This design comes from an exercise in tuning for a short achievable clock period and few clock cycles on the open sky130 flow, not from production work. RTL that was checked went through simulation tests only; none was proved equivalent to the original. Not every run is shown, and edits may drop behaviour that the tests do not exercise. For runs 4 to 6, 9, 10, 13 and 14, only the layout was checked, not whether the RTL still works.

### Cell density map, run 1

Scale: 3 px per um. The die is cut into 13 by 13 equal tiles; dark blue is low, red is high, 0 to 100% covered.
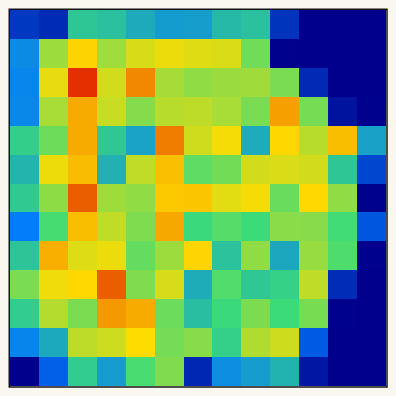
### Port wiring, run 1

Scale: 6 px per um.
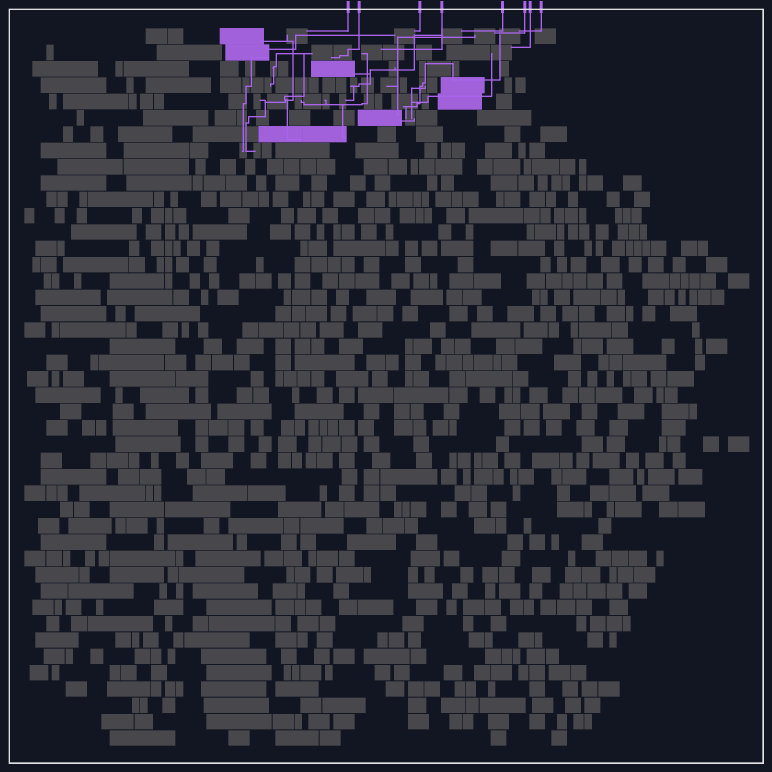
### Register map, names as in the netlist, run 1

Scale: 6 px per um. Other sequential cells in the stronger grey, the rest of the logic in the fainter grey.
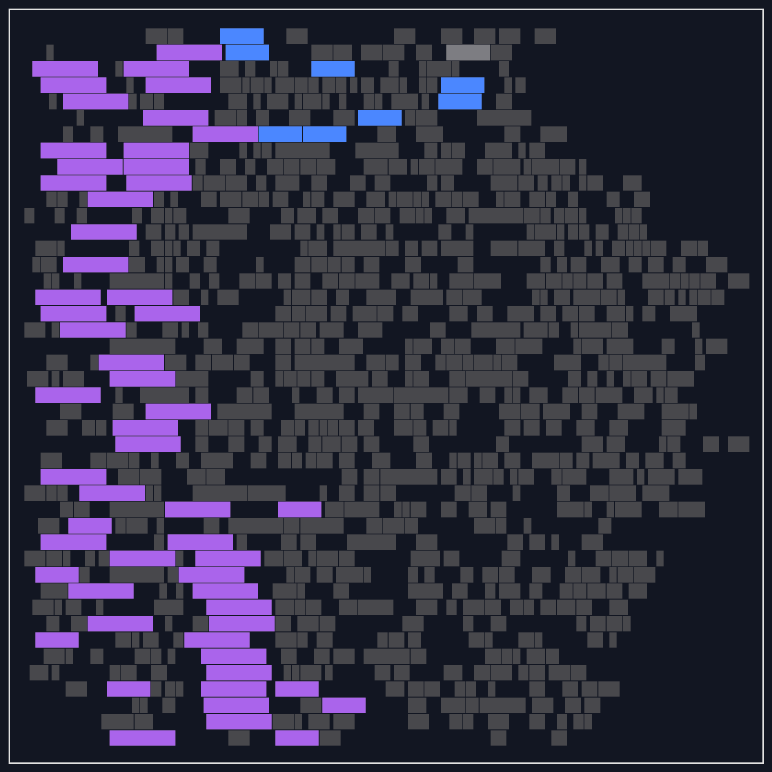
==> flow/run.sh <==
#!/bin/bash
# synth_recipe.tcl (not shown) runs the flow's synth.tcl, then flattens the netlist and writes it again
# the make line also repeats each setting of config.mk as NAME=value (left out here)
make -C /OpenROAD-flow-scripts/flow DESIGN_CONFIG=/design/flow/config.mk WORK_HOME=/design/flow/orfs CLKGATE_MAP_FILE= SYNTH_SCRIPT=/design/flow/synth_recipe.tcl finish
==> flow/config.mk <==
export PLATFORM = sky130hd
export DESIGN_NAME = overture
export DESIGN_NICKNAME = overture
export VERILOG_FILES = /design/flow/design.v
export SDC_FILE = /design/flow/constraint.sdc
export NUM_CORES = 4
export LEC_CHECK = 0
export CAP_MARGIN = 20
export CORE_MARGIN = 2
export CORE_UTILIZATION = 40
export SLEW_MARGIN = 20
==> flow/constraint.sdc <==
create_clock -name core_clock -period 7.2 [get_ports {clk_i}]
set_input_delay 1.4400 -clock core_clock [delete_from_list [all_inputs] [get_ports {clk_i}]]
set_output_delay 1.4400 -clock core_clock [all_outputs]
set_load 0.01 [all_outputs]
==> flow/design.v <==
module fetch (
    input  wire       clk_i,
    input  wire       reset_i,
    input  wire       perform_jump_i,
    input  wire [7:0] jump_address_i,
    input  wire       halt_i,
    input  wire [7:0] memory_data_i,
    output wire [7:0] memory_address_o,
    output wire [7:0] fetched_instruction_o
);
    reg [7:0] program_counter_reg;
    always @(posedge clk_i) begin
        if (reset_i)
            program_counter_reg <= 8'd0;
        else if (halt_i)
            program_counter_reg <= program_counter_reg;
        else if (perform_jump_i)
            program_counter_reg <= jump_address_i;
        else
            program_counter_reg <= program_counter_reg + 8'd1;
    end
    assign memory_address_o      = program_counter_reg;
    assign fetched_instruction_o = memory_data_i;
endmodule
module decode (
    input  wire [7:0] fetched_instruction_i,
    output wire [1:0] instruction_type_o,
    output reg  [2:0] alu_op_o,
    output reg  [2:0] jump_condition_o,
    output reg  [2:0] src_reg_o,
    output reg  [2:0] dst_reg_o,
    output reg  [5:0] immediate_value_o,
    output reg        halt_o
);
    assign instruction_type_o = fetched_instruction_i[7:6];
    always @(*) begin
        src_reg_o         = 3'b000;
        dst_reg_o         = 3'b000;
        alu_op_o          = 3'b000;
        jump_condition_o  = 3'b000;
        immediate_value_o = 6'b000000;
        halt_o            = 1'b0;
        case (fetched_instruction_i[7:6])
            2'b00: begin  
                dst_reg_o         = 3'd0;
                immediate_value_o = fetched_instruction_i[5:0];
            end
            2'b01: begin  
                if (fetched_instruction_i[5:3] != 3'b000) begin
                    halt_o = 1'b1;
                end else begin
                    src_reg_o = 3'd2;
                    dst_reg_o = 3'd3;
                    alu_op_o  = fetched_instruction_i[2:0];
                end
            end
            2'b10: begin  
                src_reg_o = fetched_instruction_i[5:3];
                dst_reg_o = fetched_instruction_i[2:0];
            end
            default: begin  
                if (fetched_instruction_i[5:3] != 3'b000) begin
                    halt_o = 1'b1;
                end else begin
                    src_reg_o        = 3'd3;
                    jump_condition_o = fetched_instruction_i[2:0];
                end
            end
        endcase
    end
endmodule
module alu (
    input  wire [2:0] alu_op_i,
    input  wire [7:0] operand_a_i,
    input  wire [7:0] operand_b_i,
    output reg  [7:0] result_o
);
    always @(*) begin
        case (alu_op_i)
            3'b000:  result_o = operand_a_i | operand_b_i;
            3'b001:  result_o = ~(operand_a_i & operand_b_i);
            3'b010:  result_o = ~(operand_a_i | operand_b_i);
            3'b011:  result_o = operand_a_i & operand_b_i;
            3'b100:  result_o = operand_a_i + operand_b_i;
            3'b101:  result_o = operand_a_i - operand_b_i;
            3'b110:  result_o = operand_a_i ^ operand_b_i;
            default: result_o = 8'h00;
        endcase
    end
endmodule
module barrel_shifter (
    input  wire [7:0] input_vector_i,
    input  wire [3:0] shift_amount_i,
    output wire [7:0] output_vector_o
);
    wire       shift_direction_left = ~shift_amount_i[3];
    wire [3:0] shift_amount_abs     = shift_amount_i[3] ? (4'd0 - shift_amount_i) : shift_amount_i;
    wire [7:0] input_vector_reversed;
    wire [7:0] output_vector_reversed;
    wire [7:0] stage0;
    wire [7:0] stage1;
    wire [7:0] stage2;
    wire [7:0] stage3;
    genvar i;
    generate
        for (i = 0; i < 8; i = i + 1) begin : g_reverse
            assign input_vector_reversed[7 - i]  = input_vector_i[i];
            assign output_vector_reversed[7 - i] = stage3[i];
        end
    endgenerate
    assign stage0 = shift_direction_left ? input_vector_reversed : input_vector_i;
    assign stage1 = shift_amount_abs[0] ? {1'b0, stage0[7:1]}    : stage0;
    assign stage2 = shift_amount_abs[1] ? {2'b00, stage1[7:2]}   : stage1;
    assign stage3 = shift_amount_abs[2] ? {4'b0000, stage2[7:4]} : stage2;
    assign output_vector_o = shift_direction_left ? output_vector_reversed : stage3;
endmodule
module condition (
    input  wire [2:0] condition_op_i,
    input  wire [7:0] operand_i,
    output reg        result_o
);
    wire is_zero     = (operand_i == 8'd0);
    wire is_negative = operand_i[7];
    always @(*) begin
        case (condition_op_i)
            3'b000:  result_o = 1'b0;
            3'b001:  result_o = is_zero;
            3'b010:  result_o = is_negative;
            3'b011:  result_o = is_negative | is_zero;
            3'b100:  result_o = 1'b1;
            3'b101:  result_o = ~is_zero;
            3'b110:  result_o = ~is_negative;
            default: result_o = ~is_negative & ~is_zero;
        endcase
    end
endmodule
module execute (
    input  wire [1:0] instruction_type_i,
    input  wire [2:0] alu_op_i,
    input  wire [2:0] jump_condition_i,
    input  wire [2:0] dst_reg_i,
    input  wire [7:0] alu_operand_a_i,
    input  wire [7:0] source_register_i,
    input  wire [5:0] immediate_value_i,
    output wire [1:0] instruction_type_o,
    output wire [2:0] dst_reg_o,
    output reg  [7:0] result_data_o,
    output wire       condition_result_o
);
    wire [7:0] logic_alu_result;
    wire [7:0] barrel_shift_result;
    wire [7:0] alu_result;
    assign dst_reg_o          = dst_reg_i;
    assign instruction_type_o = instruction_type_i;
    assign alu_result = (alu_op_i != 3'b111) ? logic_alu_result : barrel_shift_result;
    always @(*) begin
        case (instruction_type_i)
            2'b00:   result_data_o = {2'b00, immediate_value_i};
            2'b01:   result_data_o = alu_result;
            default: result_data_o = source_register_i;
        endcase
    end
    alu ALU_INST (
        .alu_op_i    (alu_op_i),
        .operand_a_i (alu_operand_a_i),
        .operand_b_i (source_register_i),
        .result_o    (logic_alu_result)
    );
    barrel_shifter BARREL_SHIFTER_INST (
        .input_vector_i  (alu_operand_a_i),
        .shift_amount_i  (source_register_i[3:0]),
        .output_vector_o (barrel_shift_result)
    );
    condition JMP_CONDITION_CHECK_INST (
        .condition_op_i (jump_condition_i),
        .operand_i      (source_register_i),
        .result_o       (condition_result_o)
    );
endmodule
module registers (
    input  wire       clk_i,
    input  wire       reset_i,
    input  wire [2:0] write_address_i,
    input  wire [7:0] write_data_i,
    input  wire       write_enable_i,
    input  wire [2:0] read_address_i,
    output wire [7:0] read_data_o,
    output wire [7:0] jump_address_o,
    output wire [7:0] alu_operand_a_o,
    output wire [7:0] io_address_o
);
    reg [7:0] register_file [0:6];
    assign read_data_o     = (read_address_i == 3'b111) ? 8'h00 : register_file[read_address_i];
    assign jump_address_o  = register_file[0];
    assign alu_operand_a_o = register_file[1];
    assign io_address_o    = register_file[6];
    integer k;
    always @(posedge clk_i) begin
        if (reset_i) begin
            for (k = 0; k < 7; k = k + 1)
                register_file[k] <= 8'h00;
        end else if (write_enable_i && write_address_i < 3'd7) begin
            register_file[write_address_i] <= write_data_i;
        end
    end
endmodule
module write_back (
    input  wire [1:0] instruction_type_i,
    input  wire [2:0] dst_reg_i,
    input  wire [7:0] result_data_i,
    output wire [7:0] register_data_o,
    output reg        registers_write_enable_o,
    output wire [2:0] registers_write_address_o,
    output wire [7:0] io_data_o,
    output reg        io_data_write_enable_o
);
    assign register_data_o           = result_data_i;
    assign registers_write_address_o = dst_reg_i;
    assign io_data_o                 = result_data_i;
    always @(*) begin
        registers_write_enable_o = 1'b0;
        io_data_write_enable_o   = 1'b0;
        case (instruction_type_i)
            2'b00, 2'b01: registers_write_enable_o = 1'b1;
            2'b10: begin
                if (dst_reg_i == 3'b111)
                    io_data_write_enable_o = 1'b1;
                else
                    registers_write_enable_o = 1'b1;
            end
            default: ;
        endcase
    end
endmodule
module overture (
    input  wire       clk_i,
    input  wire       reset_i,
    input  wire [7:0] memory_data_i,
    output wire [7:0] memory_address_o,
    output wire [7:0] io_address_o,
    input  wire [7:0] io_data_read_i,
    output wire [7:0] io_data_write_o,
    output wire       io_data_write_enable_o,
    output wire       io_data_read_enable_o,
    output wire       cpu_halted_o
);
    wire       perform_jump_EX_FE;
    wire [7:0] jump_address_RF_FE;
    wire       cpu_halt_DE_FE;
    wire [7:0] fetched_instruction_FE_DE;
    wire [1:0] instruction_type_DE_EX;
    wire [1:0] instruction_type_EX_WB;
    wire [5:0] immediate_value_DE_EX;
    wire [2:0] alu_op_DE_EX;
    wire [2:0] jump_condition_DE_EX;
    wire [2:0] src_reg_addr_DE_RF;
    wire [2:0] dst_reg_addr_DE_EX;
    wire [2:0] dst_reg_addr_EX_WB;
    wire [7:0] result_data_EX_WB;
    wire [7:0] alu_operand_a_RF_EX;
    wire [7:0] source_register_EX;
    wire [7:0] read_register_RF_EX;
    wire       register_write_enable_WB_RF;
    wire [2:0] write_address_WB_RF;
    wire [7:0] write_data_WB_RF;
    reg cpu_halted_reg;
    assign cpu_halted_o = cpu_halted_reg;
    always @(posedge clk_i) begin
        if (reset_i)
            cpu_halted_reg <= 1'b0;
        else
            cpu_halted_reg <= cpu_halt_DE_FE;
    end
    fetch FETCH_UNIT (
        .clk_i                 (clk_i),
        .reset_i               (reset_i),
        .perform_jump_i        (perform_jump_EX_FE),
        .jump_address_i        (jump_address_RF_FE),
        .halt_i                (cpu_halt_DE_FE),
        .memory_data_i         (memory_data_i),
        .memory_address_o      (memory_address_o),
        .fetched_instruction_o (fetched_instruction_FE_DE)
    );
    decode DECODE_UNIT (
        .fetched_instruction_i (fetched_instruction_FE_DE),
        .instruction_type_o    (instruction_type_DE_EX),
        .alu_op_o              (alu_op_DE_EX),
        .jump_condition_o      (jump_condition_DE_EX),
        .src_reg_o             (src_reg_addr_DE_RF),
        .dst_reg_o             (dst_reg_addr_DE_EX),
        .immediate_value_o     (immediate_value_DE_EX),
        .halt_o                (cpu_halt_DE_FE)
    );
    assign source_register_EX    = (src_reg_addr_DE_RF == 3'b111) ? io_data_read_i : read_register_RF_EX;
    assign io_data_read_enable_o = (src_reg_addr_DE_RF == 3'b111);
    execute EXECUTE_UNIT (
        .instruction_type_i (instruction_type_DE_EX),
        .alu_op_i           (alu_op_DE_EX),
        .jump_condition_i   (jump_condition_DE_EX),
        .dst_reg_i          (dst_reg_addr_DE_EX),
        .alu_operand_a_i    (alu_operand_a_RF_EX),
        .source_register_i  (source_register_EX),
        .immediate_value_i  (immediate_value_DE_EX),
        .instruction_type_o (instruction_type_EX_WB),
        .dst_reg_o          (dst_reg_addr_EX_WB),
        .result_data_o      (result_data_EX_WB),
        .condition_result_o (perform_jump_EX_FE)
    );
    registers REGISTER_FILE (
        .clk_i           (clk_i),
        .reset_i         (reset_i),
        .write_address_i (write_address_WB_RF),
        .write_data_i    (write_data_WB_RF),
        .write_enable_i  (register_write_enable_WB_RF),
        .read_address_i  (src_reg_addr_DE_RF),
        .read_data_o     (read_register_RF_EX),
        .jump_address_o  (jump_address_RF_FE),
        .alu_operand_a_o (alu_operand_a_RF_EX),
        .io_address_o    (io_address_o)
    );
    write_back WRITE_BACK_UNIT (
        .instruction_type_i        (instruction_type_EX_WB),
        .dst_reg_i                 (dst_reg_addr_EX_WB),
        .result_data_i             (result_data_EX_WB),
        .register_data_o           (write_data_WB_RF),
        .registers_write_enable_o  (register_write_enable_WB_RF),
        .registers_write_address_o (write_address_WB_RF),
        .io_data_o                 (io_data_write_o),
        .io_data_write_enable_o    (io_data_write_enable_o)
    );
endmodule
==> results.ini, run 1 <==
[status]
status = no timing/DRC/antenna violations

[synthesis]
synthAdderAreaFrac = 0.0671
yosysTopAreaCell = edfxtp_1
synthCells = 676
synth.most_common_cell = nor2_1
synth.distinct_cells = 94
synthMuxAreaShare = 0.0596
synth_simple_gate_area_frac = 0.198
async_flop_share = 0
ys_top_cells_by_area = edfxtp_1, ha_1, dfxtp_1
synth-seq-cells = 65

[timing]
setup_slack_ns = 0.128
fmax_ghz = 0.141
hold_viol_final = 0
whs_ns = 0.518
fin_crit_sh = 0.982
maxSlewHeadroom = 0.361

[clocking]
cts_root_buf = clkbuf_16
cts.htree.levels = 3
cts_max_path_buffers = 2
postCtsSetupBuffers = 2
ctsHoldBuffers = 0

[placed_design]
place_ws_ns = -0.757

[cells_and_area]
largest_reg_flops = 56
finalInstanceArea_um2 = 7920
buffer_area_frac = 0.192
numSequentialCells = 65
layout_commonest_cell = buf_4
multi_input_cells = 531
n_all_inverters = 34
area_delta_synth_final_pct = 34.3

[worst_hold_path]
hold_path_class = flip-flop to flip-flop
hold_depth = 2

[die]
fp.dieArea_um2 = 15700
tap_cells = 184
die_h_um = 125

[global_routing]
use_met3 = 0.0351
use_met1 = 0.385
met2_usage = 0.486

[worst_setup_path]
crit_arrival_ns = 5.63
timing.rr.end = REGISTER_FILE.register_file[0][7]
cp-endpoint = io_data_write_o[7]
crit_slowest_cell = o41a_1
worstPathCellList = clkbuf_2 -> inv_2 -> ha_4 -> clkbuf_4 -> and2_2 -> buf_4 -> mux2i_4 -> mux2i_4 -> a21oi_4 -> ha_4 -> nor2_2 -> a21oi_2 -> inv_1 -> ha_1 -> nor2b_2 -> o2111ai_2 -> nand3_2 -> o41a_1 -> xnor3_1 -> xnor2_1 -> o221ai_1 -> o211ai_2 -> nand2_1 -> buf_2
start_kind = input port
r2r_start = REGISTER_FILE.register_file[1][1]
reg2reg_depth = 19
r2r_slack_ns = 2.67

[detailed_routing]
wl_met3_mm = 1.42
wl_met2_mm = 11.1
drtIter0Drc = 741

Testbench counts for the RTL of run 1, summed over its fixed seeds: cycles 58,323.
Back to the opening pictures, 'Cell density map':
14% of the tiles are over 75% full. 12% of the tiles are nearly empty. The emptiest ninth of the die: top right. The mean over all tiles is 49%. The fullest tile reaches 95%.

Back to the opening pictures, 'Port wiring':
Key: memory_address_o = purple [bits 8, direction output, end cells 8, buffers 8, wire 344 um]
I/O Buffers: 44
io pins: 45

Back to the opening pictures, 'Register map, names as in the netlist':
Key: REGISTER_FILE.register_file = purple [flops 56, where a column on the left]; FETCH_UNIT.program_counter_reg = blue [flops 8, where top middle]
Another 1 sequential cells are not coloured.
Reg area: 1780 um^2
register fraction of the total cell area: 0.225

### Pin placement, run 1

Scale: 4 px per um. Pins as bars across the die edge, other pins in grey.
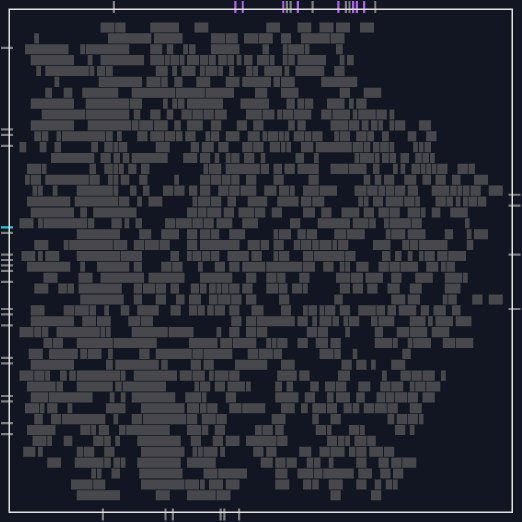

--- run 2 (changed files replaced; the others as in run 1) ---
==> flow/design.v <==
module overture (
    input  wire       clk_i,
    input  wire       reset_i,
    input  wire [7:0] memory_data_i,
    output wire [7:0] memory_address_o,
    output wire [7:0] io_address_o,
    input  wire [7:0] io_data_read_i,
    output wire [7:0] io_data_write_o,
    output wire       io_data_write_enable_o,
    output wire       io_data_read_enable_o,
    output wire       cpu_halted_o
);
    reg [7:0] pc;
    reg [7:0] r0, r1, r2, r3, r4, r5, r6;
    reg       halted;
    reg [6:0] e_wen;       
    reg       e_alu;       
    reg       e_sel_imm;   
    reg       e_sel_io;    
    reg [2:0] e_op;
    reg [5:0] e_imm;
    reg [7:0] op_a;        
    reg [7:0] op_b;        
    reg       re_q;
    reg       we_q;
    reg       bf_phase;    
    reg [7:0] alu_out;
    wire [3:0] sh_amt = op_b[3:0];
    wire [2:0] sh_right = 3'd0 - sh_amt[2:0];
    always @(*) begin
        case (e_op)
            3'b000:  alu_out = op_a | op_b;
            3'b001:  alu_out = ~(op_a & op_b);
            3'b010:  alu_out = ~(op_a | op_b);
            3'b011:  alu_out = op_a & op_b;
            3'b100:  alu_out = op_a + op_b;
            3'b101:  alu_out = op_a - op_b;
            3'b110:  alu_out = op_a ^ op_b;
            default: alu_out = sh_amt[3] ? (op_a >> sh_right) : (op_a << sh_amt[2:0]);
        endcase
    end
    wire [7:0] e_val_fast = e_sel_imm ? {2'b00, e_imm} :
                            e_sel_io  ? io_data_read_i : op_b;
    wire [7:0] e_val      = e_alu ? alu_out : e_val_fast;
    wire [7:0] n0 = e_wen[0] ? e_val : r0;
    wire [7:0] n1 = e_wen[1] ? e_val : r1;
    wire [7:0] n2 = e_wen[2] ? e_val : r2;
    wire [7:0] n3 = e_wen[3] ? e_val : r3;
    wire [7:0] n4 = e_wen[4] ? e_val : r4;
    wire [7:0] n5 = e_wen[5] ? e_val : r5;
    wire [7:0] n6 = e_wen[6] ? e_val : r6;
    wire [7:0] n0_fast = e_wen[0] ? e_val_fast : r0;
    wire [7:0] n3_fast = e_wen[3] ? e_val_fast : r3;
    wire [7:0] ins    = memory_data_i;
    wire [1:0] ty     = ins[7:6];
    wire [2:0] src    = ins[5:3];
    wire [2:0] dst    = ins[2:0];
    wire       bad    = (ty[0] == 1'b1) && (src != 3'b000);
    wire       is_ldi = (ty == 2'b00);
    wire       is_alu = (ty == 2'b01) && !bad;
    wire       is_cp  = (ty == 2'b10);
    wire       is_jmp = (ty == 2'b11) && !bad;
    wire       is_rd  = is_cp && (src == 3'b111);
    wire       is_wr  = is_cp && (dst == 3'b111);
    wire       is_bf  = is_rd && is_wr;
    wire       zero = (n3_fast == 8'd0);
    wire       neg  = n3_fast[7];
    reg        cond;
    always @(*) begin
        case (dst)
            3'b000:  cond = 1'b0;
            3'b001:  cond = zero;
            3'b010:  cond = neg;
            3'b011:  cond = neg | zero;
            3'b100:  cond = 1'b1;
            3'b101:  cond = ~zero;
            3'b110:  cond = ~neg;
            default: cond = ~neg & ~zero;
        endcase
    end
    wire jstall  = is_jmp && e_alu && (dst[1:0] != 2'b00);
    wire issue   = !halted && !bad && !jstall;
    wire bf_rd   = is_bf && !bf_phase;
    wire advance = issue && !bf_rd;
    reg [7:0] src_val;
    always @(*) begin
        case (is_alu ? 3'd2 : src)
            3'd0:    src_val = n0;
            3'd1:    src_val = n1;
            3'd2:    src_val = n2;
            3'd3:    src_val = n3;
            3'd4:    src_val = n4;
            3'd5:    src_val = n5;
            3'd6:    src_val = n6;
            default: src_val = io_data_read_i;    
        endcase
    end
    reg [6:0] wen;
    always @(*) begin
        wen = 7'd0;
        if (is_ldi) wen[0] = 1'b1;
        if (is_alu) wen[3] = 1'b1;
        if (is_cp && dst != 3'b111) wen[dst] = 1'b1;
    end
    always @(posedge clk_i) begin
        if (reset_i) begin
            pc        <= 8'd0;
            halted    <= 1'b0;
            r0 <= 8'd0; r1 <= 8'd0; r2 <= 8'd0; r3 <= 8'd0;
            r4 <= 8'd0; r5 <= 8'd0; r6 <= 8'd0;
            e_wen     <= 7'd0;
            e_alu     <= 1'b0;
            e_sel_imm <= 1'b0;
            e_sel_io  <= 1'b0;
            e_op      <= 3'd0;
            e_imm     <= 6'd0;
            op_a      <= 8'd0;
            op_b      <= 8'd0;
            re_q      <= 1'b0;
            we_q      <= 1'b0;
            bf_phase  <= 1'b0;
        end else begin
            r0 <= n0; r1 <= n1; r2 <= n2; r3 <= n3;
            r4 <= n4; r5 <= n5; r6 <= n6;
            if (!halted && bad)
                halted <= 1'b1;
            if (advance)
                pc <= (is_jmp && cond) ? n0_fast : pc + 8'd1;
            e_wen     <= issue ? wen : 7'd0;
            e_alu     <= issue && is_alu;
            e_sel_imm <= is_ldi;
            e_sel_io  <= is_rd;
            e_op      <= dst;
            e_imm     <= ins[5:0];
            op_a      <= n1;
            op_b      <= src_val;
            re_q      <= issue && is_rd && !(is_bf && bf_phase);
            we_q      <= issue && is_wr && !bf_rd;
            bf_phase  <= issue && bf_rd;
        end
    end
    assign memory_address_o       = pc;
    assign io_address_o           = r6;
    assign io_data_write_o        = op_b;
    assign io_data_write_enable_o = we_q;
    assign io_data_read_enable_o  = re_q;
    assign cpu_halted_o           = halted;
endmodule
==> flow/config.mk <==
export PLATFORM = sky130hd
export DESIGN_NAME = overture
export DESIGN_NICKNAME = overture
export VERILOG_FILES = /design/flow/design.v
export SDC_FILE = /design/flow/constraint.sdc
export NUM_CORES = 4
export LEC_CHECK = 0
export ABC_CLOCK_PERIOD_IN_PS = 2000
export CAP_MARGIN = 20
export CORE_MARGIN = 2
export CORE_UTILIZATION = 40
export SETUP_SLACK_MARGIN = 5
export SLEW_MARGIN = 20
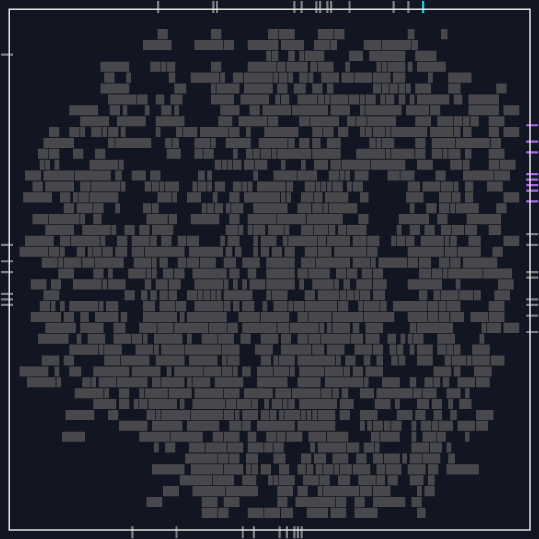
*Pin placement, run 2*
Scale: 4 px per um. Pins as bars across the die edge, other pins in grey.
Key: memory_address_o = purple [pins 8, direction output, edge right]; io_data_read_enable_o = cyan [pins 1, direction output, edge top]
All pins by edge: 16 right, 13 top, 9 bottom, 7 left.

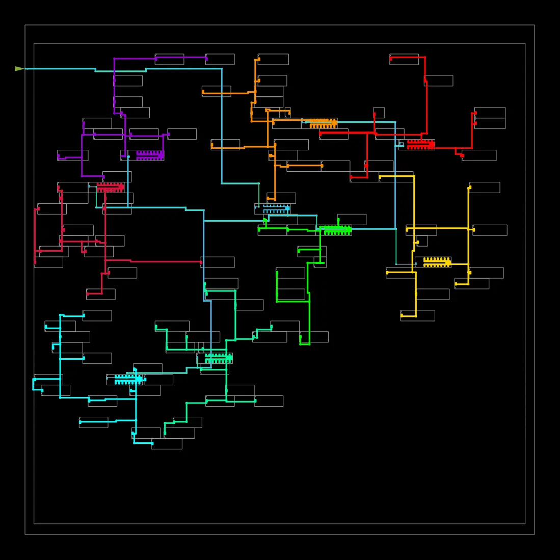
*The clock tree on the layout, run 2*
CTS Root Cell: clkbuf_16
CTS Sinks: 92

==> results.ini, run 2 <==
[status]
status = no timing/DRC/antenna violations

[die]
tap_cells = 211  ; +15%

[global_routing]
met2_usage = 0.434  ; -0.0520
use_met1 = 0.393  ; +0.00844

[synthesis]
yosysTopAreaCell = dfxtp_1
synth-seq-cells = 92  ; +42%
synthAdderAreaFrac = 0.0684  ; +0.00133
synthMuxAreaShare = 0.0980  ; +0.0384
synth.most_common_cell = nor2_1

[worst_setup_path]
r2r_slack_ns = 3.91  ; +1.24 ns
crit_arrival_ns = 3.50  ; -2.13 ns
r2r_start = op_b[1]
crit_slowest_cell = or4_1
worstPathCellList = clkinvlp_4 -> ha_4 -> a21o_1 -> inv_2 -> ha_4 -> nor2b_4 -> o2111a_1 -> or4_1 -> a31o_1 -> a31oi_4 -> buf_6 -> a21oi_4 -> o21bai_1 -> a311oi_1
cp-endpoint = op_b[5]
timing.rr.end = op_b[5]

[cells_and_area]
n_all_inverters = 34  ; unchanged
multi_input_cells = 583  ; +9.8%
numSequentialCells = 92  ; +42%
finalInstanceArea_um2 = 9160  ; +16%

[detailed_routing]
wl_met2_mm = 11.0  ; -1.3%

[clocking]
ctsHoldBuffers = 0  ; unchanged
cts.htree.levels = 3  ; unchanged

[timing]
setup_slack_ns = 3.91  ; +3.78 ns
maxSlewHeadroom = 0.266  ; -0.0952
whs_ns = 0.445  ; -0.0732 ns
fmax_ghz = 0.304  ; +110%
fin_crit_sh = 0.457  ; -0.525

[worst_hold_path]
hold_path_class = flip-flop to flip-flop
hold_depth = 1  ; -1

[placed_design]
io_buffers = 44  ; unchanged

Testbench counts for the RTL of run 2, summed over its fixed seeds: cycles 58,570.
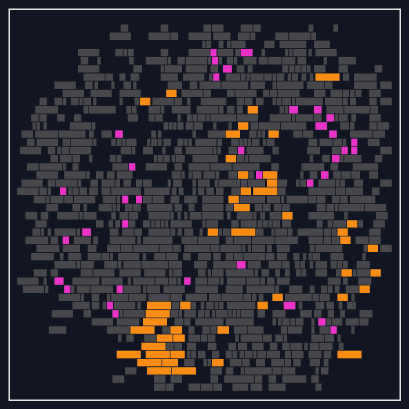
*Gate families picked out, run 2*
Scale: 3 px per um.
Key: and/or cells = magenta [cells 36, most used and2_1]; mux cells = orange [cells 47, most used mux2i_1]
fraction of area in multi-input gates: 0.543
Non-Filler Instances: 1,098
most common library cell in the layout ignoring fill and taps: nor2_1

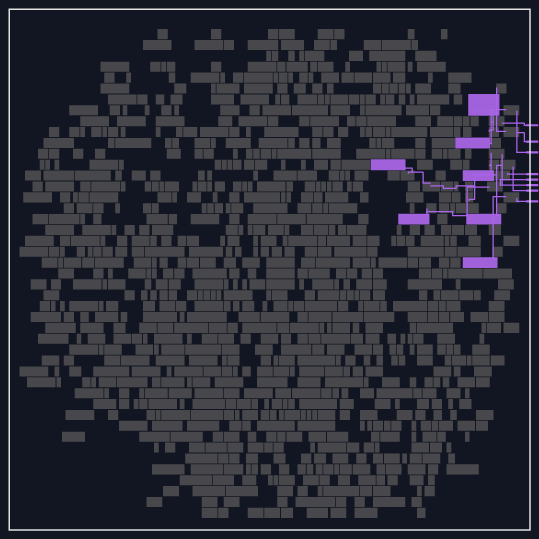
*Port wiring, run 2*
Scale: 4 px per um.
Key: memory_address_o = purple [bits 8, direction output, end cells 8, buffers 8, wire 199 um]

### Cell density map, run 2

Scale: 3 px per um. The die is cut into 13 by 13 equal tiles; dark blue is low, red is high, 0 to 100% covered.
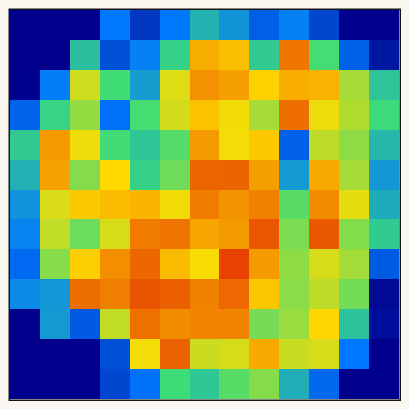

--- run 3 (diff from run 2) ---
--- a/flow/config.mk
+++ b/flow/config.mk
@@ -6,8 +6,6 @@
 export NUM_CORES = 4
 export LEC_CHECK = 0
-export ABC_CLOCK_PERIOD_IN_PS = 2000
 export CAP_MARGIN = 20
 export CORE_MARGIN = 2
 export CORE_UTILIZATION = 40
-export SETUP_SLACK_MARGIN = 5
 export SLEW_MARGIN = 20
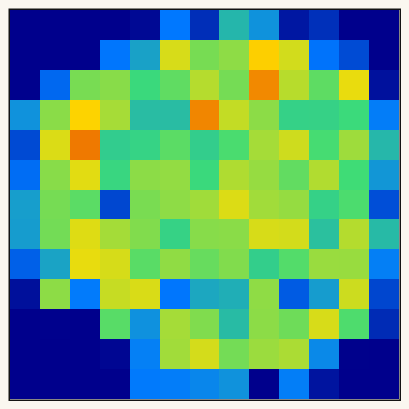
*Cell density map, run 3*
Scale: 3 px per um. The die is cut into 13 by 13 equal tiles; dark blue is low, red is high, 0 to 100% covered.
The densest ninth of the die: middle. The mean over all tiles is 41%. 17% of the tiles are nearly empty. 3.0% of the tiles are over 75% full.

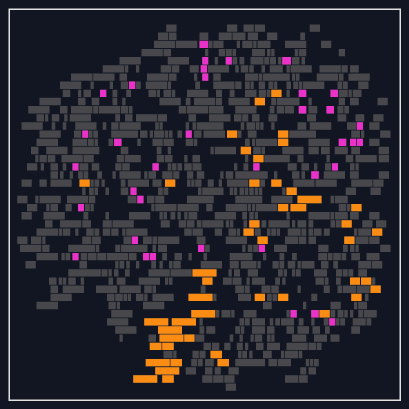
*Gate families picked out, run 3*
Scale: 3 px per um.
Key: mux cells = orange [cells 47, most used mux2i_1]; and/or cells = magenta [cells 36, most used and2_1]

==> results.ini, run 3 <==
[cells_and_area]
buffers_excl_clock = 51
multi_input_cells = 582  ; -0.17%
n_all_inverters = 33  ; -2.9%
finalNonFillerCells = 985  ; -10%
clockNetworkAreaShare = 0.0470
largest_class = multi-input gates
layout_commonest_cell = nor2_1
numSequentialCells = 92  ; unchanged

[worst_setup_path]
cp-endpoint = op_b[5]
worstPathCellList = nor2b_1 -> nand2_1 -> nor2_1 -> a21o_1 -> inv_1 -> ha_1 -> nor2b_4 -> o2111a_1 -> or4_1 -> a31o_1 -> a31oi_4 -> a211oi_1 -> a2111oi_1 -> a311oi_1
crit_slowest_cell = dfxtp_1
r2r_start = e_imm[2]
crit_arrival_ns = 4.77  ; +1.27 ns
timing.rr.end = op_b[5]
r2r_slack_ns = 2.62  ; -1.29 ns
cp_num_cells = 14

[placed_design]
routabilityCongestion = 0.915
io_buffers = 44  ; unchanged
place_hpwl_mm = 14.8

[status]
status = no timing/DRC/antenna violations

[synthesis]
synth-seq-cells = 92  ; unchanged
synthMuxAreaShare = 0.0980  ; unchanged
synth.most_common_cell = nor2_1
synth_edf_count = 0
yosysTopAreaCell = dfxtp_1
async_flop_share = 0
synthAdderAreaFrac = 0.0684  ; unchanged

[timing]
fin_crit_sh = 0.636  ; +0.179
fmax_ghz = 0.218  ; -28%
maxSlewHeadroom = 0.299  ; +0.0331
whs_ns = 0.455  ; +0.0105 ns

[job]
cap_violations = 0

[worst_hold_path]
hold_depth = 1  ; unchanged
hold_path_class = flip-flop to flip-flop

[detailed_routing]
drtIter0Drc = 641
wl_met2_mm = 8.77  ; -20%
wl_met1_mm = 9.76

[clocking]
ctsHoldBuffers = 0  ; unchanged
cts.htree.levels = 3  ; unchanged
cts_root_buf = clkbuf_16
cts.sinks = 92  ; unchanged

[die]
tap_cells = 211  ; unchanged

[global_routing]
met2_usage = 0.366  ; -0.0681
use_met1 = 0.360  ; -0.0327

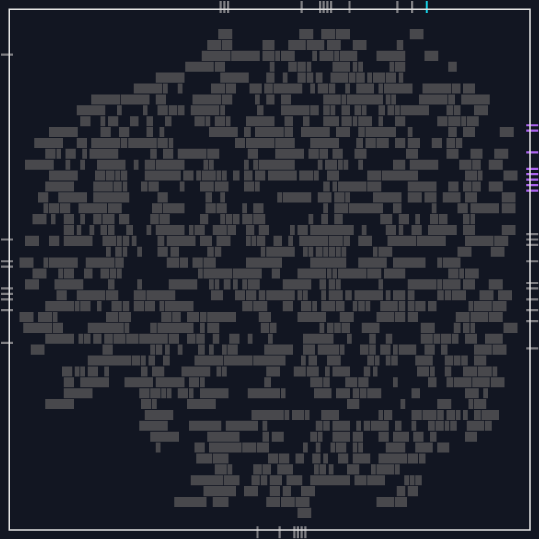
*Pin placement, run 3*
Scale: 4 px per um. Pins as bars across the die edge, other pins in grey.
Key: io_data_read_enable_o = cyan [pins 1, direction output, edge top]; memory_address_o = purple [pins 8, direction output, edge right]
All pins by edge: 18 right, 12 top, 9 left, 6 bottom.
die outline width: 130 um
die height: 130 um

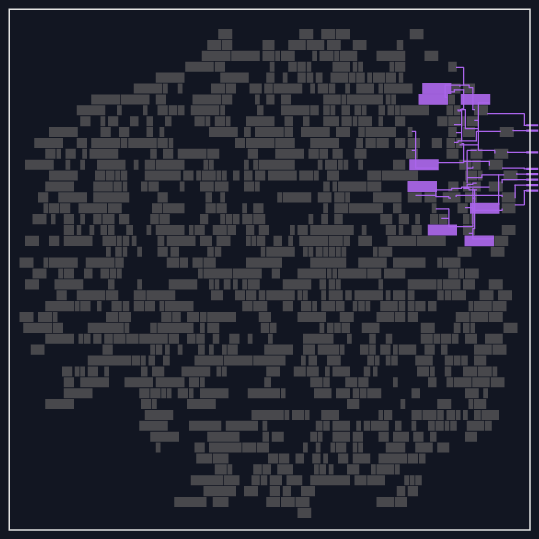
*Port wiring, run 3*
Scale: 4 px per um.
Key: memory_address_o = purple [bits 8, direction output, end cells 8, buffers 8, wire 308 um]

### The clock tree on the layout, run 3

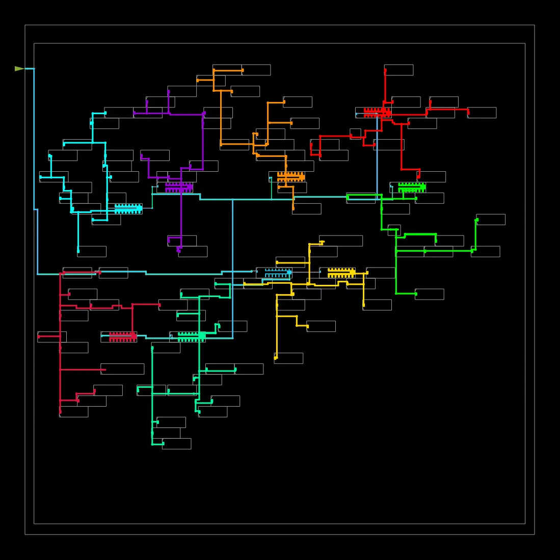

--- run 4 (diff from run 3) ---
--- a/flow/design.v
+++ b/flow/design.v
@@ -25,4 +25,6 @@
     reg       we_q;
     reg       bf_phase;    
+    reg [7:0] io_addr_q;   
+    reg [7:0] io_wdata_q;  
     reg [7:0] alu_out;
     wire [3:0] sh_amt = op_b[3:0];
@@ -42,13 +44,12 @@
     wire [7:0] e_val_fast = e_sel_imm ? {2'b00, e_imm} :
                             e_sel_io  ? io_data_read_i : op_b;
-    wire [7:0] e_val      = e_alu ? alu_out : e_val_fast;
-    wire [7:0] n0 = e_wen[0] ? e_val : r0;
-    wire [7:0] n1 = e_wen[1] ? e_val : r1;
-    wire [7:0] n2 = e_wen[2] ? e_val : r2;
-    wire [7:0] n3 = e_wen[3] ? e_val : r3;
-    wire [7:0] n4 = e_wen[4] ? e_val : r4;
-    wire [7:0] n5 = e_wen[5] ? e_val : r5;
-    wire [7:0] n6 = e_wen[6] ? e_val : r6;
-    wire [7:0] n0_fast = e_wen[0] ? e_val_fast : r0;
+    wire [7:0] n0 = e_wen[0] ? e_val_fast : r0;
+    wire [7:0] n1 = e_wen[1] ? e_val_fast : r1;
+    wire [7:0] n2 = e_wen[2] ? e_val_fast : r2;
+    wire [7:0] n3 = e_alu ? alu_out : e_wen[3] ? e_val_fast : r3;
+    wire [7:0] n4 = e_wen[4] ? e_val_fast : r4;
+    wire [7:0] n5 = e_wen[5] ? e_val_fast : r5;
+    wire [7:0] n6 = e_wen[6] ? e_val_fast : r6;
+    wire [7:0] n0_fast = n0;
     wire [7:0] n3_fast = e_wen[3] ? e_val_fast : r3;
     wire [7:0] ins    = memory_data_i;
@@ -83,17 +84,19 @@
     wire bf_rd   = is_bf && !bf_phase;
     wire advance = issue && !bf_rd;
-    reg [7:0] src_val;
+    wire [2:0] sel = is_alu ? 3'd2 : src;
+    reg  [7:0] src_fast;
     always @(*) begin
-        case (is_alu ? 3'd2 : src)
-            3'd0:    src_val = n0;
-            3'd1:    src_val = n1;
-            3'd2:    src_val = n2;
-            3'd3:    src_val = n3;
-            3'd4:    src_val = n4;
-            3'd5:    src_val = n5;
-            3'd6:    src_val = n6;
-            default: src_val = io_data_read_i;    
+        case (sel)
+            3'd0:    src_fast = n0_fast;
+            3'd1:    src_fast = n1;
+            3'd2:    src_fast = n2;
+            3'd3:    src_fast = n3_fast;
+            3'd4:    src_fast = n4;
+            3'd5:    src_fast = n5;
+            3'd6:    src_fast = n6;
+            default: src_fast = io_data_read_i;    
         endcase
     end
+    wire [7:0] src_val = (e_alu && sel == 3'd3) ? alu_out : src_fast;
     reg [6:0] wen;
     always @(*) begin
@@ -120,4 +123,6 @@
             we_q      <= 1'b0;
             bf_phase  <= 1'b0;
+            io_addr_q <= 8'd0;
+            io_wdata_q <= 8'd0;
         end else begin
             r0 <= n0; r1 <= n1; r2 <= n2; r3 <= n3;
@@ -138,9 +143,13 @@
             we_q      <= issue && is_wr && !bf_rd;
             bf_phase  <= issue && bf_rd;
+            if (is_rd || is_wr)
+                io_addr_q <= n6;
+            if (is_wr)
+                io_wdata_q <= src_val;
         end
     end
     assign memory_address_o       = pc;
-    assign io_address_o           = r6;
-    assign io_data_write_o        = op_b;
+    assign io_address_o           = io_addr_q;
+    assign io_data_write_o        = io_wdata_q;
     assign io_data_write_enable_o = we_q;
     assign io_data_read_enable_o  = re_q;
--- a/flow/config.mk
+++ b/flow/config.mk
@@ -6,6 +6,8 @@
 export NUM_CORES = 4
 export LEC_CHECK = 0
+export ABC_CLOCK_PERIOD_IN_PS = 2000
 export CAP_MARGIN = 20
 export CORE_MARGIN = 2
 export CORE_UTILIZATION = 40
+export SETUP_SLACK_MARGIN = 5
 export SLEW_MARGIN = 20
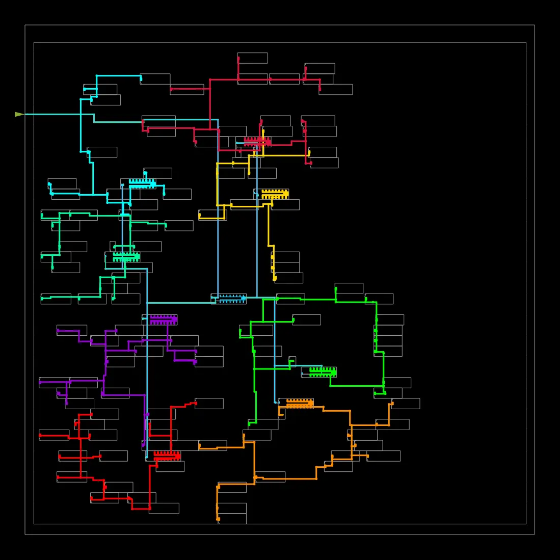
*The clock tree on the layout, run 4*
H-tree Lvls: 3
CTS Sinks: 108

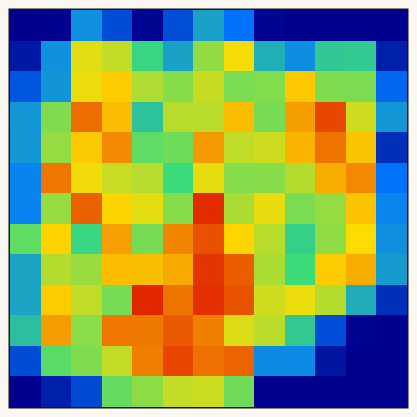
*Cell density map, run 4*
Scale: 3 px per um. The die is cut into 13 by 13 equal tiles; dark blue is low, red is high, 0 to 100% covered.
The emptiest ninth of the die: bottom right. The mean over all tiles is 53%. 27% of the tiles are over 75% full.
Core Area: 16,000 um^2
Final Core Density: 0.601

==> results.ini, run 4 <==
[status]
status = no timing/DRC/antenna violations

[worst_setup_path]
r2r_start = e_imm[2]
crit_arrival_ns = 3.42  ; -1.35 ns
crit_slowest_cell = nor4_2
cp-endpoint = pc[1]

[cells_and_area]
clockNetworkAreaShare = 0.0273  ; -0.0197
buffers_excl_clock = 150  ; +190%
largest_class = multi-input gates
numSequentialCells = 108  ; +17%

[global_routing]
met2_usage = 0.425  ; +0.0590
use_met1 = 0.335  ; -0.0252

[worst_hold_path]
hold_path_class = flip-flop to flip-flop

[clocking]
ctsHoldBuffers = 0  ; unchanged
cts_root_buf = clkbuf_16

[synthesis]
synthAdderAreaFrac = 0.0657  ; -0.00270
async_flop_share = 0  ; unchanged
synth-seq-cells = 108  ; +17%
synth_edf_count = 0  ; unchanged

[timing]
maxSlewHeadroom = 0.407  ; +0.109
fin_crit_sh = 0.441  ; -0.195
whs_ns = 0.480  ; +0.0244 ns

[detailed_routing]
drtIter0Drc = 556  ; -13%

[die]
die_h_um = 132  ; +2.0%
die-width_um = 132  ; +2.0%

[placed_design]
place_hpwl_mm = 14.3  ; -3.5%
io_buffers = 44  ; unchanged

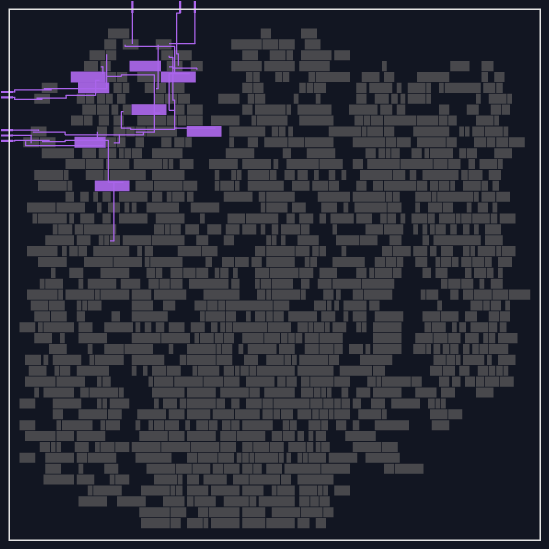
*Port wiring, run 4*
Scale: 4 px per um.
Key: memory_address_o = purple [bits 8, direction output, end cells 8, buffers 8, wire 363 um]

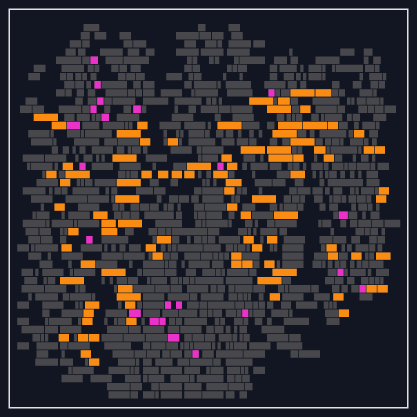
*Gate families picked out, run 4*
Scale: 3 px per um.
Key: mux cells = orange [cells 94, most used mux2i_1]; and/or cells = magenta [cells 22, most used and3_1]
Non-Filler Instances: 1,113
fraction of area in multi-input gates: 0.529

### Pin placement, run 4

Scale: 4 px per um. Pins as bars across the die edge, other pins in grey.
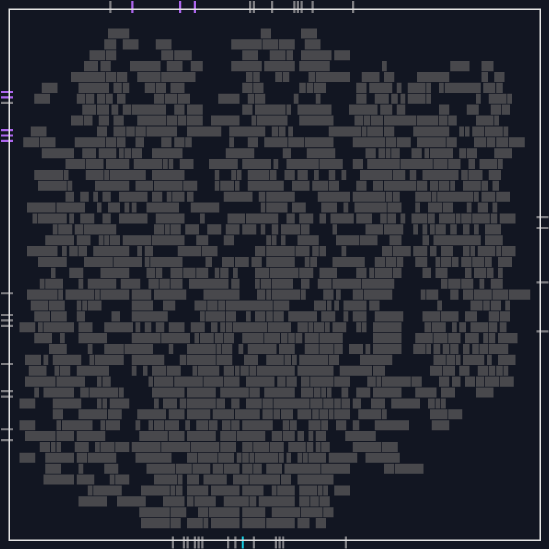

==> run 5: a larger rewrite; changed files in full <==
==> flow/design.v <==
module overture (
    input  wire       clk_i,
    input  wire       reset_i,
    input  wire [7:0] memory_data_i,
    output wire [7:0] memory_address_o,
    output wire [7:0] io_address_o,
    input  wire [7:0] io_data_read_i,
    output wire [7:0] io_data_write_o,
    output wire       io_data_write_enable_o,
    output wire       io_data_read_enable_o,
    output wire       cpu_halted_o
);
    reg [7:0] pc;
    reg [7:0] r0, r1, r2, r3, r4, r5, r6;
    reg       halted;
    reg [6:0] e_wen;       
    reg       e_alu;       
    reg       e_io;        
    reg [7:0] e_val;       
    reg       e_add;       
    reg       e_sub;
    reg       e_shl;
    reg       e_shr;
    reg       e_log;
    reg [2:0] e_op;
    reg [7:0] op_a;        
    reg [7:0] op_b;        
    reg [2:0] sh_n;        
    reg       re_q;
    reg       we_q;
    reg       bf_phase;    
    reg [7:0] io_addr_q;   
    reg [7:0] io_wdata_q;  
    reg [7:0] log_out;
    always @(*) begin
        case (e_op[2:0])
            3'b000:  log_out = op_a | op_b;
            3'b001:  log_out = ~(op_a & op_b);
            3'b010:  log_out = ~(op_a | op_b);
            3'b011:  log_out = op_a & op_b;
            default: log_out = op_a ^ op_b;
        endcase
    end
    wire [7:0] sum     = op_a + (op_b ^ {8{e_sub}}) + {7'd0, e_sub};
    wire [7:0] shl_out = op_a << sh_n;
    wire [7:0] shr_out = op_a >> sh_n;
    wire [7:0] alu_out = ({8{e_add | e_sub}} & sum) |
                         ({8{e_shl}} & shl_out) |
                         ({8{e_shr}} & shr_out) |
                         ({8{e_log}} & log_out);
    wire [7:0] e_wval = e_io ? io_data_read_i : e_val;
    wire [7:0] n0 = e_wen[0] ? e_wval : r0;
    wire [7:0] n1 = e_wen[1] ? e_wval : r1;
    wire [7:0] n2 = e_wen[2] ? e_wval : r2;
    wire [7:0] n3 = e_alu ? alu_out : e_wen[3] ? e_wval : r3;
    wire [7:0] n4 = e_wen[4] ? e_wval : r4;
    wire [7:0] n5 = e_wen[5] ? e_wval : r5;
    wire [7:0] n6 = e_wen[6] ? e_wval : r6;
    wire [7:0] m0 = e_wen[0] ? e_val : r0;
    wire [7:0] m1 = e_wen[1] ? e_val : r1;
    wire [7:0] m2 = e_wen[2] ? e_val : r2;
    wire [7:0] m3 = e_wen[3] ? e_val : r3;
    wire [7:0] m4 = e_wen[4] ? e_val : r4;
    wire [7:0] m5 = e_wen[5] ? e_val : r5;
    wire [7:0] m6 = e_wen[6] ? e_val : r6;
    wire [7:0] ins    = memory_data_i;
    wire [1:0] ty     = ins[7:6];
    wire [2:0] src    = ins[5:3];
    wire [2:0] dst    = ins[2:0];
    wire       bad    = (ty[0] == 1'b1) && (src != 3'b000);
    wire       is_ldi = (ty == 2'b00);
    wire       is_alu = (ty == 2'b01);             
    wire       is_cp  = (ty == 2'b10);
    wire       is_jmp = (ty == 2'b11);             
    wire       is_rd  = is_cp && (src == 3'b111);
    wire       is_wr  = is_cp && (dst == 3'b111);
    wire       is_bf  = is_rd && is_wr;
    wire       zero = (m3 == 8'd0);
    wire       neg  = m3[7];
    reg        cond;
    always @(*) begin
        case (dst)
            3'b000:  cond = 1'b0;
            3'b001:  cond = zero;
            3'b010:  cond = neg;
            3'b011:  cond = neg | zero;
            3'b100:  cond = 1'b1;
            3'b101:  cond = ~zero;
            3'b110:  cond = ~neg;
            default: cond = ~neg & ~zero;
        endcase
    end
    wire e_r3_late = e_alu | (e_io & e_wen[3]);
    wire jstall  = is_jmp && e_r3_late && (dst[1:0] != 2'b00);
    wire bf_rd   = is_bf && !bf_phase;
    wire issue   = !halted && !bad && !jstall;
    wire hold    = halted || bad || jstall || bf_rd;
    wire [2:0] sel = is_alu ? 3'd2 : src;
    reg  [7:0] src_m;
    reg        src_e;    
    always @(*) begin
        case (sel)
            3'd0:    begin src_m = m0; src_e = e_wen[0]; end
            3'd1:    begin src_m = m1; src_e = e_wen[1]; end
            3'd2:    begin src_m = m2; src_e = e_wen[2]; end
            3'd3:    begin src_m = m3; src_e = e_wen[3]; end
            3'd4:    begin src_m = m4; src_e = e_wen[4]; end
            3'd5:    begin src_m = m5; src_e = e_wen[5]; end
            3'd6:    begin src_m = m6; src_e = e_wen[6]; end
            default: begin src_m = m0; src_e = 1'b1;     end  
        endcase
    end
    wire fwd_io  = e_io && src_e;
    wire fwd_alu = e_alu && (sel == 3'd3);
    wire [7:0] src_val = fwd_io ? io_data_read_i : fwd_alu ? alu_out : src_m;
    reg [6:0] wen;
    always @(*) begin
        wen = 7'd0;
        if (is_ldi) wen[0] = 1'b1;
        if (is_alu) wen[3] = 1'b1;
        if (is_cp && dst != 3'b111) wen[dst] = 1'b1;
    end
    wire [3:0] amt = n2[3:0];
    wire [2:0] amt_neg = 3'd0 - amt[2:0];
    always @(posedge clk_i) begin
        if (reset_i) begin
            pc        <= 8'd0;
            halted    <= 1'b0;
            r0 <= 8'd0; r1 <= 8'd0; r2 <= 8'd0; r3 <= 8'd0;
            r4 <= 8'd0; r5 <= 8'd0; r6 <= 8'd0;
            e_wen     <= 7'd0;
            e_alu     <= 1'b0;
            e_io      <= 1'b0;
            re_q      <= 1'b0;
            we_q      <= 1'b0;
            bf_phase  <= 1'b0;
        end else begin
            r0 <= n0; r1 <= n1; r2 <= n2; r3 <= n3;
            r4 <= n4; r5 <= n5; r6 <= n6;
            if (bad)
                halted <= 1'b1;
            if (!hold)
                pc <= (is_jmp && cond) ? n0 : pc + 8'd1;
            e_wen     <= issue ? wen : 7'd0;
            e_alu     <= issue && is_alu;
            e_io      <= issue && is_rd;
            re_q      <= issue && is_rd && !(is_bf && bf_phase);
            we_q      <= issue && is_wr && !bf_rd;
            bf_phase  <= issue && bf_rd;
        end
        e_val     <= is_ldi ? {2'b00, ins[5:0]} : src_val;
        e_op      <= dst;
        e_add     <= dst == 3'b100;
        e_sub     <= dst == 3'b101;
        e_shl     <= dst == 3'b111 && !amt[3];
        e_shr     <= dst == 3'b111 && amt[3];
        e_log     <= dst[2] == 1'b0 || dst == 3'b110;
        sh_n      <= amt[3] ? amt_neg : amt[2:0];
        op_a      <= n1;
        op_b      <= n2;
        if (is_rd || is_wr)
            io_addr_q <= n6;
        if (is_wr)
            io_wdata_q <= src_val;
    end
    assign memory_address_o       = pc;
    assign io_address_o           = io_addr_q;
    assign io_data_write_o        = io_wdata_q;
    assign io_data_write_enable_o = we_q;
    assign io_data_read_enable_o  = re_q;
    assign cpu_halted_o           = halted;
endmodule
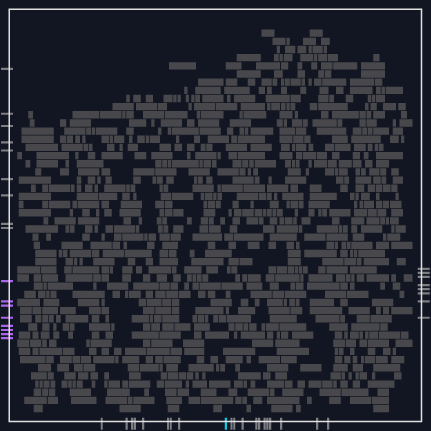
*Pin placement, run 5*
Scale: 3 px per um. Pins as bars across the die edge, other pins in grey.
Key: io_data_read_enable_o = cyan [pins 1, direction output, edge bottom]; memory_address_o = purple [pins 8, direction output, edge left]
die height: 137 um
die outline width: 137 um

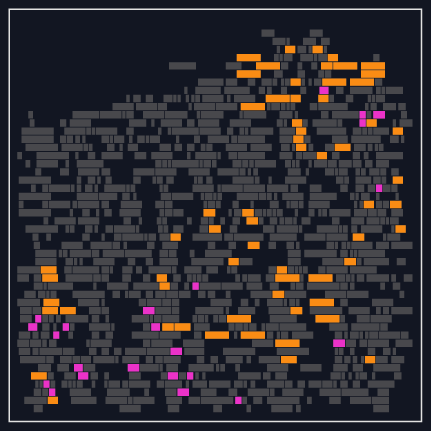
*Gate families picked out, run 5*
Scale: 3 px per um.
Key: mux cells = orange [cells 62, most used mux2i_1, where spread over the die]; and/or cells = magenta [cells 23, most used or3_1, where spread over the die]

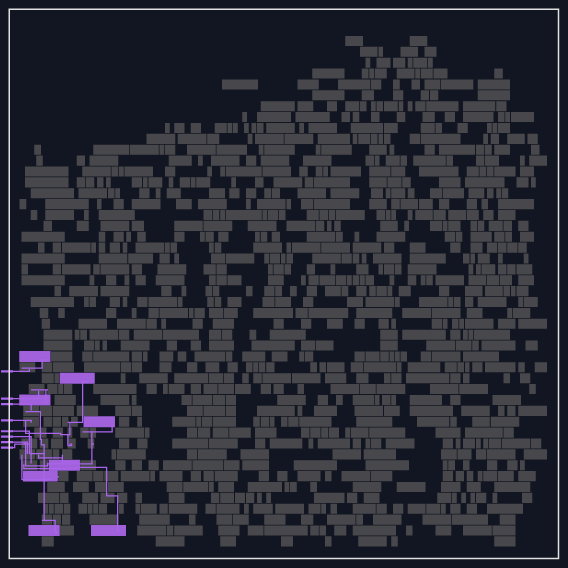
*Port wiring, run 5*
Scale: 4 px per um.
Key: memory_address_o = purple [bits 8, direction output, end cells 8, buffers 8, wire 263 um]

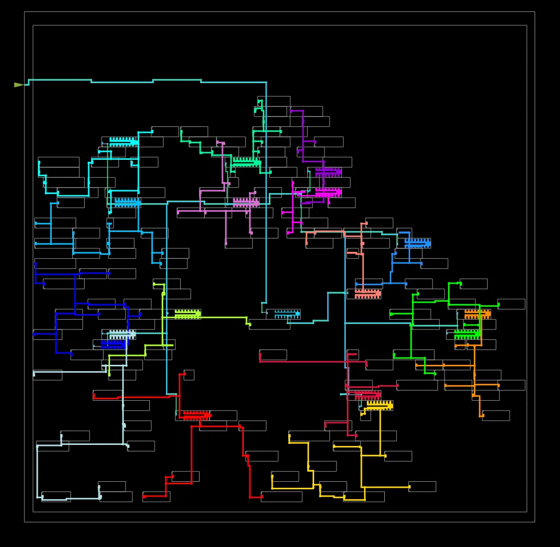
*The clock tree on the layout, run 5*
FFs & Latches: 127
H-tree Lvls: 4
CTS Sinks: 127
CTS buffer count: 17

==> results.ini, run 5 <==
[status]
status = no timing/DRC/antenna violations

[synthesis]
synthAdderAreaFrac = 0.0612  ; -0.00444
async_flop_share = 0  ; unchanged
yosysTopAreaCell = dfxtp_1
synth_edf_count = 16  ; +16
synth-seq-cells = 127  ; +18%

[global_routing]
use_met1 = 0.362  ; +0.0269
met2_usage = 0.398  ; -0.0266

[worst_setup_path]
r2r_start = e_wen[5]
endpoint_kind = flip-flop
crit_slowest_cell = a222oi_1

[cells_and_area]
buffers_excl_clock = 134  ; -11%
multi_input_area_um2 = 4810
final_util = 0.564  ; -0.0371
finalNonFillerCells = 1114  ; +0.090%
multi_input_area_share = 0.493  ; -0.0358
clockNetworkAreaShare = 0.0574  ; +0.0301
largest_class = multi-input gates

[placed_design]
placed_area_um2 = 7920
io_buffers = 44  ; unchanged
place_hpwl_mm = 16.1  ; +12%

[die]
fp.coreArea_um2 = 17300  ; +8.1%

[timing]
fin_crit_sh = 0.435  ; -0.00666
maxSlewHeadroom = 0.422  ; +0.0144
whs_ns = 0.484  ; +0.00441 ns
setup_viol_count_final = 0

[worst_hold_path]
hold_path_class = flip-flop to flip-flop

[clocking]
ctsHoldBuffers = 0  ; unchanged

[detailed_routing]
wl_met3_mm = 1.83

### Cell density map, run 5

Scale: 3 px per um. The die is cut into 14 by 14 equal tiles; dark blue is low, red is high, 0 to 100% covered.
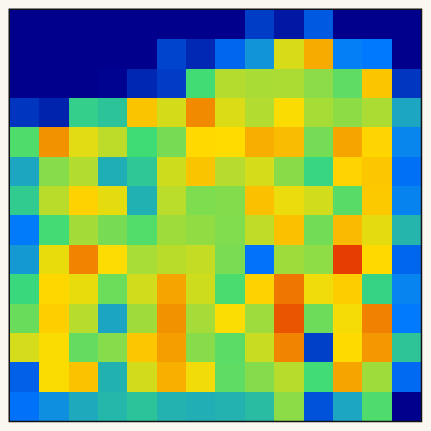

--- run 6 (diff from run 5) ---
--- a/flow/config.mk
+++ b/flow/config.mk
@@ -9,5 +9,5 @@
 export CAP_MARGIN = 20
 export CORE_MARGIN = 2
-export CORE_UTILIZATION = 40
+export CORE_UTILIZATION = 65
 export SETUP_SLACK_MARGIN = 5
 export SLEW_MARGIN = 20
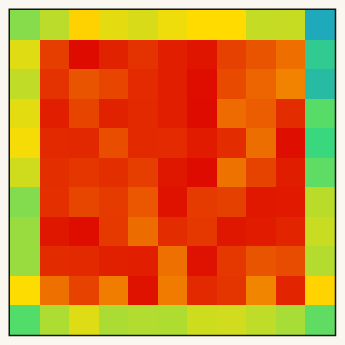
*Cell density map, run 6*
Scale: 3 px per um. The die is cut into 11 by 11 equal tiles; dark blue is low, red is high, 0 to 100% covered.
The fullest tile reaches 99%. 70% of the tiles are over 75% full. The mean over all tiles is 84%.
Core Area: 10,700 um^2
Final Core Density: 0.933
Initial Util: 0.658

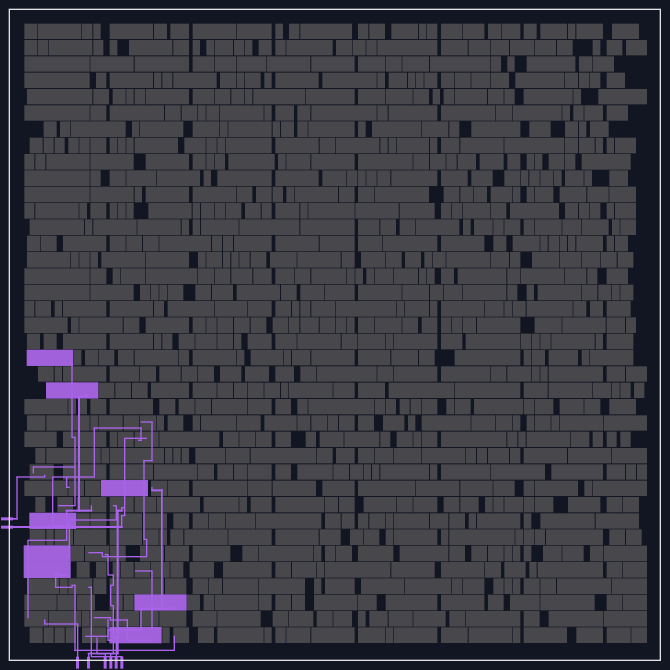
*Port wiring, run 6*
Scale: 6 px per um.
Key: memory_address_o = purple [bits 8, direction output, end cells 8, buffers 8, wire 426 um]

==> results.ini, run 6 <==
[cells_and_area]
buffers_excl_clock = 157  ; +17%
multi_input_area_um2 = 4930  ; +2.4%
clockNetworkAreaShare = 0.0624  ; +0.00496
largest_class = multi-input gates
multi_input_area_share = 0.492  ; -0.00145
numSequentialCells = 127  ; unchanged
finalNonFillerCells = 1053  ; -5.5%

[synthesis]
synth-seq-cells = 127  ; unchanged
async_flop_share = 0  ; unchanged
synthAdderAreaFrac = 0.0612  ; unchanged
synth_edf_count = 16  ; unchanged
yosysTopAreaCell = dfxtp_1

[timing]
fin_crit_sh = 0.462  ; +0.0269
setup_viol_count_final = 0  ; unchanged
whs_ns = 0.506  ; +0.0223 ns

[clocking]
ctsHoldBuffers = 0  ; unchanged
cts.htree.levels = 4  ; unchanged
cts.sinks = 127  ; unchanged
cts_made_buffers = 17  ; unchanged

[detailed_routing]
wl_met3_mm = 5.21  ; +180%

[worst_hold_path]
hold_path_class = flip-flop to flip-flop

[die]
die_h_um = 108  ; -21%
die-width_um = 108  ; -21%

[global_routing]
met2_usage = 0.655  ; +0.256

[placed_design]
placed_area_um2 = 7800  ; -1.5%
io_buffers = 44  ; unchanged

[status]
status = no timing/DRC/antenna violations

[worst_setup_path]
r2r_start = e_wen[6]

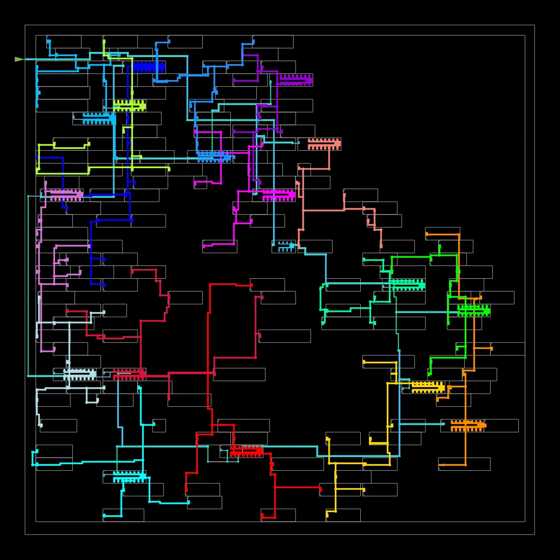
*The clock tree on the layout, run 6*
CTS Root Cell: clkbuf_8

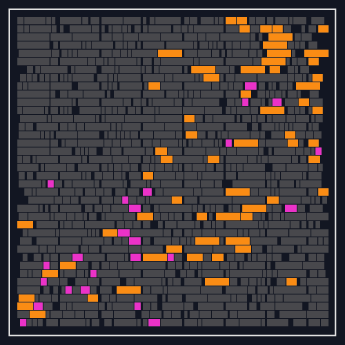
*Gate families picked out, run 6*
Scale: 3 px per um.
Key: and/or cells = magenta [cells 24, most used or3_1]; mux cells = orange [cells 62, most used mux2i_1, where spread over the die]

### Pin placement, run 6

Scale: 4 px per um. Pins as bars across the die edge, other pins in grey.
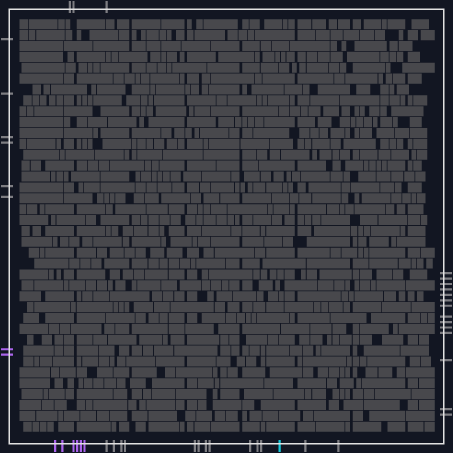

--- run 7 (diff from run 6) ---
--- a/flow/design.v
+++ b/flow/design.v
@@ -18,4 +18,6 @@
     reg       e_io;        
     reg [7:0] e_val;       
+    reg       e_ldi;       
+    reg [5:0] e_imm;
     reg       e_add;       
     reg       e_sub;
@@ -49,5 +51,6 @@
                          ({8{e_shr}} & shr_out) |
                          ({8{e_log}} & log_out);
-    wire [7:0] e_wval = e_io ? io_data_read_i : e_val;
+    wire [7:0] e_fval = e_ldi ? {2'b00, e_imm} : e_val;
+    wire [7:0] e_wval = e_io ? io_data_read_i : e_fval;
     wire [7:0] n0 = e_wen[0] ? e_wval : r0;
     wire [7:0] n1 = e_wen[1] ? e_wval : r1;
@@ -57,11 +60,11 @@
     wire [7:0] n5 = e_wen[5] ? e_wval : r5;
     wire [7:0] n6 = e_wen[6] ? e_wval : r6;
-    wire [7:0] m0 = e_wen[0] ? e_val : r0;
-    wire [7:0] m1 = e_wen[1] ? e_val : r1;
-    wire [7:0] m2 = e_wen[2] ? e_val : r2;
-    wire [7:0] m3 = e_wen[3] ? e_val : r3;
-    wire [7:0] m4 = e_wen[4] ? e_val : r4;
-    wire [7:0] m5 = e_wen[5] ? e_val : r5;
-    wire [7:0] m6 = e_wen[6] ? e_val : r6;
+    wire [7:0] m0 = e_wen[0] ? e_fval : r0;
+    wire [7:0] m1 = e_wen[1] ? e_fval : r1;
+    wire [7:0] m2 = e_wen[2] ? e_fval : r2;
+    wire [7:0] m3 = e_wen[3] ? e_fval : r3;
+    wire [7:0] m4 = e_wen[4] ? e_fval : r4;
+    wire [7:0] m5 = e_wen[5] ? e_fval : r5;
+    wire [7:0] m6 = e_wen[6] ? e_fval : r6;
     wire [7:0] ins    = memory_data_i;
     wire [1:0] ty     = ins[7:6];
@@ -96,5 +99,5 @@
     wire issue   = !halted && !bad && !jstall;
     wire hold    = halted || bad || jstall || bf_rd;
-    wire [2:0] sel = is_alu ? 3'd2 : src;
+    wire [2:0] sel = src;
     reg  [7:0] src_m;
     reg        src_e;    
@@ -149,5 +152,7 @@
             bf_phase  <= issue && bf_rd;
         end
-        e_val     <= is_ldi ? {2'b00, ins[5:0]} : src_val;
+        e_val     <= src_val;
+        e_ldi     <= is_ldi;
+        e_imm     <= ins[5:0];
         e_op      <= dst;
         e_add     <= dst == 3'b100;
@@ -159,8 +164,6 @@
         op_a      <= n1;
         op_b      <= n2;
-        if (is_rd || is_wr)
-            io_addr_q <= n6;
-        if (is_wr)
-            io_wdata_q <= src_val;
+        io_addr_q <= n6;
+        io_wdata_q <= src_val;
     end
     assign memory_address_o       = pc;
--- a/flow/config.mk
+++ b/flow/config.mk
@@ -9,5 +9,5 @@
 export CAP_MARGIN = 20
 export CORE_MARGIN = 2
-export CORE_UTILIZATION = 65
+export CORE_UTILIZATION = 40
 export SETUP_SLACK_MARGIN = 5
 export SLEW_MARGIN = 20
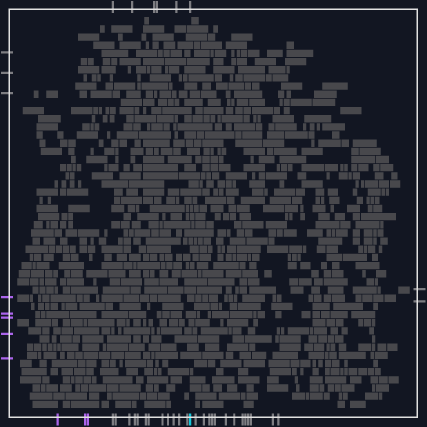
*Pin placement, run 7*
Scale: 3 px per um. Pins as bars across the die edge, other pins in grey.
Key: memory_address_o = purple [pins 8, direction output, edge 5 left, 3 bottom]; io_data_read_enable_o = cyan [pins 1, direction output, edge bottom]
All pins by edge: 29 bottom, 8 left, 6 top, 2 right.
die height: 136 um
die outline width: 136 um

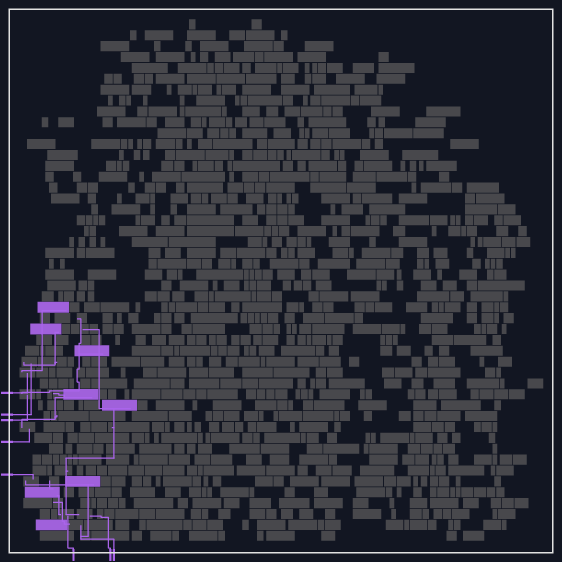
*Port wiring, run 7*
Scale: 4 px per um.
Key: memory_address_o = purple [bits 8, direction output, end cells 8, buffers 8, wire 330 um]

==> results.ini, run 7 <==
[clocking]
cts.sinks = 123  ; -3.1%
cts.htree.levels = 4  ; unchanged
cts_max_path_buffers = 2
cts_root_buf = clkbuf_16
cts_made_buffers = 17  ; unchanged
ctsHoldBuffers = 0  ; unchanged

[synthesis]
synth-seq-cells = 123  ; -3.1%
synthMuxAreaShare = 0.123
yosysTopAreaCell = dfxtp_1
async_flop_share = 0  ; unchanged
synth_edf_count = 0  ; -16
synth_xor_area_frac = 0.0266
synthAdderAreaFrac = 0.0608  ; -0.000490

[cells_and_area]
numSequentialCells = 123  ; -3.1%
clockNetworkAreaShare = 0.0547  ; -0.00772
largest_class = multi-input gates
n_all_inverters = 43
buffers_excl_clock = 172  ; +9.6%
nFillCells = 1358
multi_input_area_um2 = 4970  ; +0.74%
multi_input_area_share = 0.479  ; -0.0126
layout_commonest_cell = dfxtp_1

[worst_setup_path]
critPathMaxStageDelay_ns = 0.43
r2r_start = e_ldi

[detailed_routing]
postRouteAntennaNets = 0
highest_layer = met4
firstDrtPassIters = 6
wl_per_cell_um = 22.6
wl_met3_mm = 1.63  ; -69%

[placed_design]
io_buffers = 44  ; unchanged
place_ws_ns = 2.95
placed_area_um2 = 7780  ; -0.19%

[timing]
fin_crit_sh = 0.425  ; -0.0362
whs_ns = 0.487  ; -0.0189 ns
setup_viol_count_final = 0  ; unchanged

[worst_hold_path]
hold_path_class = flip-flop to flip-flop

[status]
status = no timing/DRC/antenna violations

[global_routing]
met2_usage = 0.491  ; -0.164

Testbench counts for the RTL of run 7, summed over its fixed seeds: cycles 58,708.
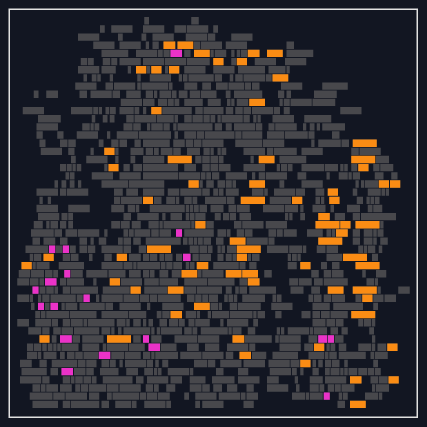
*Gate families picked out, run 7*
Scale: 3 px per um.
Key: mux cells = orange [cells 70, most used mux2i_1]; and/or cells = magenta [cells 19, most used or3_1]

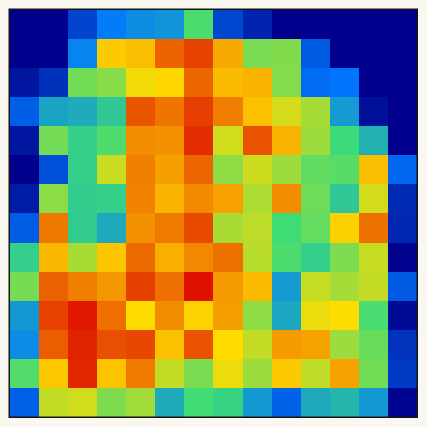
*Cell density map, run 7*
Scale: 3 px per um. The die is cut into 14 by 14 equal tiles; dark blue is low, red is high, 0 to 100% covered.
The fullest tile reaches 98%. The emptiest ninth of the die: top right. 35% of the tiles are over 75% full. 9.7% of the tiles are nearly empty.
Final Core Density: 0.606
Initial Util: 0.404
Core Area: 17,100 um^2

### The clock tree on the layout, run 7

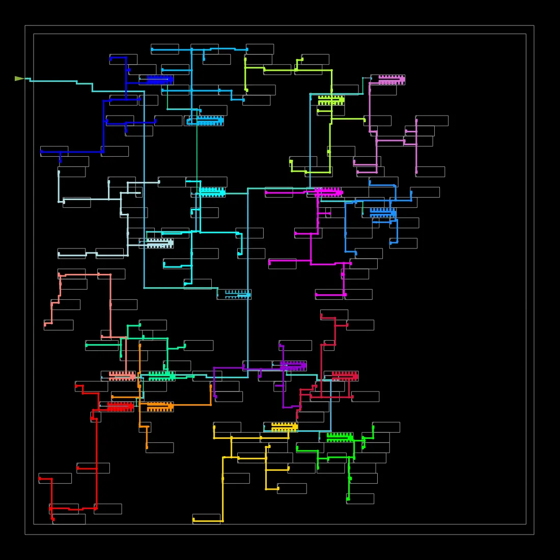

--- run 8 (diff from run 7) ---
--- a/flow/design.v
+++ b/flow/design.v
@@ -14,4 +14,6 @@
     reg [7:0] r0, r1, r2, r3, r4, r5, r6;
     reg       halted;
+    reg [7:0] ir;          
+    reg       ir_v;
     reg [6:0] e_wen;       
     reg       e_alu;       
@@ -67,9 +69,9 @@
     wire [7:0] m5 = e_wen[5] ? e_fval : r5;
     wire [7:0] m6 = e_wen[6] ? e_fval : r6;
-    wire [7:0] ins    = memory_data_i;
+    wire [7:0] ins    = ir;
     wire [1:0] ty     = ins[7:6];
     wire [2:0] src    = ins[5:3];
     wire [2:0] dst    = ins[2:0];
-    wire       bad    = (ty[0] == 1'b1) && (src != 3'b000);
+    wire       bad    = ir_v && (ty[0] == 1'b1) && (src != 3'b000);
     wire       is_ldi = (ty == 2'b00);
     wire       is_alu = (ty == 2'b01);             
@@ -97,6 +99,6 @@
     wire jstall  = is_jmp && e_r3_late && (dst[1:0] != 2'b00);
     wire bf_rd   = is_bf && !bf_phase;
-    wire issue   = !halted && !bad && !jstall;
-    wire hold    = halted || bad || jstall || bf_rd;
+    wire issue   = ir_v && !halted && !bad && !jstall;
+    wire hold    = halted || bad || (ir_v && (jstall || bf_rd));
     wire [2:0] sel = src;
     reg  [7:0] src_m;
@@ -130,4 +132,5 @@
             pc        <= 8'd0;
             halted    <= 1'b0;
+            ir_v      <= 1'b0;
             r0 <= 8'd0; r1 <= 8'd0; r2 <= 8'd0; r3 <= 8'd0;
             r4 <= 8'd0; r5 <= 8'd0; r6 <= 8'd0;
@@ -143,6 +146,14 @@
             if (bad)
                 halted <= 1'b1;
-            if (!hold)
-                pc <= (is_jmp && cond) ? n0 : pc + 8'd1;
+            if (!hold) begin
+                if (ir_v && is_jmp && cond) begin
+                    pc   <= n0;
+                    ir_v <= 1'b0;      
+                end else begin
+                    pc   <= pc + 8'd1;
+                    ir   <= memory_data_i;
+                    ir_v <= 1'b1;
+                end
+            end
             e_wen     <= issue ? wen : 7'd0;
             e_alu     <= issue && is_alu;
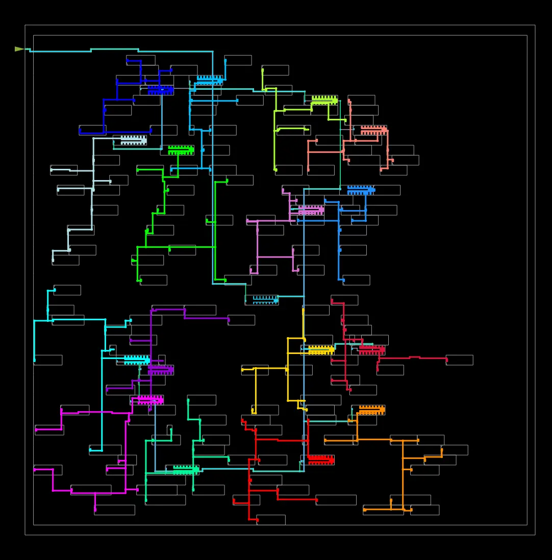
*The clock tree on the layout, run 8*
FFs & Latches: 132
CTS Sinks: 132
CTS Root Cell: clkbuf_16

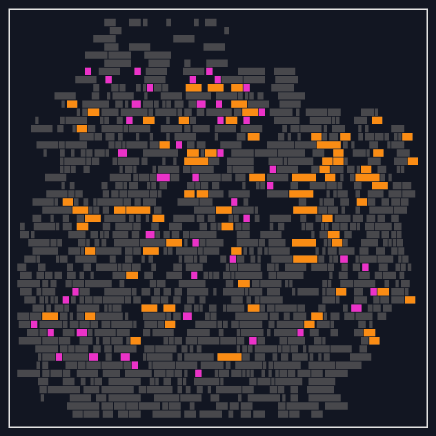
*Gate families picked out, run 8*
Scale: 3 px per um.
Key: mux cells = orange [cells 73, most used mux2i_1]; and/or cells = magenta [cells 45, most used and2_1]
most common library cell in the layout ignoring fill and taps: dfxtp_1
fraction of area in multi-input gates: 0.479

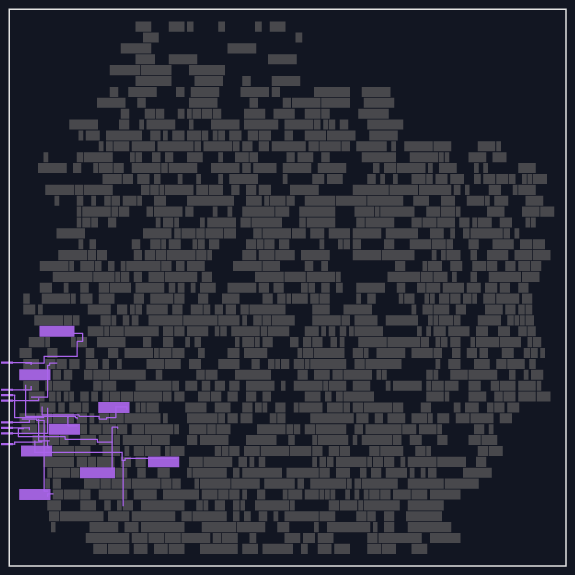
*Port wiring, run 8*
Scale: 4 px per um.
Key: memory_address_o = purple [bits 8, direction output, end cells 8, buffers 8, wire 288 um]

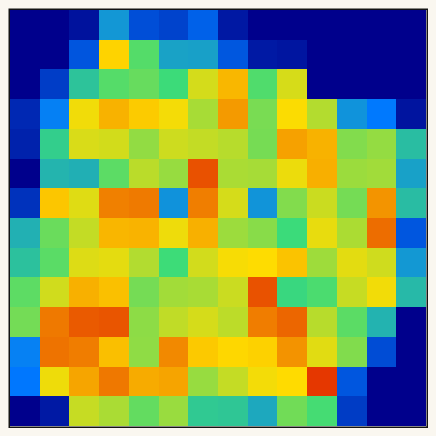
*Cell density map, run 8*
Scale: 3 px per um. The die is cut into 14 by 14 equal tiles; dark blue is low, red is high, 0 to 100% covered.
The fullest tile reaches 94%. 21% of the tiles are over 75% full. The emptiest ninth of the die: top right. 14% of the tiles are nearly empty.

==> results.ini, run 8 <==
[clocking]
ctsHoldBuffers = 0  ; unchanged
cts.htree.levels = 4  ; unchanged

[cells_and_area]
largest_class = multi-input gates
clockNetworkAreaShare = 0.0551  ; +0.000391
n_all_inverters = 43  ; unchanged
final_util = 0.557  ; -0.0485
multi_input_area_um2 = 4780  ; -3.8%

[timing]
whs_ns = 0.481  ; -0.00603 ns
fin_crit_sh = 0.349  ; -0.0765
setup_viol_count_final = 0  ; unchanged

[synthesis]
synth_xor_area_frac = 0.0241  ; -0.00248
async_flop_share = 0  ; unchanged
synthAdderAreaFrac = 0.0561  ; -0.00464
synth_edf_count = 8  ; +8
yosysTopAreaCell = dfxtp_1
synth-seq-cells = 132  ; +7.3%

[detailed_routing]
wl_met3_mm = 1.56  ; -4.1%
highest_layer = met4
firstDrtPassIters = 8  ; +2
wl_per_cell_um = 19.9  ; -12%
routed_wl_mm = 23.3

[worst_hold_path]
hold_path_class = flip-flop to flip-flop

[worst_setup_path]
r2r_start = ir[1]
critPathMaxStageDelay_ns = 0.45  ; +0.02 ns

[die]
fp.coreArea_um2 = 17900  ; +4.6%
die_h_um = 139  ; +2.4%
die-width_um = 139  ; +2.4%

[global_routing]
met2_usage = 0.377  ; -0.114

[placed_design]
io_buffers = 44  ; unchanged

[status]
status = no timing/DRC/antenna violations

Testbench counts for the RTL of run 8, summed over its fixed seeds: cycles 60,843.
### Pin placement, run 8

Scale: 3 px per um. Pins as bars across the die edge, other pins in grey.
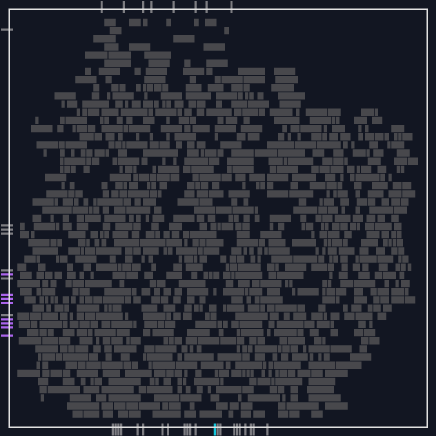

--- run 9 (diff from run 8) ---
--- a/flow/design.v
+++ b/flow/design.v
@@ -20,4 +20,6 @@
     reg       e_io;        
     reg [7:0] e_val;       
+    reg       e_valz;      
+    reg       e_valz_ok;   
     reg       e_ldi;       
     reg [5:0] e_imm;
@@ -27,7 +29,7 @@
     reg       e_shr;
     reg       e_log;
-    reg [2:0] e_op;
     reg [7:0] op_a;        
-    reg [7:0] op_b;        
+    reg [7:0] op_bx;       
+    reg [7:0] log_q;       
     reg [2:0] sh_n;        
     reg       re_q;
@@ -36,15 +38,5 @@
     reg [7:0] io_addr_q;   
     reg [7:0] io_wdata_q;  
-    reg [7:0] log_out;
-    always @(*) begin
-        case (e_op[2:0])
-            3'b000:  log_out = op_a | op_b;
-            3'b001:  log_out = ~(op_a & op_b);
-            3'b010:  log_out = ~(op_a | op_b);
-            3'b011:  log_out = op_a & op_b;
-            default: log_out = op_a ^ op_b;
-        endcase
-    end
-    wire [7:0] sum     = op_a + (op_b ^ {8{e_sub}}) + {7'd0, e_sub};
+    wire [7:0] sum     = op_a + op_bx + {7'd0, e_sub};
     wire [7:0] shl_out = op_a << sh_n;
     wire [7:0] shr_out = op_a >> sh_n;
@@ -52,5 +44,5 @@
                          ({8{e_shl}} & shl_out) |
                          ({8{e_shr}} & shr_out) |
-                         ({8{e_log}} & log_out);
+                         ({8{e_log}} & log_q);
     wire [7:0] e_fval = e_ldi ? {2'b00, e_imm} : e_val;
     wire [7:0] e_wval = e_io ? io_data_read_i : e_fval;
@@ -81,5 +73,5 @@
     wire       is_wr  = is_cp && (dst == 3'b111);
     wire       is_bf  = is_rd && is_wr;
-    wire       zero = (m3 == 8'd0);
+    wire       zero = e_wen[3] ? (e_ldi ? (e_imm == 6'd0) : e_valz) : (r3 == 8'd0);
     wire       neg  = m3[7];
     reg        cond;
@@ -96,5 +88,5 @@
         endcase
     end
-    wire e_r3_late = e_alu | (e_io & e_wen[3]);
+    wire e_r3_late = e_alu | (e_wen[3] & (e_io | (!e_ldi & !e_valz_ok)));
     wire jstall  = is_jmp && e_r3_late && (dst[1:0] != 2'b00);
     wire bf_rd   = is_bf && !bf_phase;
@@ -164,7 +156,8 @@
         end
         e_val     <= src_val;
+        e_valz    <= fwd_io ? (io_data_read_i == 8'd0) : (src_m == 8'd0);
+        e_valz_ok <= !fwd_alu;
         e_ldi     <= is_ldi;
         e_imm     <= ins[5:0];
-        e_op      <= dst;
         e_add     <= dst == 3'b100;
         e_sub     <= dst == 3'b101;
@@ -174,5 +167,12 @@
         sh_n      <= amt[3] ? amt_neg : amt[2:0];
         op_a      <= n1;
-        op_b      <= n2;
+        op_bx     <= n2 ^ {8{dst == 3'b101}};
+        case (dst)
+            3'b000:  log_q <= n1 | n2;
+            3'b001:  log_q <= ~(n1 & n2);
+            3'b010:  log_q <= ~(n1 | n2);
+            3'b011:  log_q <= n1 & n2;
+            default: log_q <= n1 ^ n2;
+        endcase
         io_addr_q <= n6;
         io_wdata_q <= src_val;
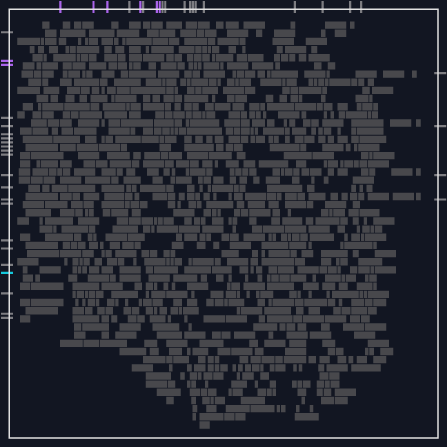
*Pin placement, run 9*
Scale: 3 px per um. Pins as bars across the die edge, other pins in grey.
Key: io_data_read_enable_o = cyan [pins 1, direction output, edge left]; memory_address_o = purple [pins 8, direction output, edge 6 top, 2 left]
All pins by edge: 22 left, 19 top, 4 right.
die outline width: 142 um
die height: 142 um

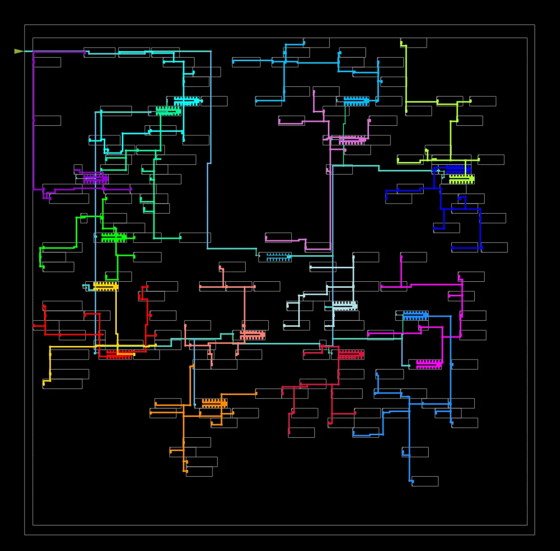
*The clock tree on the layout, run 9*
CTS Sinks: 143
FFs & Latches: 143

==> results.ini, run 9 <==
[placed_design]
io_buffers = 44  ; unchanged

[clocking]
ctsHoldBuffers = 0  ; unchanged
cts_root_buf = clkbuf_16
cts.htree.levels = 4  ; unchanged

[cells_and_area]
multi_input_area_share = 0.472  ; -0.00736
n_all_inverters = 38  ; -12%
multi_input_area_um2 = 5160  ; +7.9%
clockNetworkAreaShare = 0.0536  ; -0.00147
layout_commonest_cell = dfxtp_1
largest_class = multi-input gates

[timing]
whs_ns = 0.490  ; +0.00863 ns
fin_crit_sh = 0.343  ; -0.00580
setup_viol_count_final = 0  ; unchanged

[detailed_routing]
highest_layer = met4
wl_met3_mm = 1.75  ; +12%
routed_wl_mm = 25.5  ; +9.6%
wl_per_cell_um = 21.0  ; +5.2%

[synthesis]
synth_xor_area_frac = 0.0183  ; -0.00581
synthAdderAreaFrac = 0.0542  ; -0.00190
synth-seq-cells = 143  ; +8.3%
yosysTopAreaCell = dfxtp_1

[worst_setup_path]
critPathMaxStageDelay_ns = 0.44  ; about the same
r2r_start = ir[4]

[worst_hold_path]
hold_path_class = flip-flop to flip-flop

[status]
status = no timing/DRC/antenna violations

[global_routing]
met2_usage = 0.406  ; +0.0291

[die]
fp.coreArea_um2 = 18800  ; +4.8%

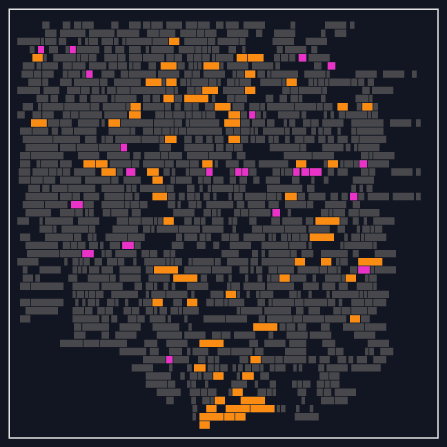
*Gate families picked out, run 9*
Scale: 3 px per um.
Key: mux cells = orange [cells 65, most used mux2i_1]; and/or cells = magenta [cells 22]

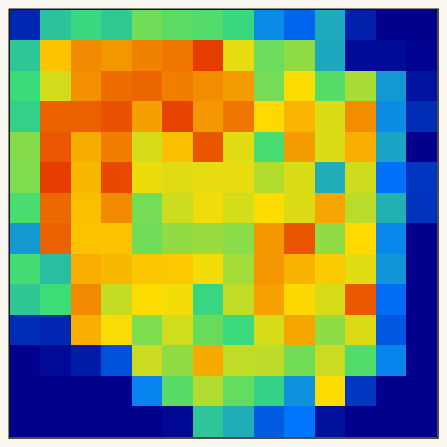
*Cell density map, run 9*
Scale: 3 px per um. The die is cut into 14 by 14 equal tiles; dark blue is low, red is high, 0 to 100% covered.
The fullest tile reaches 93%. The mean over all tiles is 52%. The emptiest ninth of the die: bottom left. 13% of the tiles are nearly empty. 29% of the tiles are over 75% full.

--- run 10 (diff from run 9) ---
--- a/flow/config.mk
+++ b/flow/config.mk
@@ -10,4 +10,6 @@
 export CORE_MARGIN = 2
 export CORE_UTILIZATION = 40
+export CTS_CLUSTER_DIAMETER = 300
+export CTS_CLUSTER_SIZE = 100
 export SETUP_SLACK_MARGIN = 5
 export SLEW_MARGIN = 20
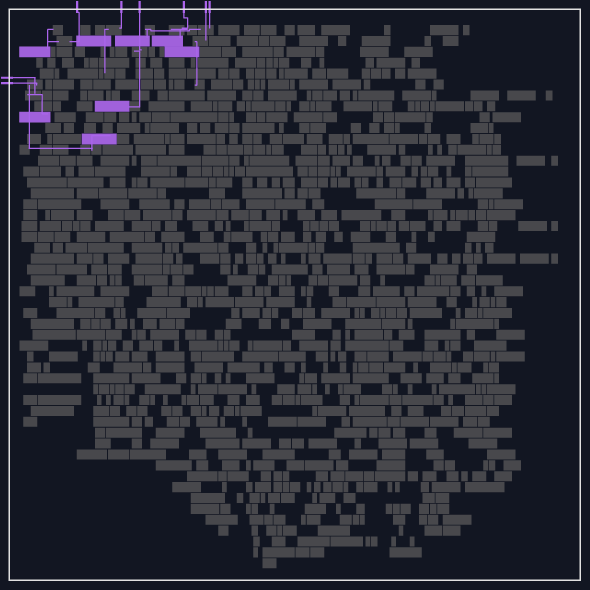
*Port wiring, run 10*
Scale: 4 px per um.
Key: memory_address_o = purple [bits 8, direction output, end cells 8, buffers 8, wire 183 um]

==> results.ini, run 10 <==
[synthesis]
synth_xor_area_frac = 0.0183  ; unchanged
synth-seq-cells = 143  ; unchanged
yosysWarnings = 1
yosysTopAreaCell = dfxtp_1
synth.distinct_cells = 93

[detailed_routing]
wl_per_cell_um = 21.0  ; unchanged
wl_met3_mm = 1.75  ; unchanged
firstDrtPassIters = 5
routed_wl_mm = 25.5  ; unchanged
highest_layer = met4

[cells_and_area]
largest_class = multi-input gates
layout_commonest_cell = dfxtp_1
clockNetworkAreaShare = 0.0536  ; unchanged
n_all_inverters = 38  ; unchanged
multi_input_area_share = 0.472  ; unchanged
numSequentialCells = 143  ; unchanged

[timing]
whs_ns = 0.490  ; unchanged
setup_viol_count_final = 0  ; unchanged
fin_crit_sh = 0.343  ; unchanged

[die]
die_h_um = 142  ; unchanged
die-width_um = 142  ; unchanged
fp.coreArea_um2 = 18800  ; unchanged
tap_cells = 234

[clocking]
cts.htree.levels = 4  ; unchanged
ctsHoldBuffers = 0  ; unchanged
cts.sinks = 143  ; unchanged
cts_root_buf = clkbuf_16

[global_routing]
met2_usage = 0.406  ; unchanged
grt_pass1_wl_mm = 38.9

[placed_design]
placed_area_um2 = 8410
io_buffers = 44  ; unchanged
routabilityCongestion = 0.907

[worst_setup_path]
cp-startpoint = ir[4]
r2r_slack_ns = 4.73
worstPathMaxFanout = 4
critPathMaxStageDelay_ns = 0.44  ; about the same

[worst_hold_path]
hold_path_class = flip-flop to flip-flop

[status]
status = no timing/DRC/antenna violations

--- run 11 (diff from run 10) ---
--- a/flow/design.v
+++ b/flow/design.v
@@ -20,6 +20,4 @@
     reg       e_io;        
     reg [7:0] e_val;       
-    reg       e_valz;      
-    reg       e_valz_ok;   
     reg       e_ldi;       
     reg [5:0] e_imm;
@@ -73,5 +71,5 @@
     wire       is_wr  = is_cp && (dst == 3'b111);
     wire       is_bf  = is_rd && is_wr;
-    wire       zero = e_wen[3] ? (e_ldi ? (e_imm == 6'd0) : e_valz) : (r3 == 8'd0);
+    wire       zero = (m3 == 8'd0);
     wire       neg  = m3[7];
     reg        cond;
@@ -88,5 +86,5 @@
         endcase
     end
-    wire e_r3_late = e_alu | (e_wen[3] & (e_io | (!e_ldi & !e_valz_ok)));
+    wire e_r3_late = e_alu | (e_io & e_wen[3]);
     wire jstall  = is_jmp && e_r3_late && (dst[1:0] != 2'b00);
     wire bf_rd   = is_bf && !bf_phase;
@@ -156,6 +154,4 @@
         end
         e_val     <= src_val;
-        e_valz    <= fwd_io ? (io_data_read_i == 8'd0) : (src_m == 8'd0);
-        e_valz_ok <= !fwd_alu;
         e_ldi     <= is_ldi;
         e_imm     <= ins[5:0];
--- a/flow/config.mk
+++ b/flow/config.mk
@@ -9,7 +9,5 @@
 export CAP_MARGIN = 20
 export CORE_MARGIN = 2
-export CORE_UTILIZATION = 40
-export CTS_CLUSTER_DIAMETER = 300
-export CTS_CLUSTER_SIZE = 100
+export CORE_UTILIZATION = 55
 export SETUP_SLACK_MARGIN = 5
 export SLEW_MARGIN = 20
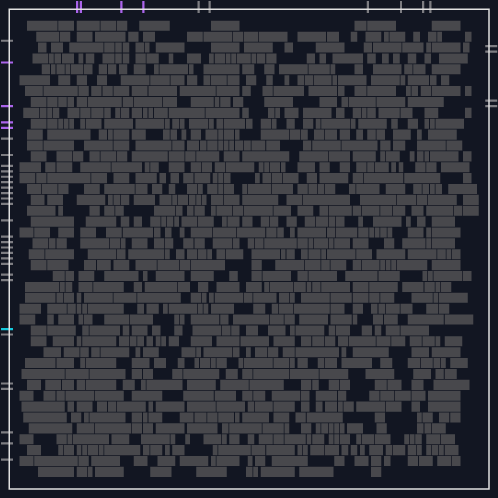
*Pin placement, run 11*
Scale: 4 px per um. Pins as bars across the die edge, other pins in grey.
Key: memory_address_o = purple [pins 8, direction output, edge 4 left, 4 top]; io_data_read_enable_o = cyan [pins 1, direction output, edge left]
All pins by edge: 31 left, 10 top, 4 right.

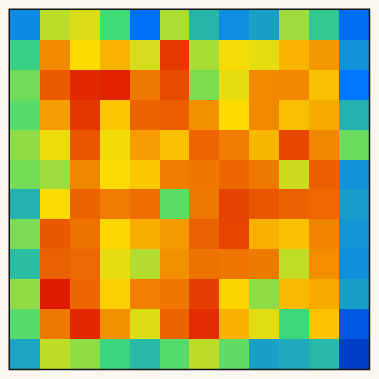
*Cell density map, run 11*
Scale: 3 px per um. The die is cut into 12 by 12 equal tiles; dark blue is low, red is high, 0 to 100% covered.
The densest ninth of the die: middle. The mean over all tiles is 70%. 55% of the tiles are over 75% full.
Initial Util: 0.559
Core Area: 13,100 um^2
Final Core Density: 0.783

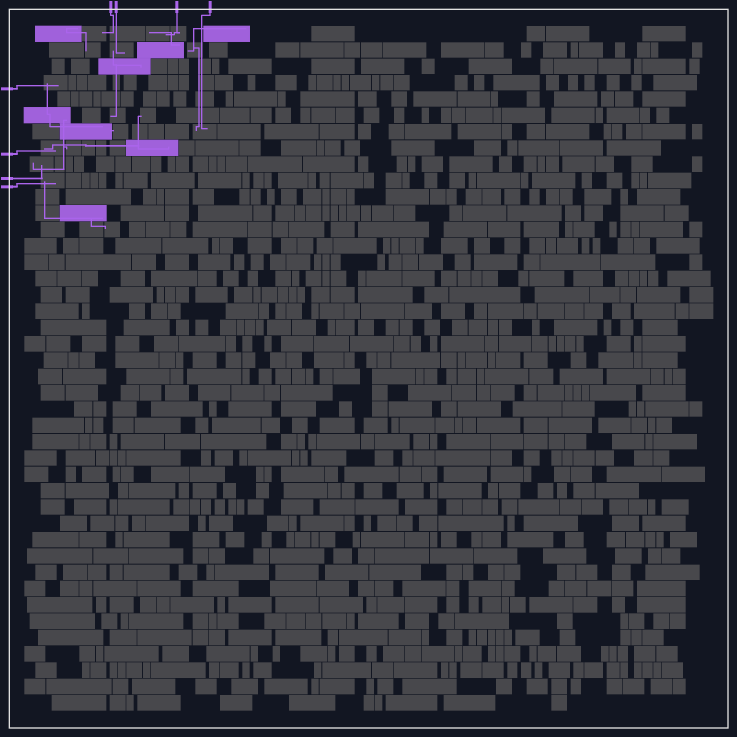
*Port wiring, run 11*
Scale: 6 px per um.
Key: memory_address_o = purple [bits 8, direction output, end cells 8, buffers 8, wire 214 um]

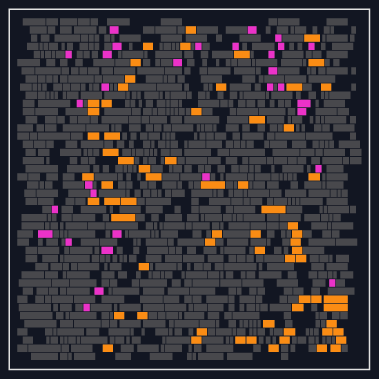
*Gate families picked out, run 11*
Scale: 3 px per um.
Key: mux cells = orange [cells 68, most used mux2i_1, where spread over the die]; and/or cells = magenta [cells 31, most used and2_1]

==> results.ini, run 11 <==
[status]
status = no timing/DRC/antenna violations

[synthesis]
yosysWarnings = 1  ; unchanged
postSynthAreaPerCell_um2 = 8.90
synth.distinct_cells = 77  ; -17%
synth_xor_area_frac = 0.0179  ; -0.000401
synth-seq-cells = 141  ; -1.4%
yosysTopAreaCell = dfxtp_1

[placed_design]
io_buffers = 44  ; unchanged
placed_area_um2 = 8100  ; -3.7%
place_ws_ns = 3.75
routabilityCongestion = 0.965  ; +6.3%

[timing]
drv_slew = 0
worst_slew_pin_slew_ns = 0.843
setup_slack_ns = 4.71
worst_clock_skew_ns = 0.00848
whs_ns = 0.498  ; +0.00786 ns
setup_viol_count_final = 0  ; unchanged
fin_crit_sh = 0.346  ; +0.00292

[detailed_routing]
highest_layer = met4
routed_wl_mm = 24.7  ; -3.4%
wl_per_cell_um = 21.7  ; +3.6%
firstDrtPassIters = 6  ; +1
wl_met3_mm = 2.36  ; +35%

[worst_setup_path]
worstPathMaxFanout = 4  ; unchanged
start_kind = flip-flop
endpoint_kind = flip-flop
r2r_slack_ns = 4.71  ; -0.02 ns
cp-startpoint = ir[0]
r2r_start = ir[0]
critPathMaxStageDelay_ns = 0.55  ; +0.11 ns

[cells_and_area]
nClkBuffers = 23
largest_class = multi-input gates
drive_above_1_share = 0.383
n_all_inverters = 41  ; +7.9%
clockNetworkAreaShare = 0.0583  ; +0.00468
regArea_um2 = 2970
multi_input_cells = 596
numSequentialCells = 141  ; -1.4%
multi_input_area_share = 0.474  ; +0.00233
layout_commonest_cell = dfxtp_1

[die]
die-width_um = 120  ; -16%
tap_cells = 176  ; -25%
die_h_um = 120  ; -16%
fp.dieArea_um2 = 14300

[worst_hold_path]
hold_path_class = flip-flop to flip-flop

[clocking]
ctsHoldBuffers = 0  ; unchanged
cts_root_buf = clkbuf_16
cts.sinks = 141  ; -1.4%
cts.htree.levels = 4  ; unchanged

[global_routing]
grt_max_degree = 33
met2_usage = 0.544  ; +0.138
grt_pass1_wl_mm = 37.3  ; -4.2%

Testbench counts for the RTL of run 11, summed over its fixed seeds: cycles 60,843.
### The clock tree on the layout, run 11

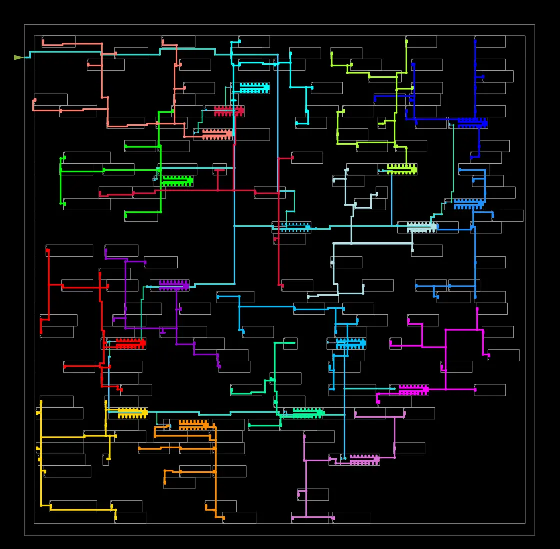

--- run 12 (diff from run 11) ---
--- a/flow/config.mk
+++ b/flow/config.mk
@@ -9,5 +9,5 @@
 export CAP_MARGIN = 20
 export CORE_MARGIN = 2
-export CORE_UTILIZATION = 55
+export CORE_UTILIZATION = 40
 export SETUP_SLACK_MARGIN = 5
 export SLEW_MARGIN = 20
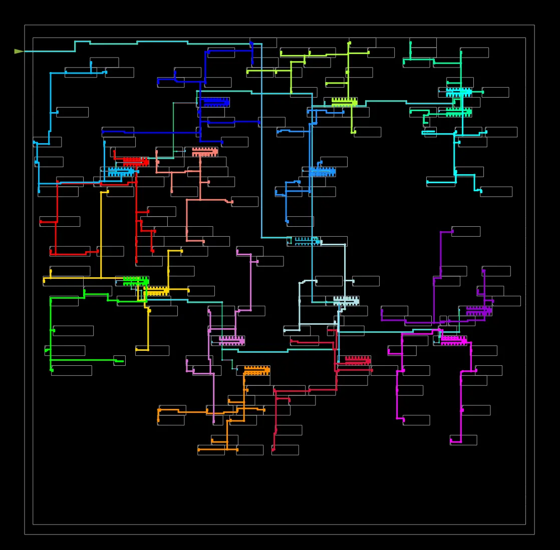
*The clock tree on the layout, run 12*
CTS Sinks: 141
FFs & Latches: 141

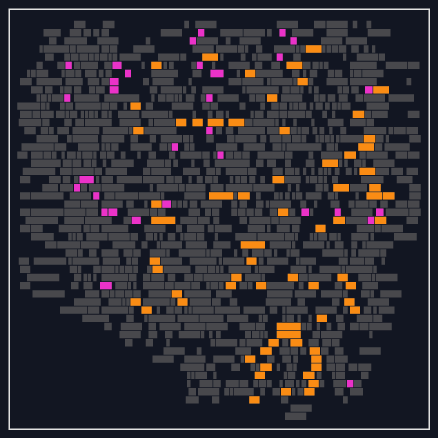
*Gate families picked out, run 12*
Scale: 3 px per um.
Key: and/or cells = magenta [cells 31, most used and2_1]; mux cells = orange [cells 68, most used mux2i_1]

==> results.ini, run 12 <==
[status]
status = no timing/DRC/antenna violations

[timing]
worst_slew_pin_slew_ns = 0.808  ; -0.0344 ns
setup_slack_ns = 4.79  ; +0.0812 ns
setup_viol_count_final = 0  ; unchanged
whs_ns = 0.489  ; -0.00901 ns

[global_routing]
met2_usage = 0.367  ; -0.177
grt_pass1_wl_mm = 36.8  ; -1.2%

[cells_and_area]
nClkBuffers = 22  ; -4.3%
clockNetworkAreaShare = 0.0577  ; -0.000564
multi_input_cells = 596  ; unchanged
drive_above_1_share = 0.371  ; -0.0126
multi_input_area_share = 0.460  ; -0.0139
largest_class = multi-input gates

[worst_setup_path]
r2r_start = ir[0]
endpoint_kind = flip-flop
start_kind = flip-flop

[clocking]
cts_root_buf = clkbuf_16
cts.htree.levels = 4  ; unchanged
ctsHoldBuffers = 0  ; unchanged

[die]
fp.dieArea_um2 = 19500  ; +36%

[synthesis]
synth.distinct_cells = 77  ; unchanged
yosysWarnings = 1  ; unchanged
synth-seq-cells = 141  ; unchanged
postSynthAreaPerCell_um2 = 8.90  ; unchanged
synth_xor_area_frac = 0.0179  ; unchanged

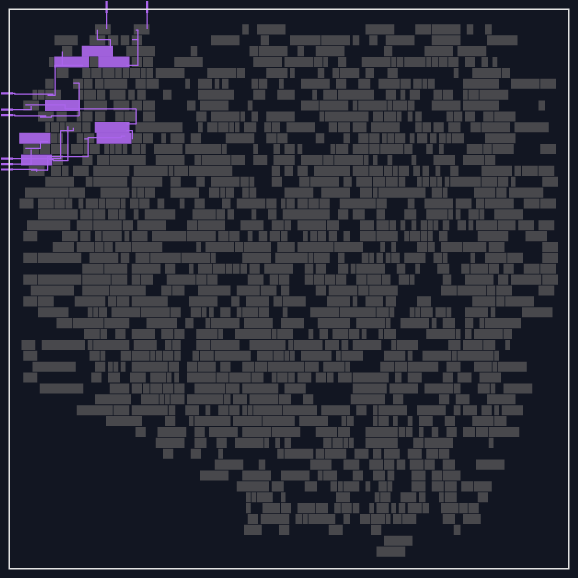
*Port wiring, run 12*
Scale: 4 px per um.
Key: memory_address_o = purple [bits 8, direction output, end cells 8, buffers 8, wire 224 um]

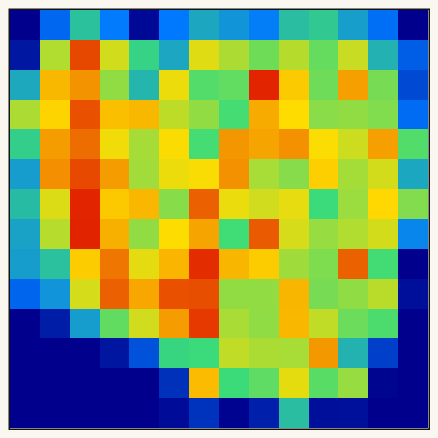
*Cell density map, run 12*
Scale: 3 px per um. The die is cut into 14 by 14 equal tiles; dark blue is low, red is high, 0 to 100% covered.
The mean over all tiles is 52%. The densest ninth of the die: middle. 25% of the tiles are over 75% full. The fullest tile reaches 96%. The emptiest ninth of the die: bottom left. 13% of the tiles are nearly empty.
Core Area: 18,000 um^2
Initial Util: 0.409
Final Core Density: 0.577

### Pin placement, run 12

Scale: 3 px per um. Pins as bars across the die edge, other pins in grey.
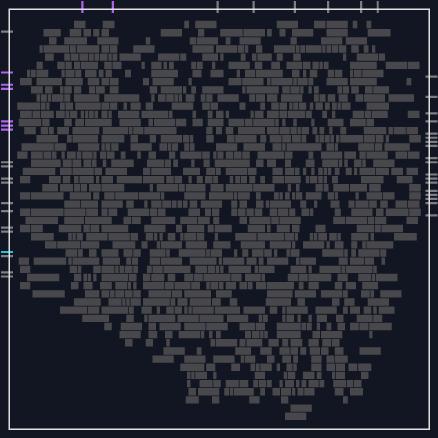

--- run 13 (diff from run 12) ---
--- a/flow/design.v
+++ b/flow/design.v
@@ -16,8 +16,12 @@
     reg [7:0] ir;          
     reg       ir_v;
+    reg       ir_pred;     
+    reg [7:0] ir_pc1;      
     reg [6:0] e_wen;       
     reg       e_alu;       
     reg       e_io;        
     reg [7:0] e_val;       
+    reg       e_valz;      
+    reg       e_valz_ok;   
     reg       e_ldi;       
     reg [5:0] e_imm;
@@ -71,5 +75,5 @@
     wire       is_wr  = is_cp && (dst == 3'b111);
     wire       is_bf  = is_rd && is_wr;
-    wire       zero = (m3 == 8'd0);
+    wire       zero = e_wen[3] ? (e_ldi ? (e_imm == 6'd0) : e_valz) : (r3 == 8'd0);
     wire       neg  = m3[7];
     reg        cond;
@@ -86,8 +90,11 @@
         endcase
     end
-    wire e_r3_late = e_alu | (e_io & e_wen[3]);
+    wire e_r3_late = e_alu | (e_wen[3] & (e_io | (!e_ldi & !e_valz_ok)));
     wire jstall  = is_jmp && e_r3_late && (dst[1:0] != 2'b00);
     wire bf_rd   = is_bf && !bf_phase;
     wire issue   = ir_v && !halted && !bad && !jstall;
+    wire pred     = memory_data_i[7:2] == 6'b110001 && !(ir_v && is_cp && dst == 3'd0);
+    wire [7:0] pred_tgt = (ir_v && is_ldi) ? {2'b00, ir[5:0]} : n0;
+    wire mispredict = ir_v && is_jmp && (cond != ir_pred);
     wire hold    = halted || bad || (ir_v && (jstall || bf_rd));
     wire [2:0] sel = src;
@@ -137,11 +144,13 @@
                 halted <= 1'b1;
             if (!hold) begin
-                if (ir_v && is_jmp && cond) begin
-                    pc   <= n0;
+                if (mispredict) begin
+                    pc   <= cond ? n0 : ir_pc1;
                     ir_v <= 1'b0;      
                 end else begin
-                    pc   <= pc + 8'd1;
-                    ir   <= memory_data_i;
-                    ir_v <= 1'b1;
+                    pc      <= pred ? pred_tgt : pc + 8'd1;
+                    ir      <= memory_data_i;
+                    ir_v    <= 1'b1;
+                    ir_pred <= pred;
+                    ir_pc1  <= pc + 8'd1;
                 end
             end
@@ -154,4 +163,6 @@
         end
         e_val     <= src_val;
+        e_valz    <= fwd_io ? (io_data_read_i == 8'd0) : (src_m == 8'd0);
+        e_valz_ok <= !fwd_alu;
         e_ldi     <= is_ldi;
         e_imm     <= ins[5:0];
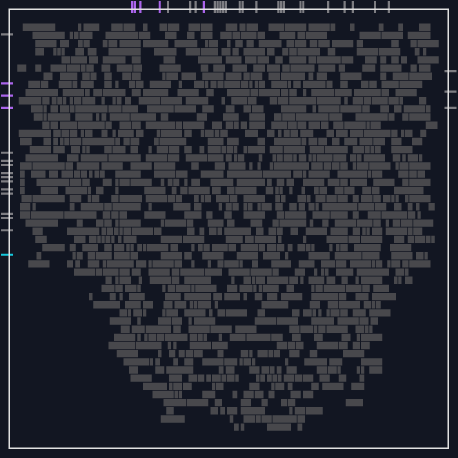
*Pin placement, run 13*
Scale: 3 px per um. Pins as bars across the die edge, other pins in grey.
Key: io_data_read_enable_o = cyan [pins 1, direction output, edge left]; memory_address_o = purple [pins 8, direction output, edge 5 top, 3 left]
All pins by edge: 26 top, 16 left, 3 right.
die outline width: 146 um
die height: 146 um

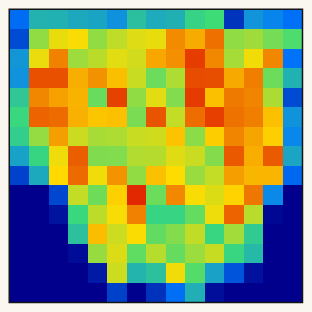
*Cell density map, run 13*
Scale: 2 px per um. The die is cut into 15 by 15 equal tiles; dark blue is low, red is high, 0 to 100% covered.
The fullest tile reaches 95%. 28% of the tiles are over 75% full. 15% of the tiles are nearly empty. The emptiest ninth of the die: bottom left. The mean over all tiles is 53%.
Final Core Density: 0.586
Core Area: 19,600 um^2

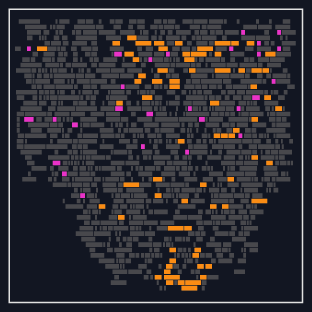
*Gate families picked out, run 13*
Scale: 2 px per um.
Key: and/or cells = magenta [cells 27, most used and2_1]; mux cells = orange [cells 71, most used mux2i_1]
fraction of area in multi-input gates: 0.478
Non-Filler Instances: 1,289

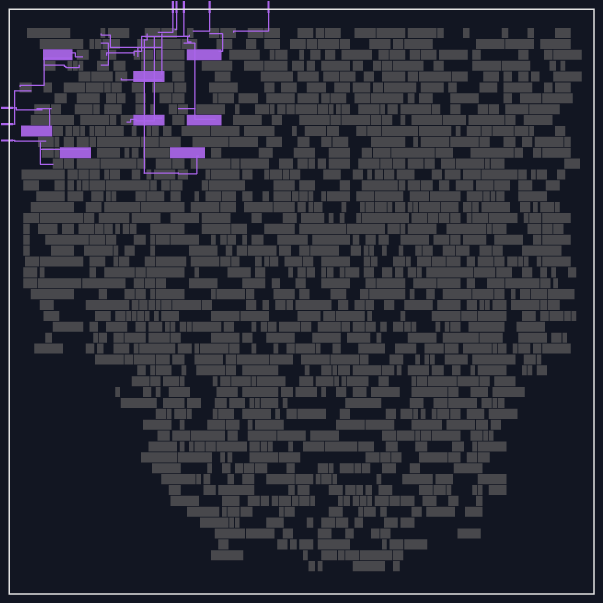
*Port wiring, run 13*
Scale: 4 px per um.
Key: memory_address_o = purple [bits 8, direction output, end cells 8, buffers 8, wire 341 um]

==> results.ini, run 13 <==
[detailed_routing]
wl_met2_mm = 12.7
wl_met3_mm = 2.01
highest_layer = met4
firstDrtPassIters = 7

[worst_setup_path]
start_kind = input port
endpoint_kind = flip-flop
r2r_start = ir[1]

[clocking]
cts.sinks = 152  ; +7.8%
cts.htree.levels = 4  ; unchanged
ctsHoldBuffers = 0  ; unchanged
cts_root_buf = clkbuf_16

[die]
start_util = 0.411  ; +0.00202
fp.dieArea_um2 = 21300  ; +9.3%

[synthesis]
synth.distinct_cells = 82  ; +6.5%
yosysWarnings = 1  ; unchanged
postSynthAreaPerCell_um2 = 9.09  ; +2.2%
synth_xor_area_frac = 0.0227  ; +0.00481
synthFlopType = dfxtp_1
synth_top_family_by_area = compound AO/OA/AOI/OAI gates
synth-seq-cells = 152  ; +7.8%

[cells_and_area]
finalInstanceArea_um2 = 11500
drive_above_1_share = 0.396  ; +0.0248
largest_class = multi-input gates
numSequentialCells = 152  ; +7.8%
clockNetworkAreaShare = 0.0525  ; -0.00522
sh_seq_area = 0.284
nClkBuffers = 21  ; -4.5%

[global_routing]
grt_pass1_wl_mm = 40.7  ; +10%
use_met3 = 0.0643
use_met1 = 0.324
met2_usage = 0.387  ; +0.0199

[timing]
setup_viol_count_final = 0  ; unchanged
worst_slew_pin_slew_ns = 0.772  ; -0.0364 ns
setup_slack_ns = 4.26  ; -0.527 ns
min_period_ns = 2.94
whs_ns = 0.477  ; -0.0120 ns

[status]
status = no timing/DRC/antenna violations

[worst_hold_path]
hold_path_class = flip-flop to flip-flop

### The clock tree on the layout, run 13

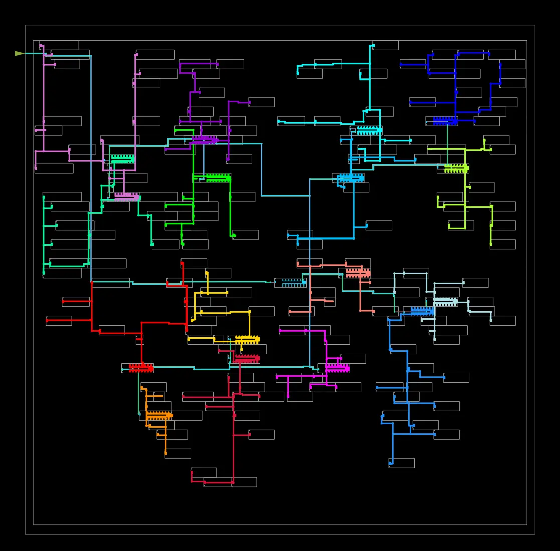

--- run 14 (diff from run 13) ---
--- a/flow/design.v
+++ b/flow/design.v
@@ -18,4 +18,5 @@
     reg       ir_pred;     
     reg [7:0] ir_pc1;      
+    reg [7:0] ir_srch;     
     reg [6:0] e_wen;       
     reg       e_alu;       
@@ -98,21 +99,11 @@
     wire mispredict = ir_v && is_jmp && (cond != ir_pred);
     wire hold    = halted || bad || (ir_v && (jstall || bf_rd));
-    wire [2:0] sel = src;
-    reg  [7:0] src_m;
-    reg        src_e;    
-    always @(*) begin
-        case (sel)
-            3'd0:    begin src_m = m0; src_e = e_wen[0]; end
-            3'd1:    begin src_m = m1; src_e = e_wen[1]; end
-            3'd2:    begin src_m = m2; src_e = e_wen[2]; end
-            3'd3:    begin src_m = m3; src_e = e_wen[3]; end
-            3'd4:    begin src_m = m4; src_e = e_wen[4]; end
-            3'd5:    begin src_m = m5; src_e = e_wen[5]; end
-            3'd6:    begin src_m = m6; src_e = e_wen[6]; end
-            default: begin src_m = m0; src_e = 1'b1;     end  
-        endcase
-    end
+    wire [7:0] src_m = ({8{ir_srch[0]}} & m0) | ({8{ir_srch[1]}} & m1) |
+                       ({8{ir_srch[2]}} & m2) | ({8{ir_srch[3]}} & m3) |
+                       ({8{ir_srch[4]}} & m4) | ({8{ir_srch[5]}} & m5) |
+                       ({8{ir_srch[6]}} & m6);
+    wire       src_e = |(ir_srch & {1'b1, e_wen});   
     wire fwd_io  = e_io && src_e;
-    wire fwd_alu = e_alu && (sel == 3'd3);
+    wire fwd_alu = e_alu && ir_srch[3];
     wire [7:0] src_val = fwd_io ? io_data_read_i : fwd_alu ? alu_out : src_m;
     reg [6:0] wen;
@@ -150,4 +141,5 @@
                     pc      <= pred ? pred_tgt : pc + 8'd1;
                     ir      <= memory_data_i;
+                    ir_srch <= 8'd1 << memory_data_i[5:3];
                     ir_v    <= 1'b1;
                     ir_pred <= pred;
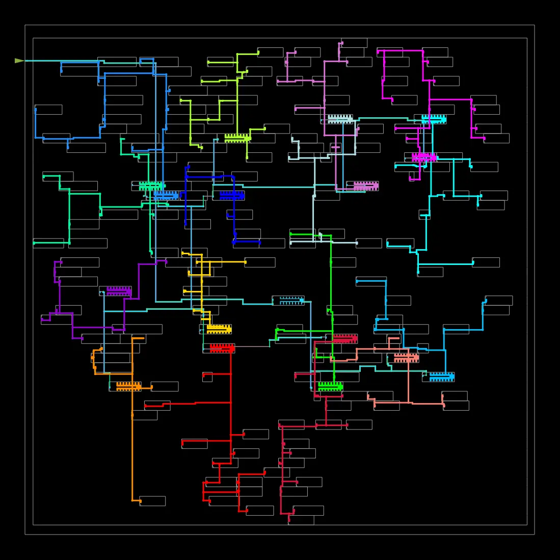
*The clock tree on the layout, run 14*
CTS Sinks: 160
FFs & Latches: 160

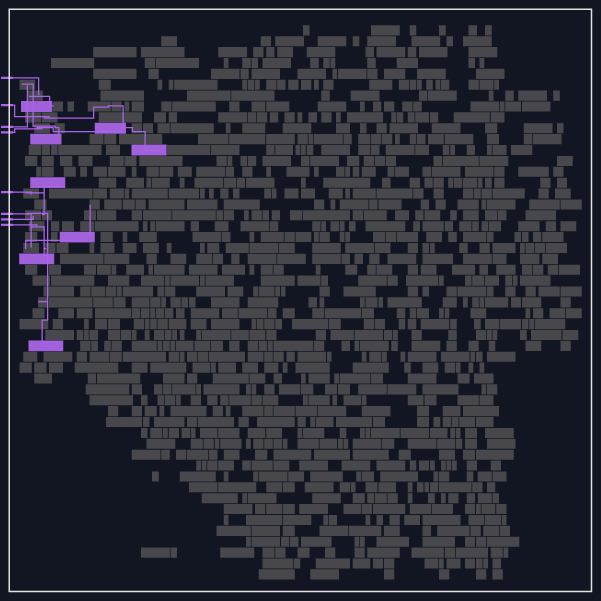
*Port wiring, run 14*
Scale: 4 px per um.
Key: memory_address_o = purple [bits 8, direction output, end cells 8, buffers 8, wire 272 um]

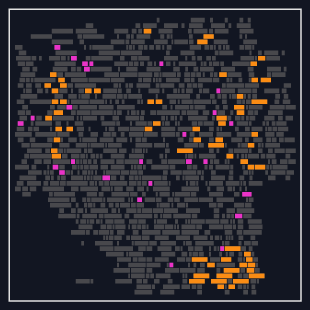
*Gate families picked out, run 14*
Scale: 2 px per um.
Key: mux cells = orange [cells 63, most used mux2i_1, where spread over the die]; and/or cells = magenta [cells 26, most used and3_1]
most common library cell in the layout ignoring fill and taps: buf_4
Non-Filler Instances: 1,262

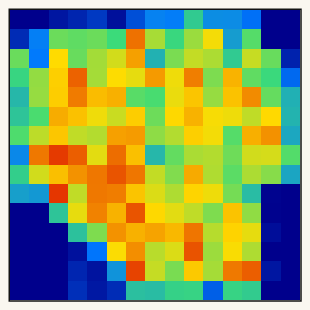
*Cell density map, run 14*
Scale: 2 px per um. The die is cut into 15 by 15 equal tiles; dark blue is low, red is high, 0 to 100% covered.
The mean over all tiles is 52%. 13% of the tiles are nearly empty. 27% of the tiles are over 75% full. The fullest tile reaches 94%. The emptiest ninth of the die: bottom left.
Core Area: 19,500 um^2
Initial Util: 0.408
Final Core Density: 0.577

==> results.ini, run 14 <==
[status]
status = no timing/DRC/antenna violations

[global_routing]
use_met3 = 0.0487  ; -0.0155
use_met1 = 0.338  ; +0.0146

[detailed_routing]
firstDrtPassIters = 5  ; -2
wl_met3_mm = 1.42  ; -30%
wl_met2_mm = 12.3  ; -3.5%
highest_layer = met4

[synthesis]
synthFlopType = dfxtp_1
synth_top_family_by_area = compound AO/OA/AOI/OAI gates
postSynthAreaPerCell_um2 = 9.55  ; +5.0%
synth-seq-cells = 160  ; +5.3%
yosysWarnings = 1  ; unchanged

[worst_setup_path]
r2r_start = ir[0]

[timing]
setup_slack_ns = 4.55  ; +0.290 ns
whs_ns = 0.487  ; +0.0104 ns

[worst_hold_path]
hold_path_class = flip-flop to flip-flop

[clocking]
cts.htree.levels = 4  ; unchanged
cts_root_buf = clkbuf_16
ctsHoldBuffers = 0  ; unchanged

[cells_and_area]
largest_class = multi-input gates
sh_seq_area = 0.312  ; +0.0278
nClkBuffers = 17  ; -19%
drive_above_1_share = 0.403  ; +0.00770
clockNetworkAreaShare = 0.0527  ; +0.000254
finalInstanceArea_um2 = 11300  ; -1.9%

[die]
die-width_um = 145  ; -0.46%

re-timing with driven ports:
How much do the figures lean on ideal ports? The routed layouts below were timed once more, with nothing changed but the port constraints.
Step 1, drivers: a clkbuf_16 drives clk_i and a buf_2 each remaining input, both assumed.
Step 2 moves the port delays by t, midway between the first and last clock arrival at a register: inputs arrive t later, outputs are due t later. That takes back most of the time a late clock gives input paths.
a / b / c = ideal / step 1 / step 2; a / b = the first two.
run	t (ns)	slack for setup (ns)	slew at the worst register clock pin (ns)	worst data-port slew with drivers (ns)
run 1	0.363	0.128 / 0.101 / 0.101	0.06 / 0.06	0.04
run 2	0.384	3.910 / 3.910 / 3.587	0.07 / 0.07	0.05
run 3	0.384	2.620 / 2.620 / 2.539	0.07 / 0.07	0.04
run 4	0.391	4.022 / 3.997 / 3.607	0.08 / 0.08	0.07
run 5	0.462	4.070 / 4.074 / 3.612	0.06 / 0.06	0.06
run 6	0.591	3.876 / 3.841 / 3.251	0.07 / 0.07	0.11
run 7	0.464	4.137 / 4.117 / 3.653	0.06 / 0.06	0.07
run 8	0.462	4.688 / 4.688 / 4.453	0.06 / 0.06	0.05
run 9	0.467	4.729 / 4.729 / 4.362	0.06 / 0.06	0.06
run 10	0.467	4.729 / 4.729 / 4.362	0.06 / 0.06	0.06
run 11	0.467	4.708 / 4.708 / 4.338	0.06 / 0.06	0.05
run 12	0.467	4.790 / 4.790 / 4.377	0.06 / 0.06	0.13
run 13	0.476	4.263 / 4.282 / 3.806	0.07 / 0.07	0.06
run 14	0.480	4.553 / 4.553 / 4.167	0.07 / 0.07	0.07
After both steps every run listed still meets setup and hold. For run 6, which loses most, drivers alone change the setup slack by -0.035 ns; drivers and shift together by -0.625 ns.
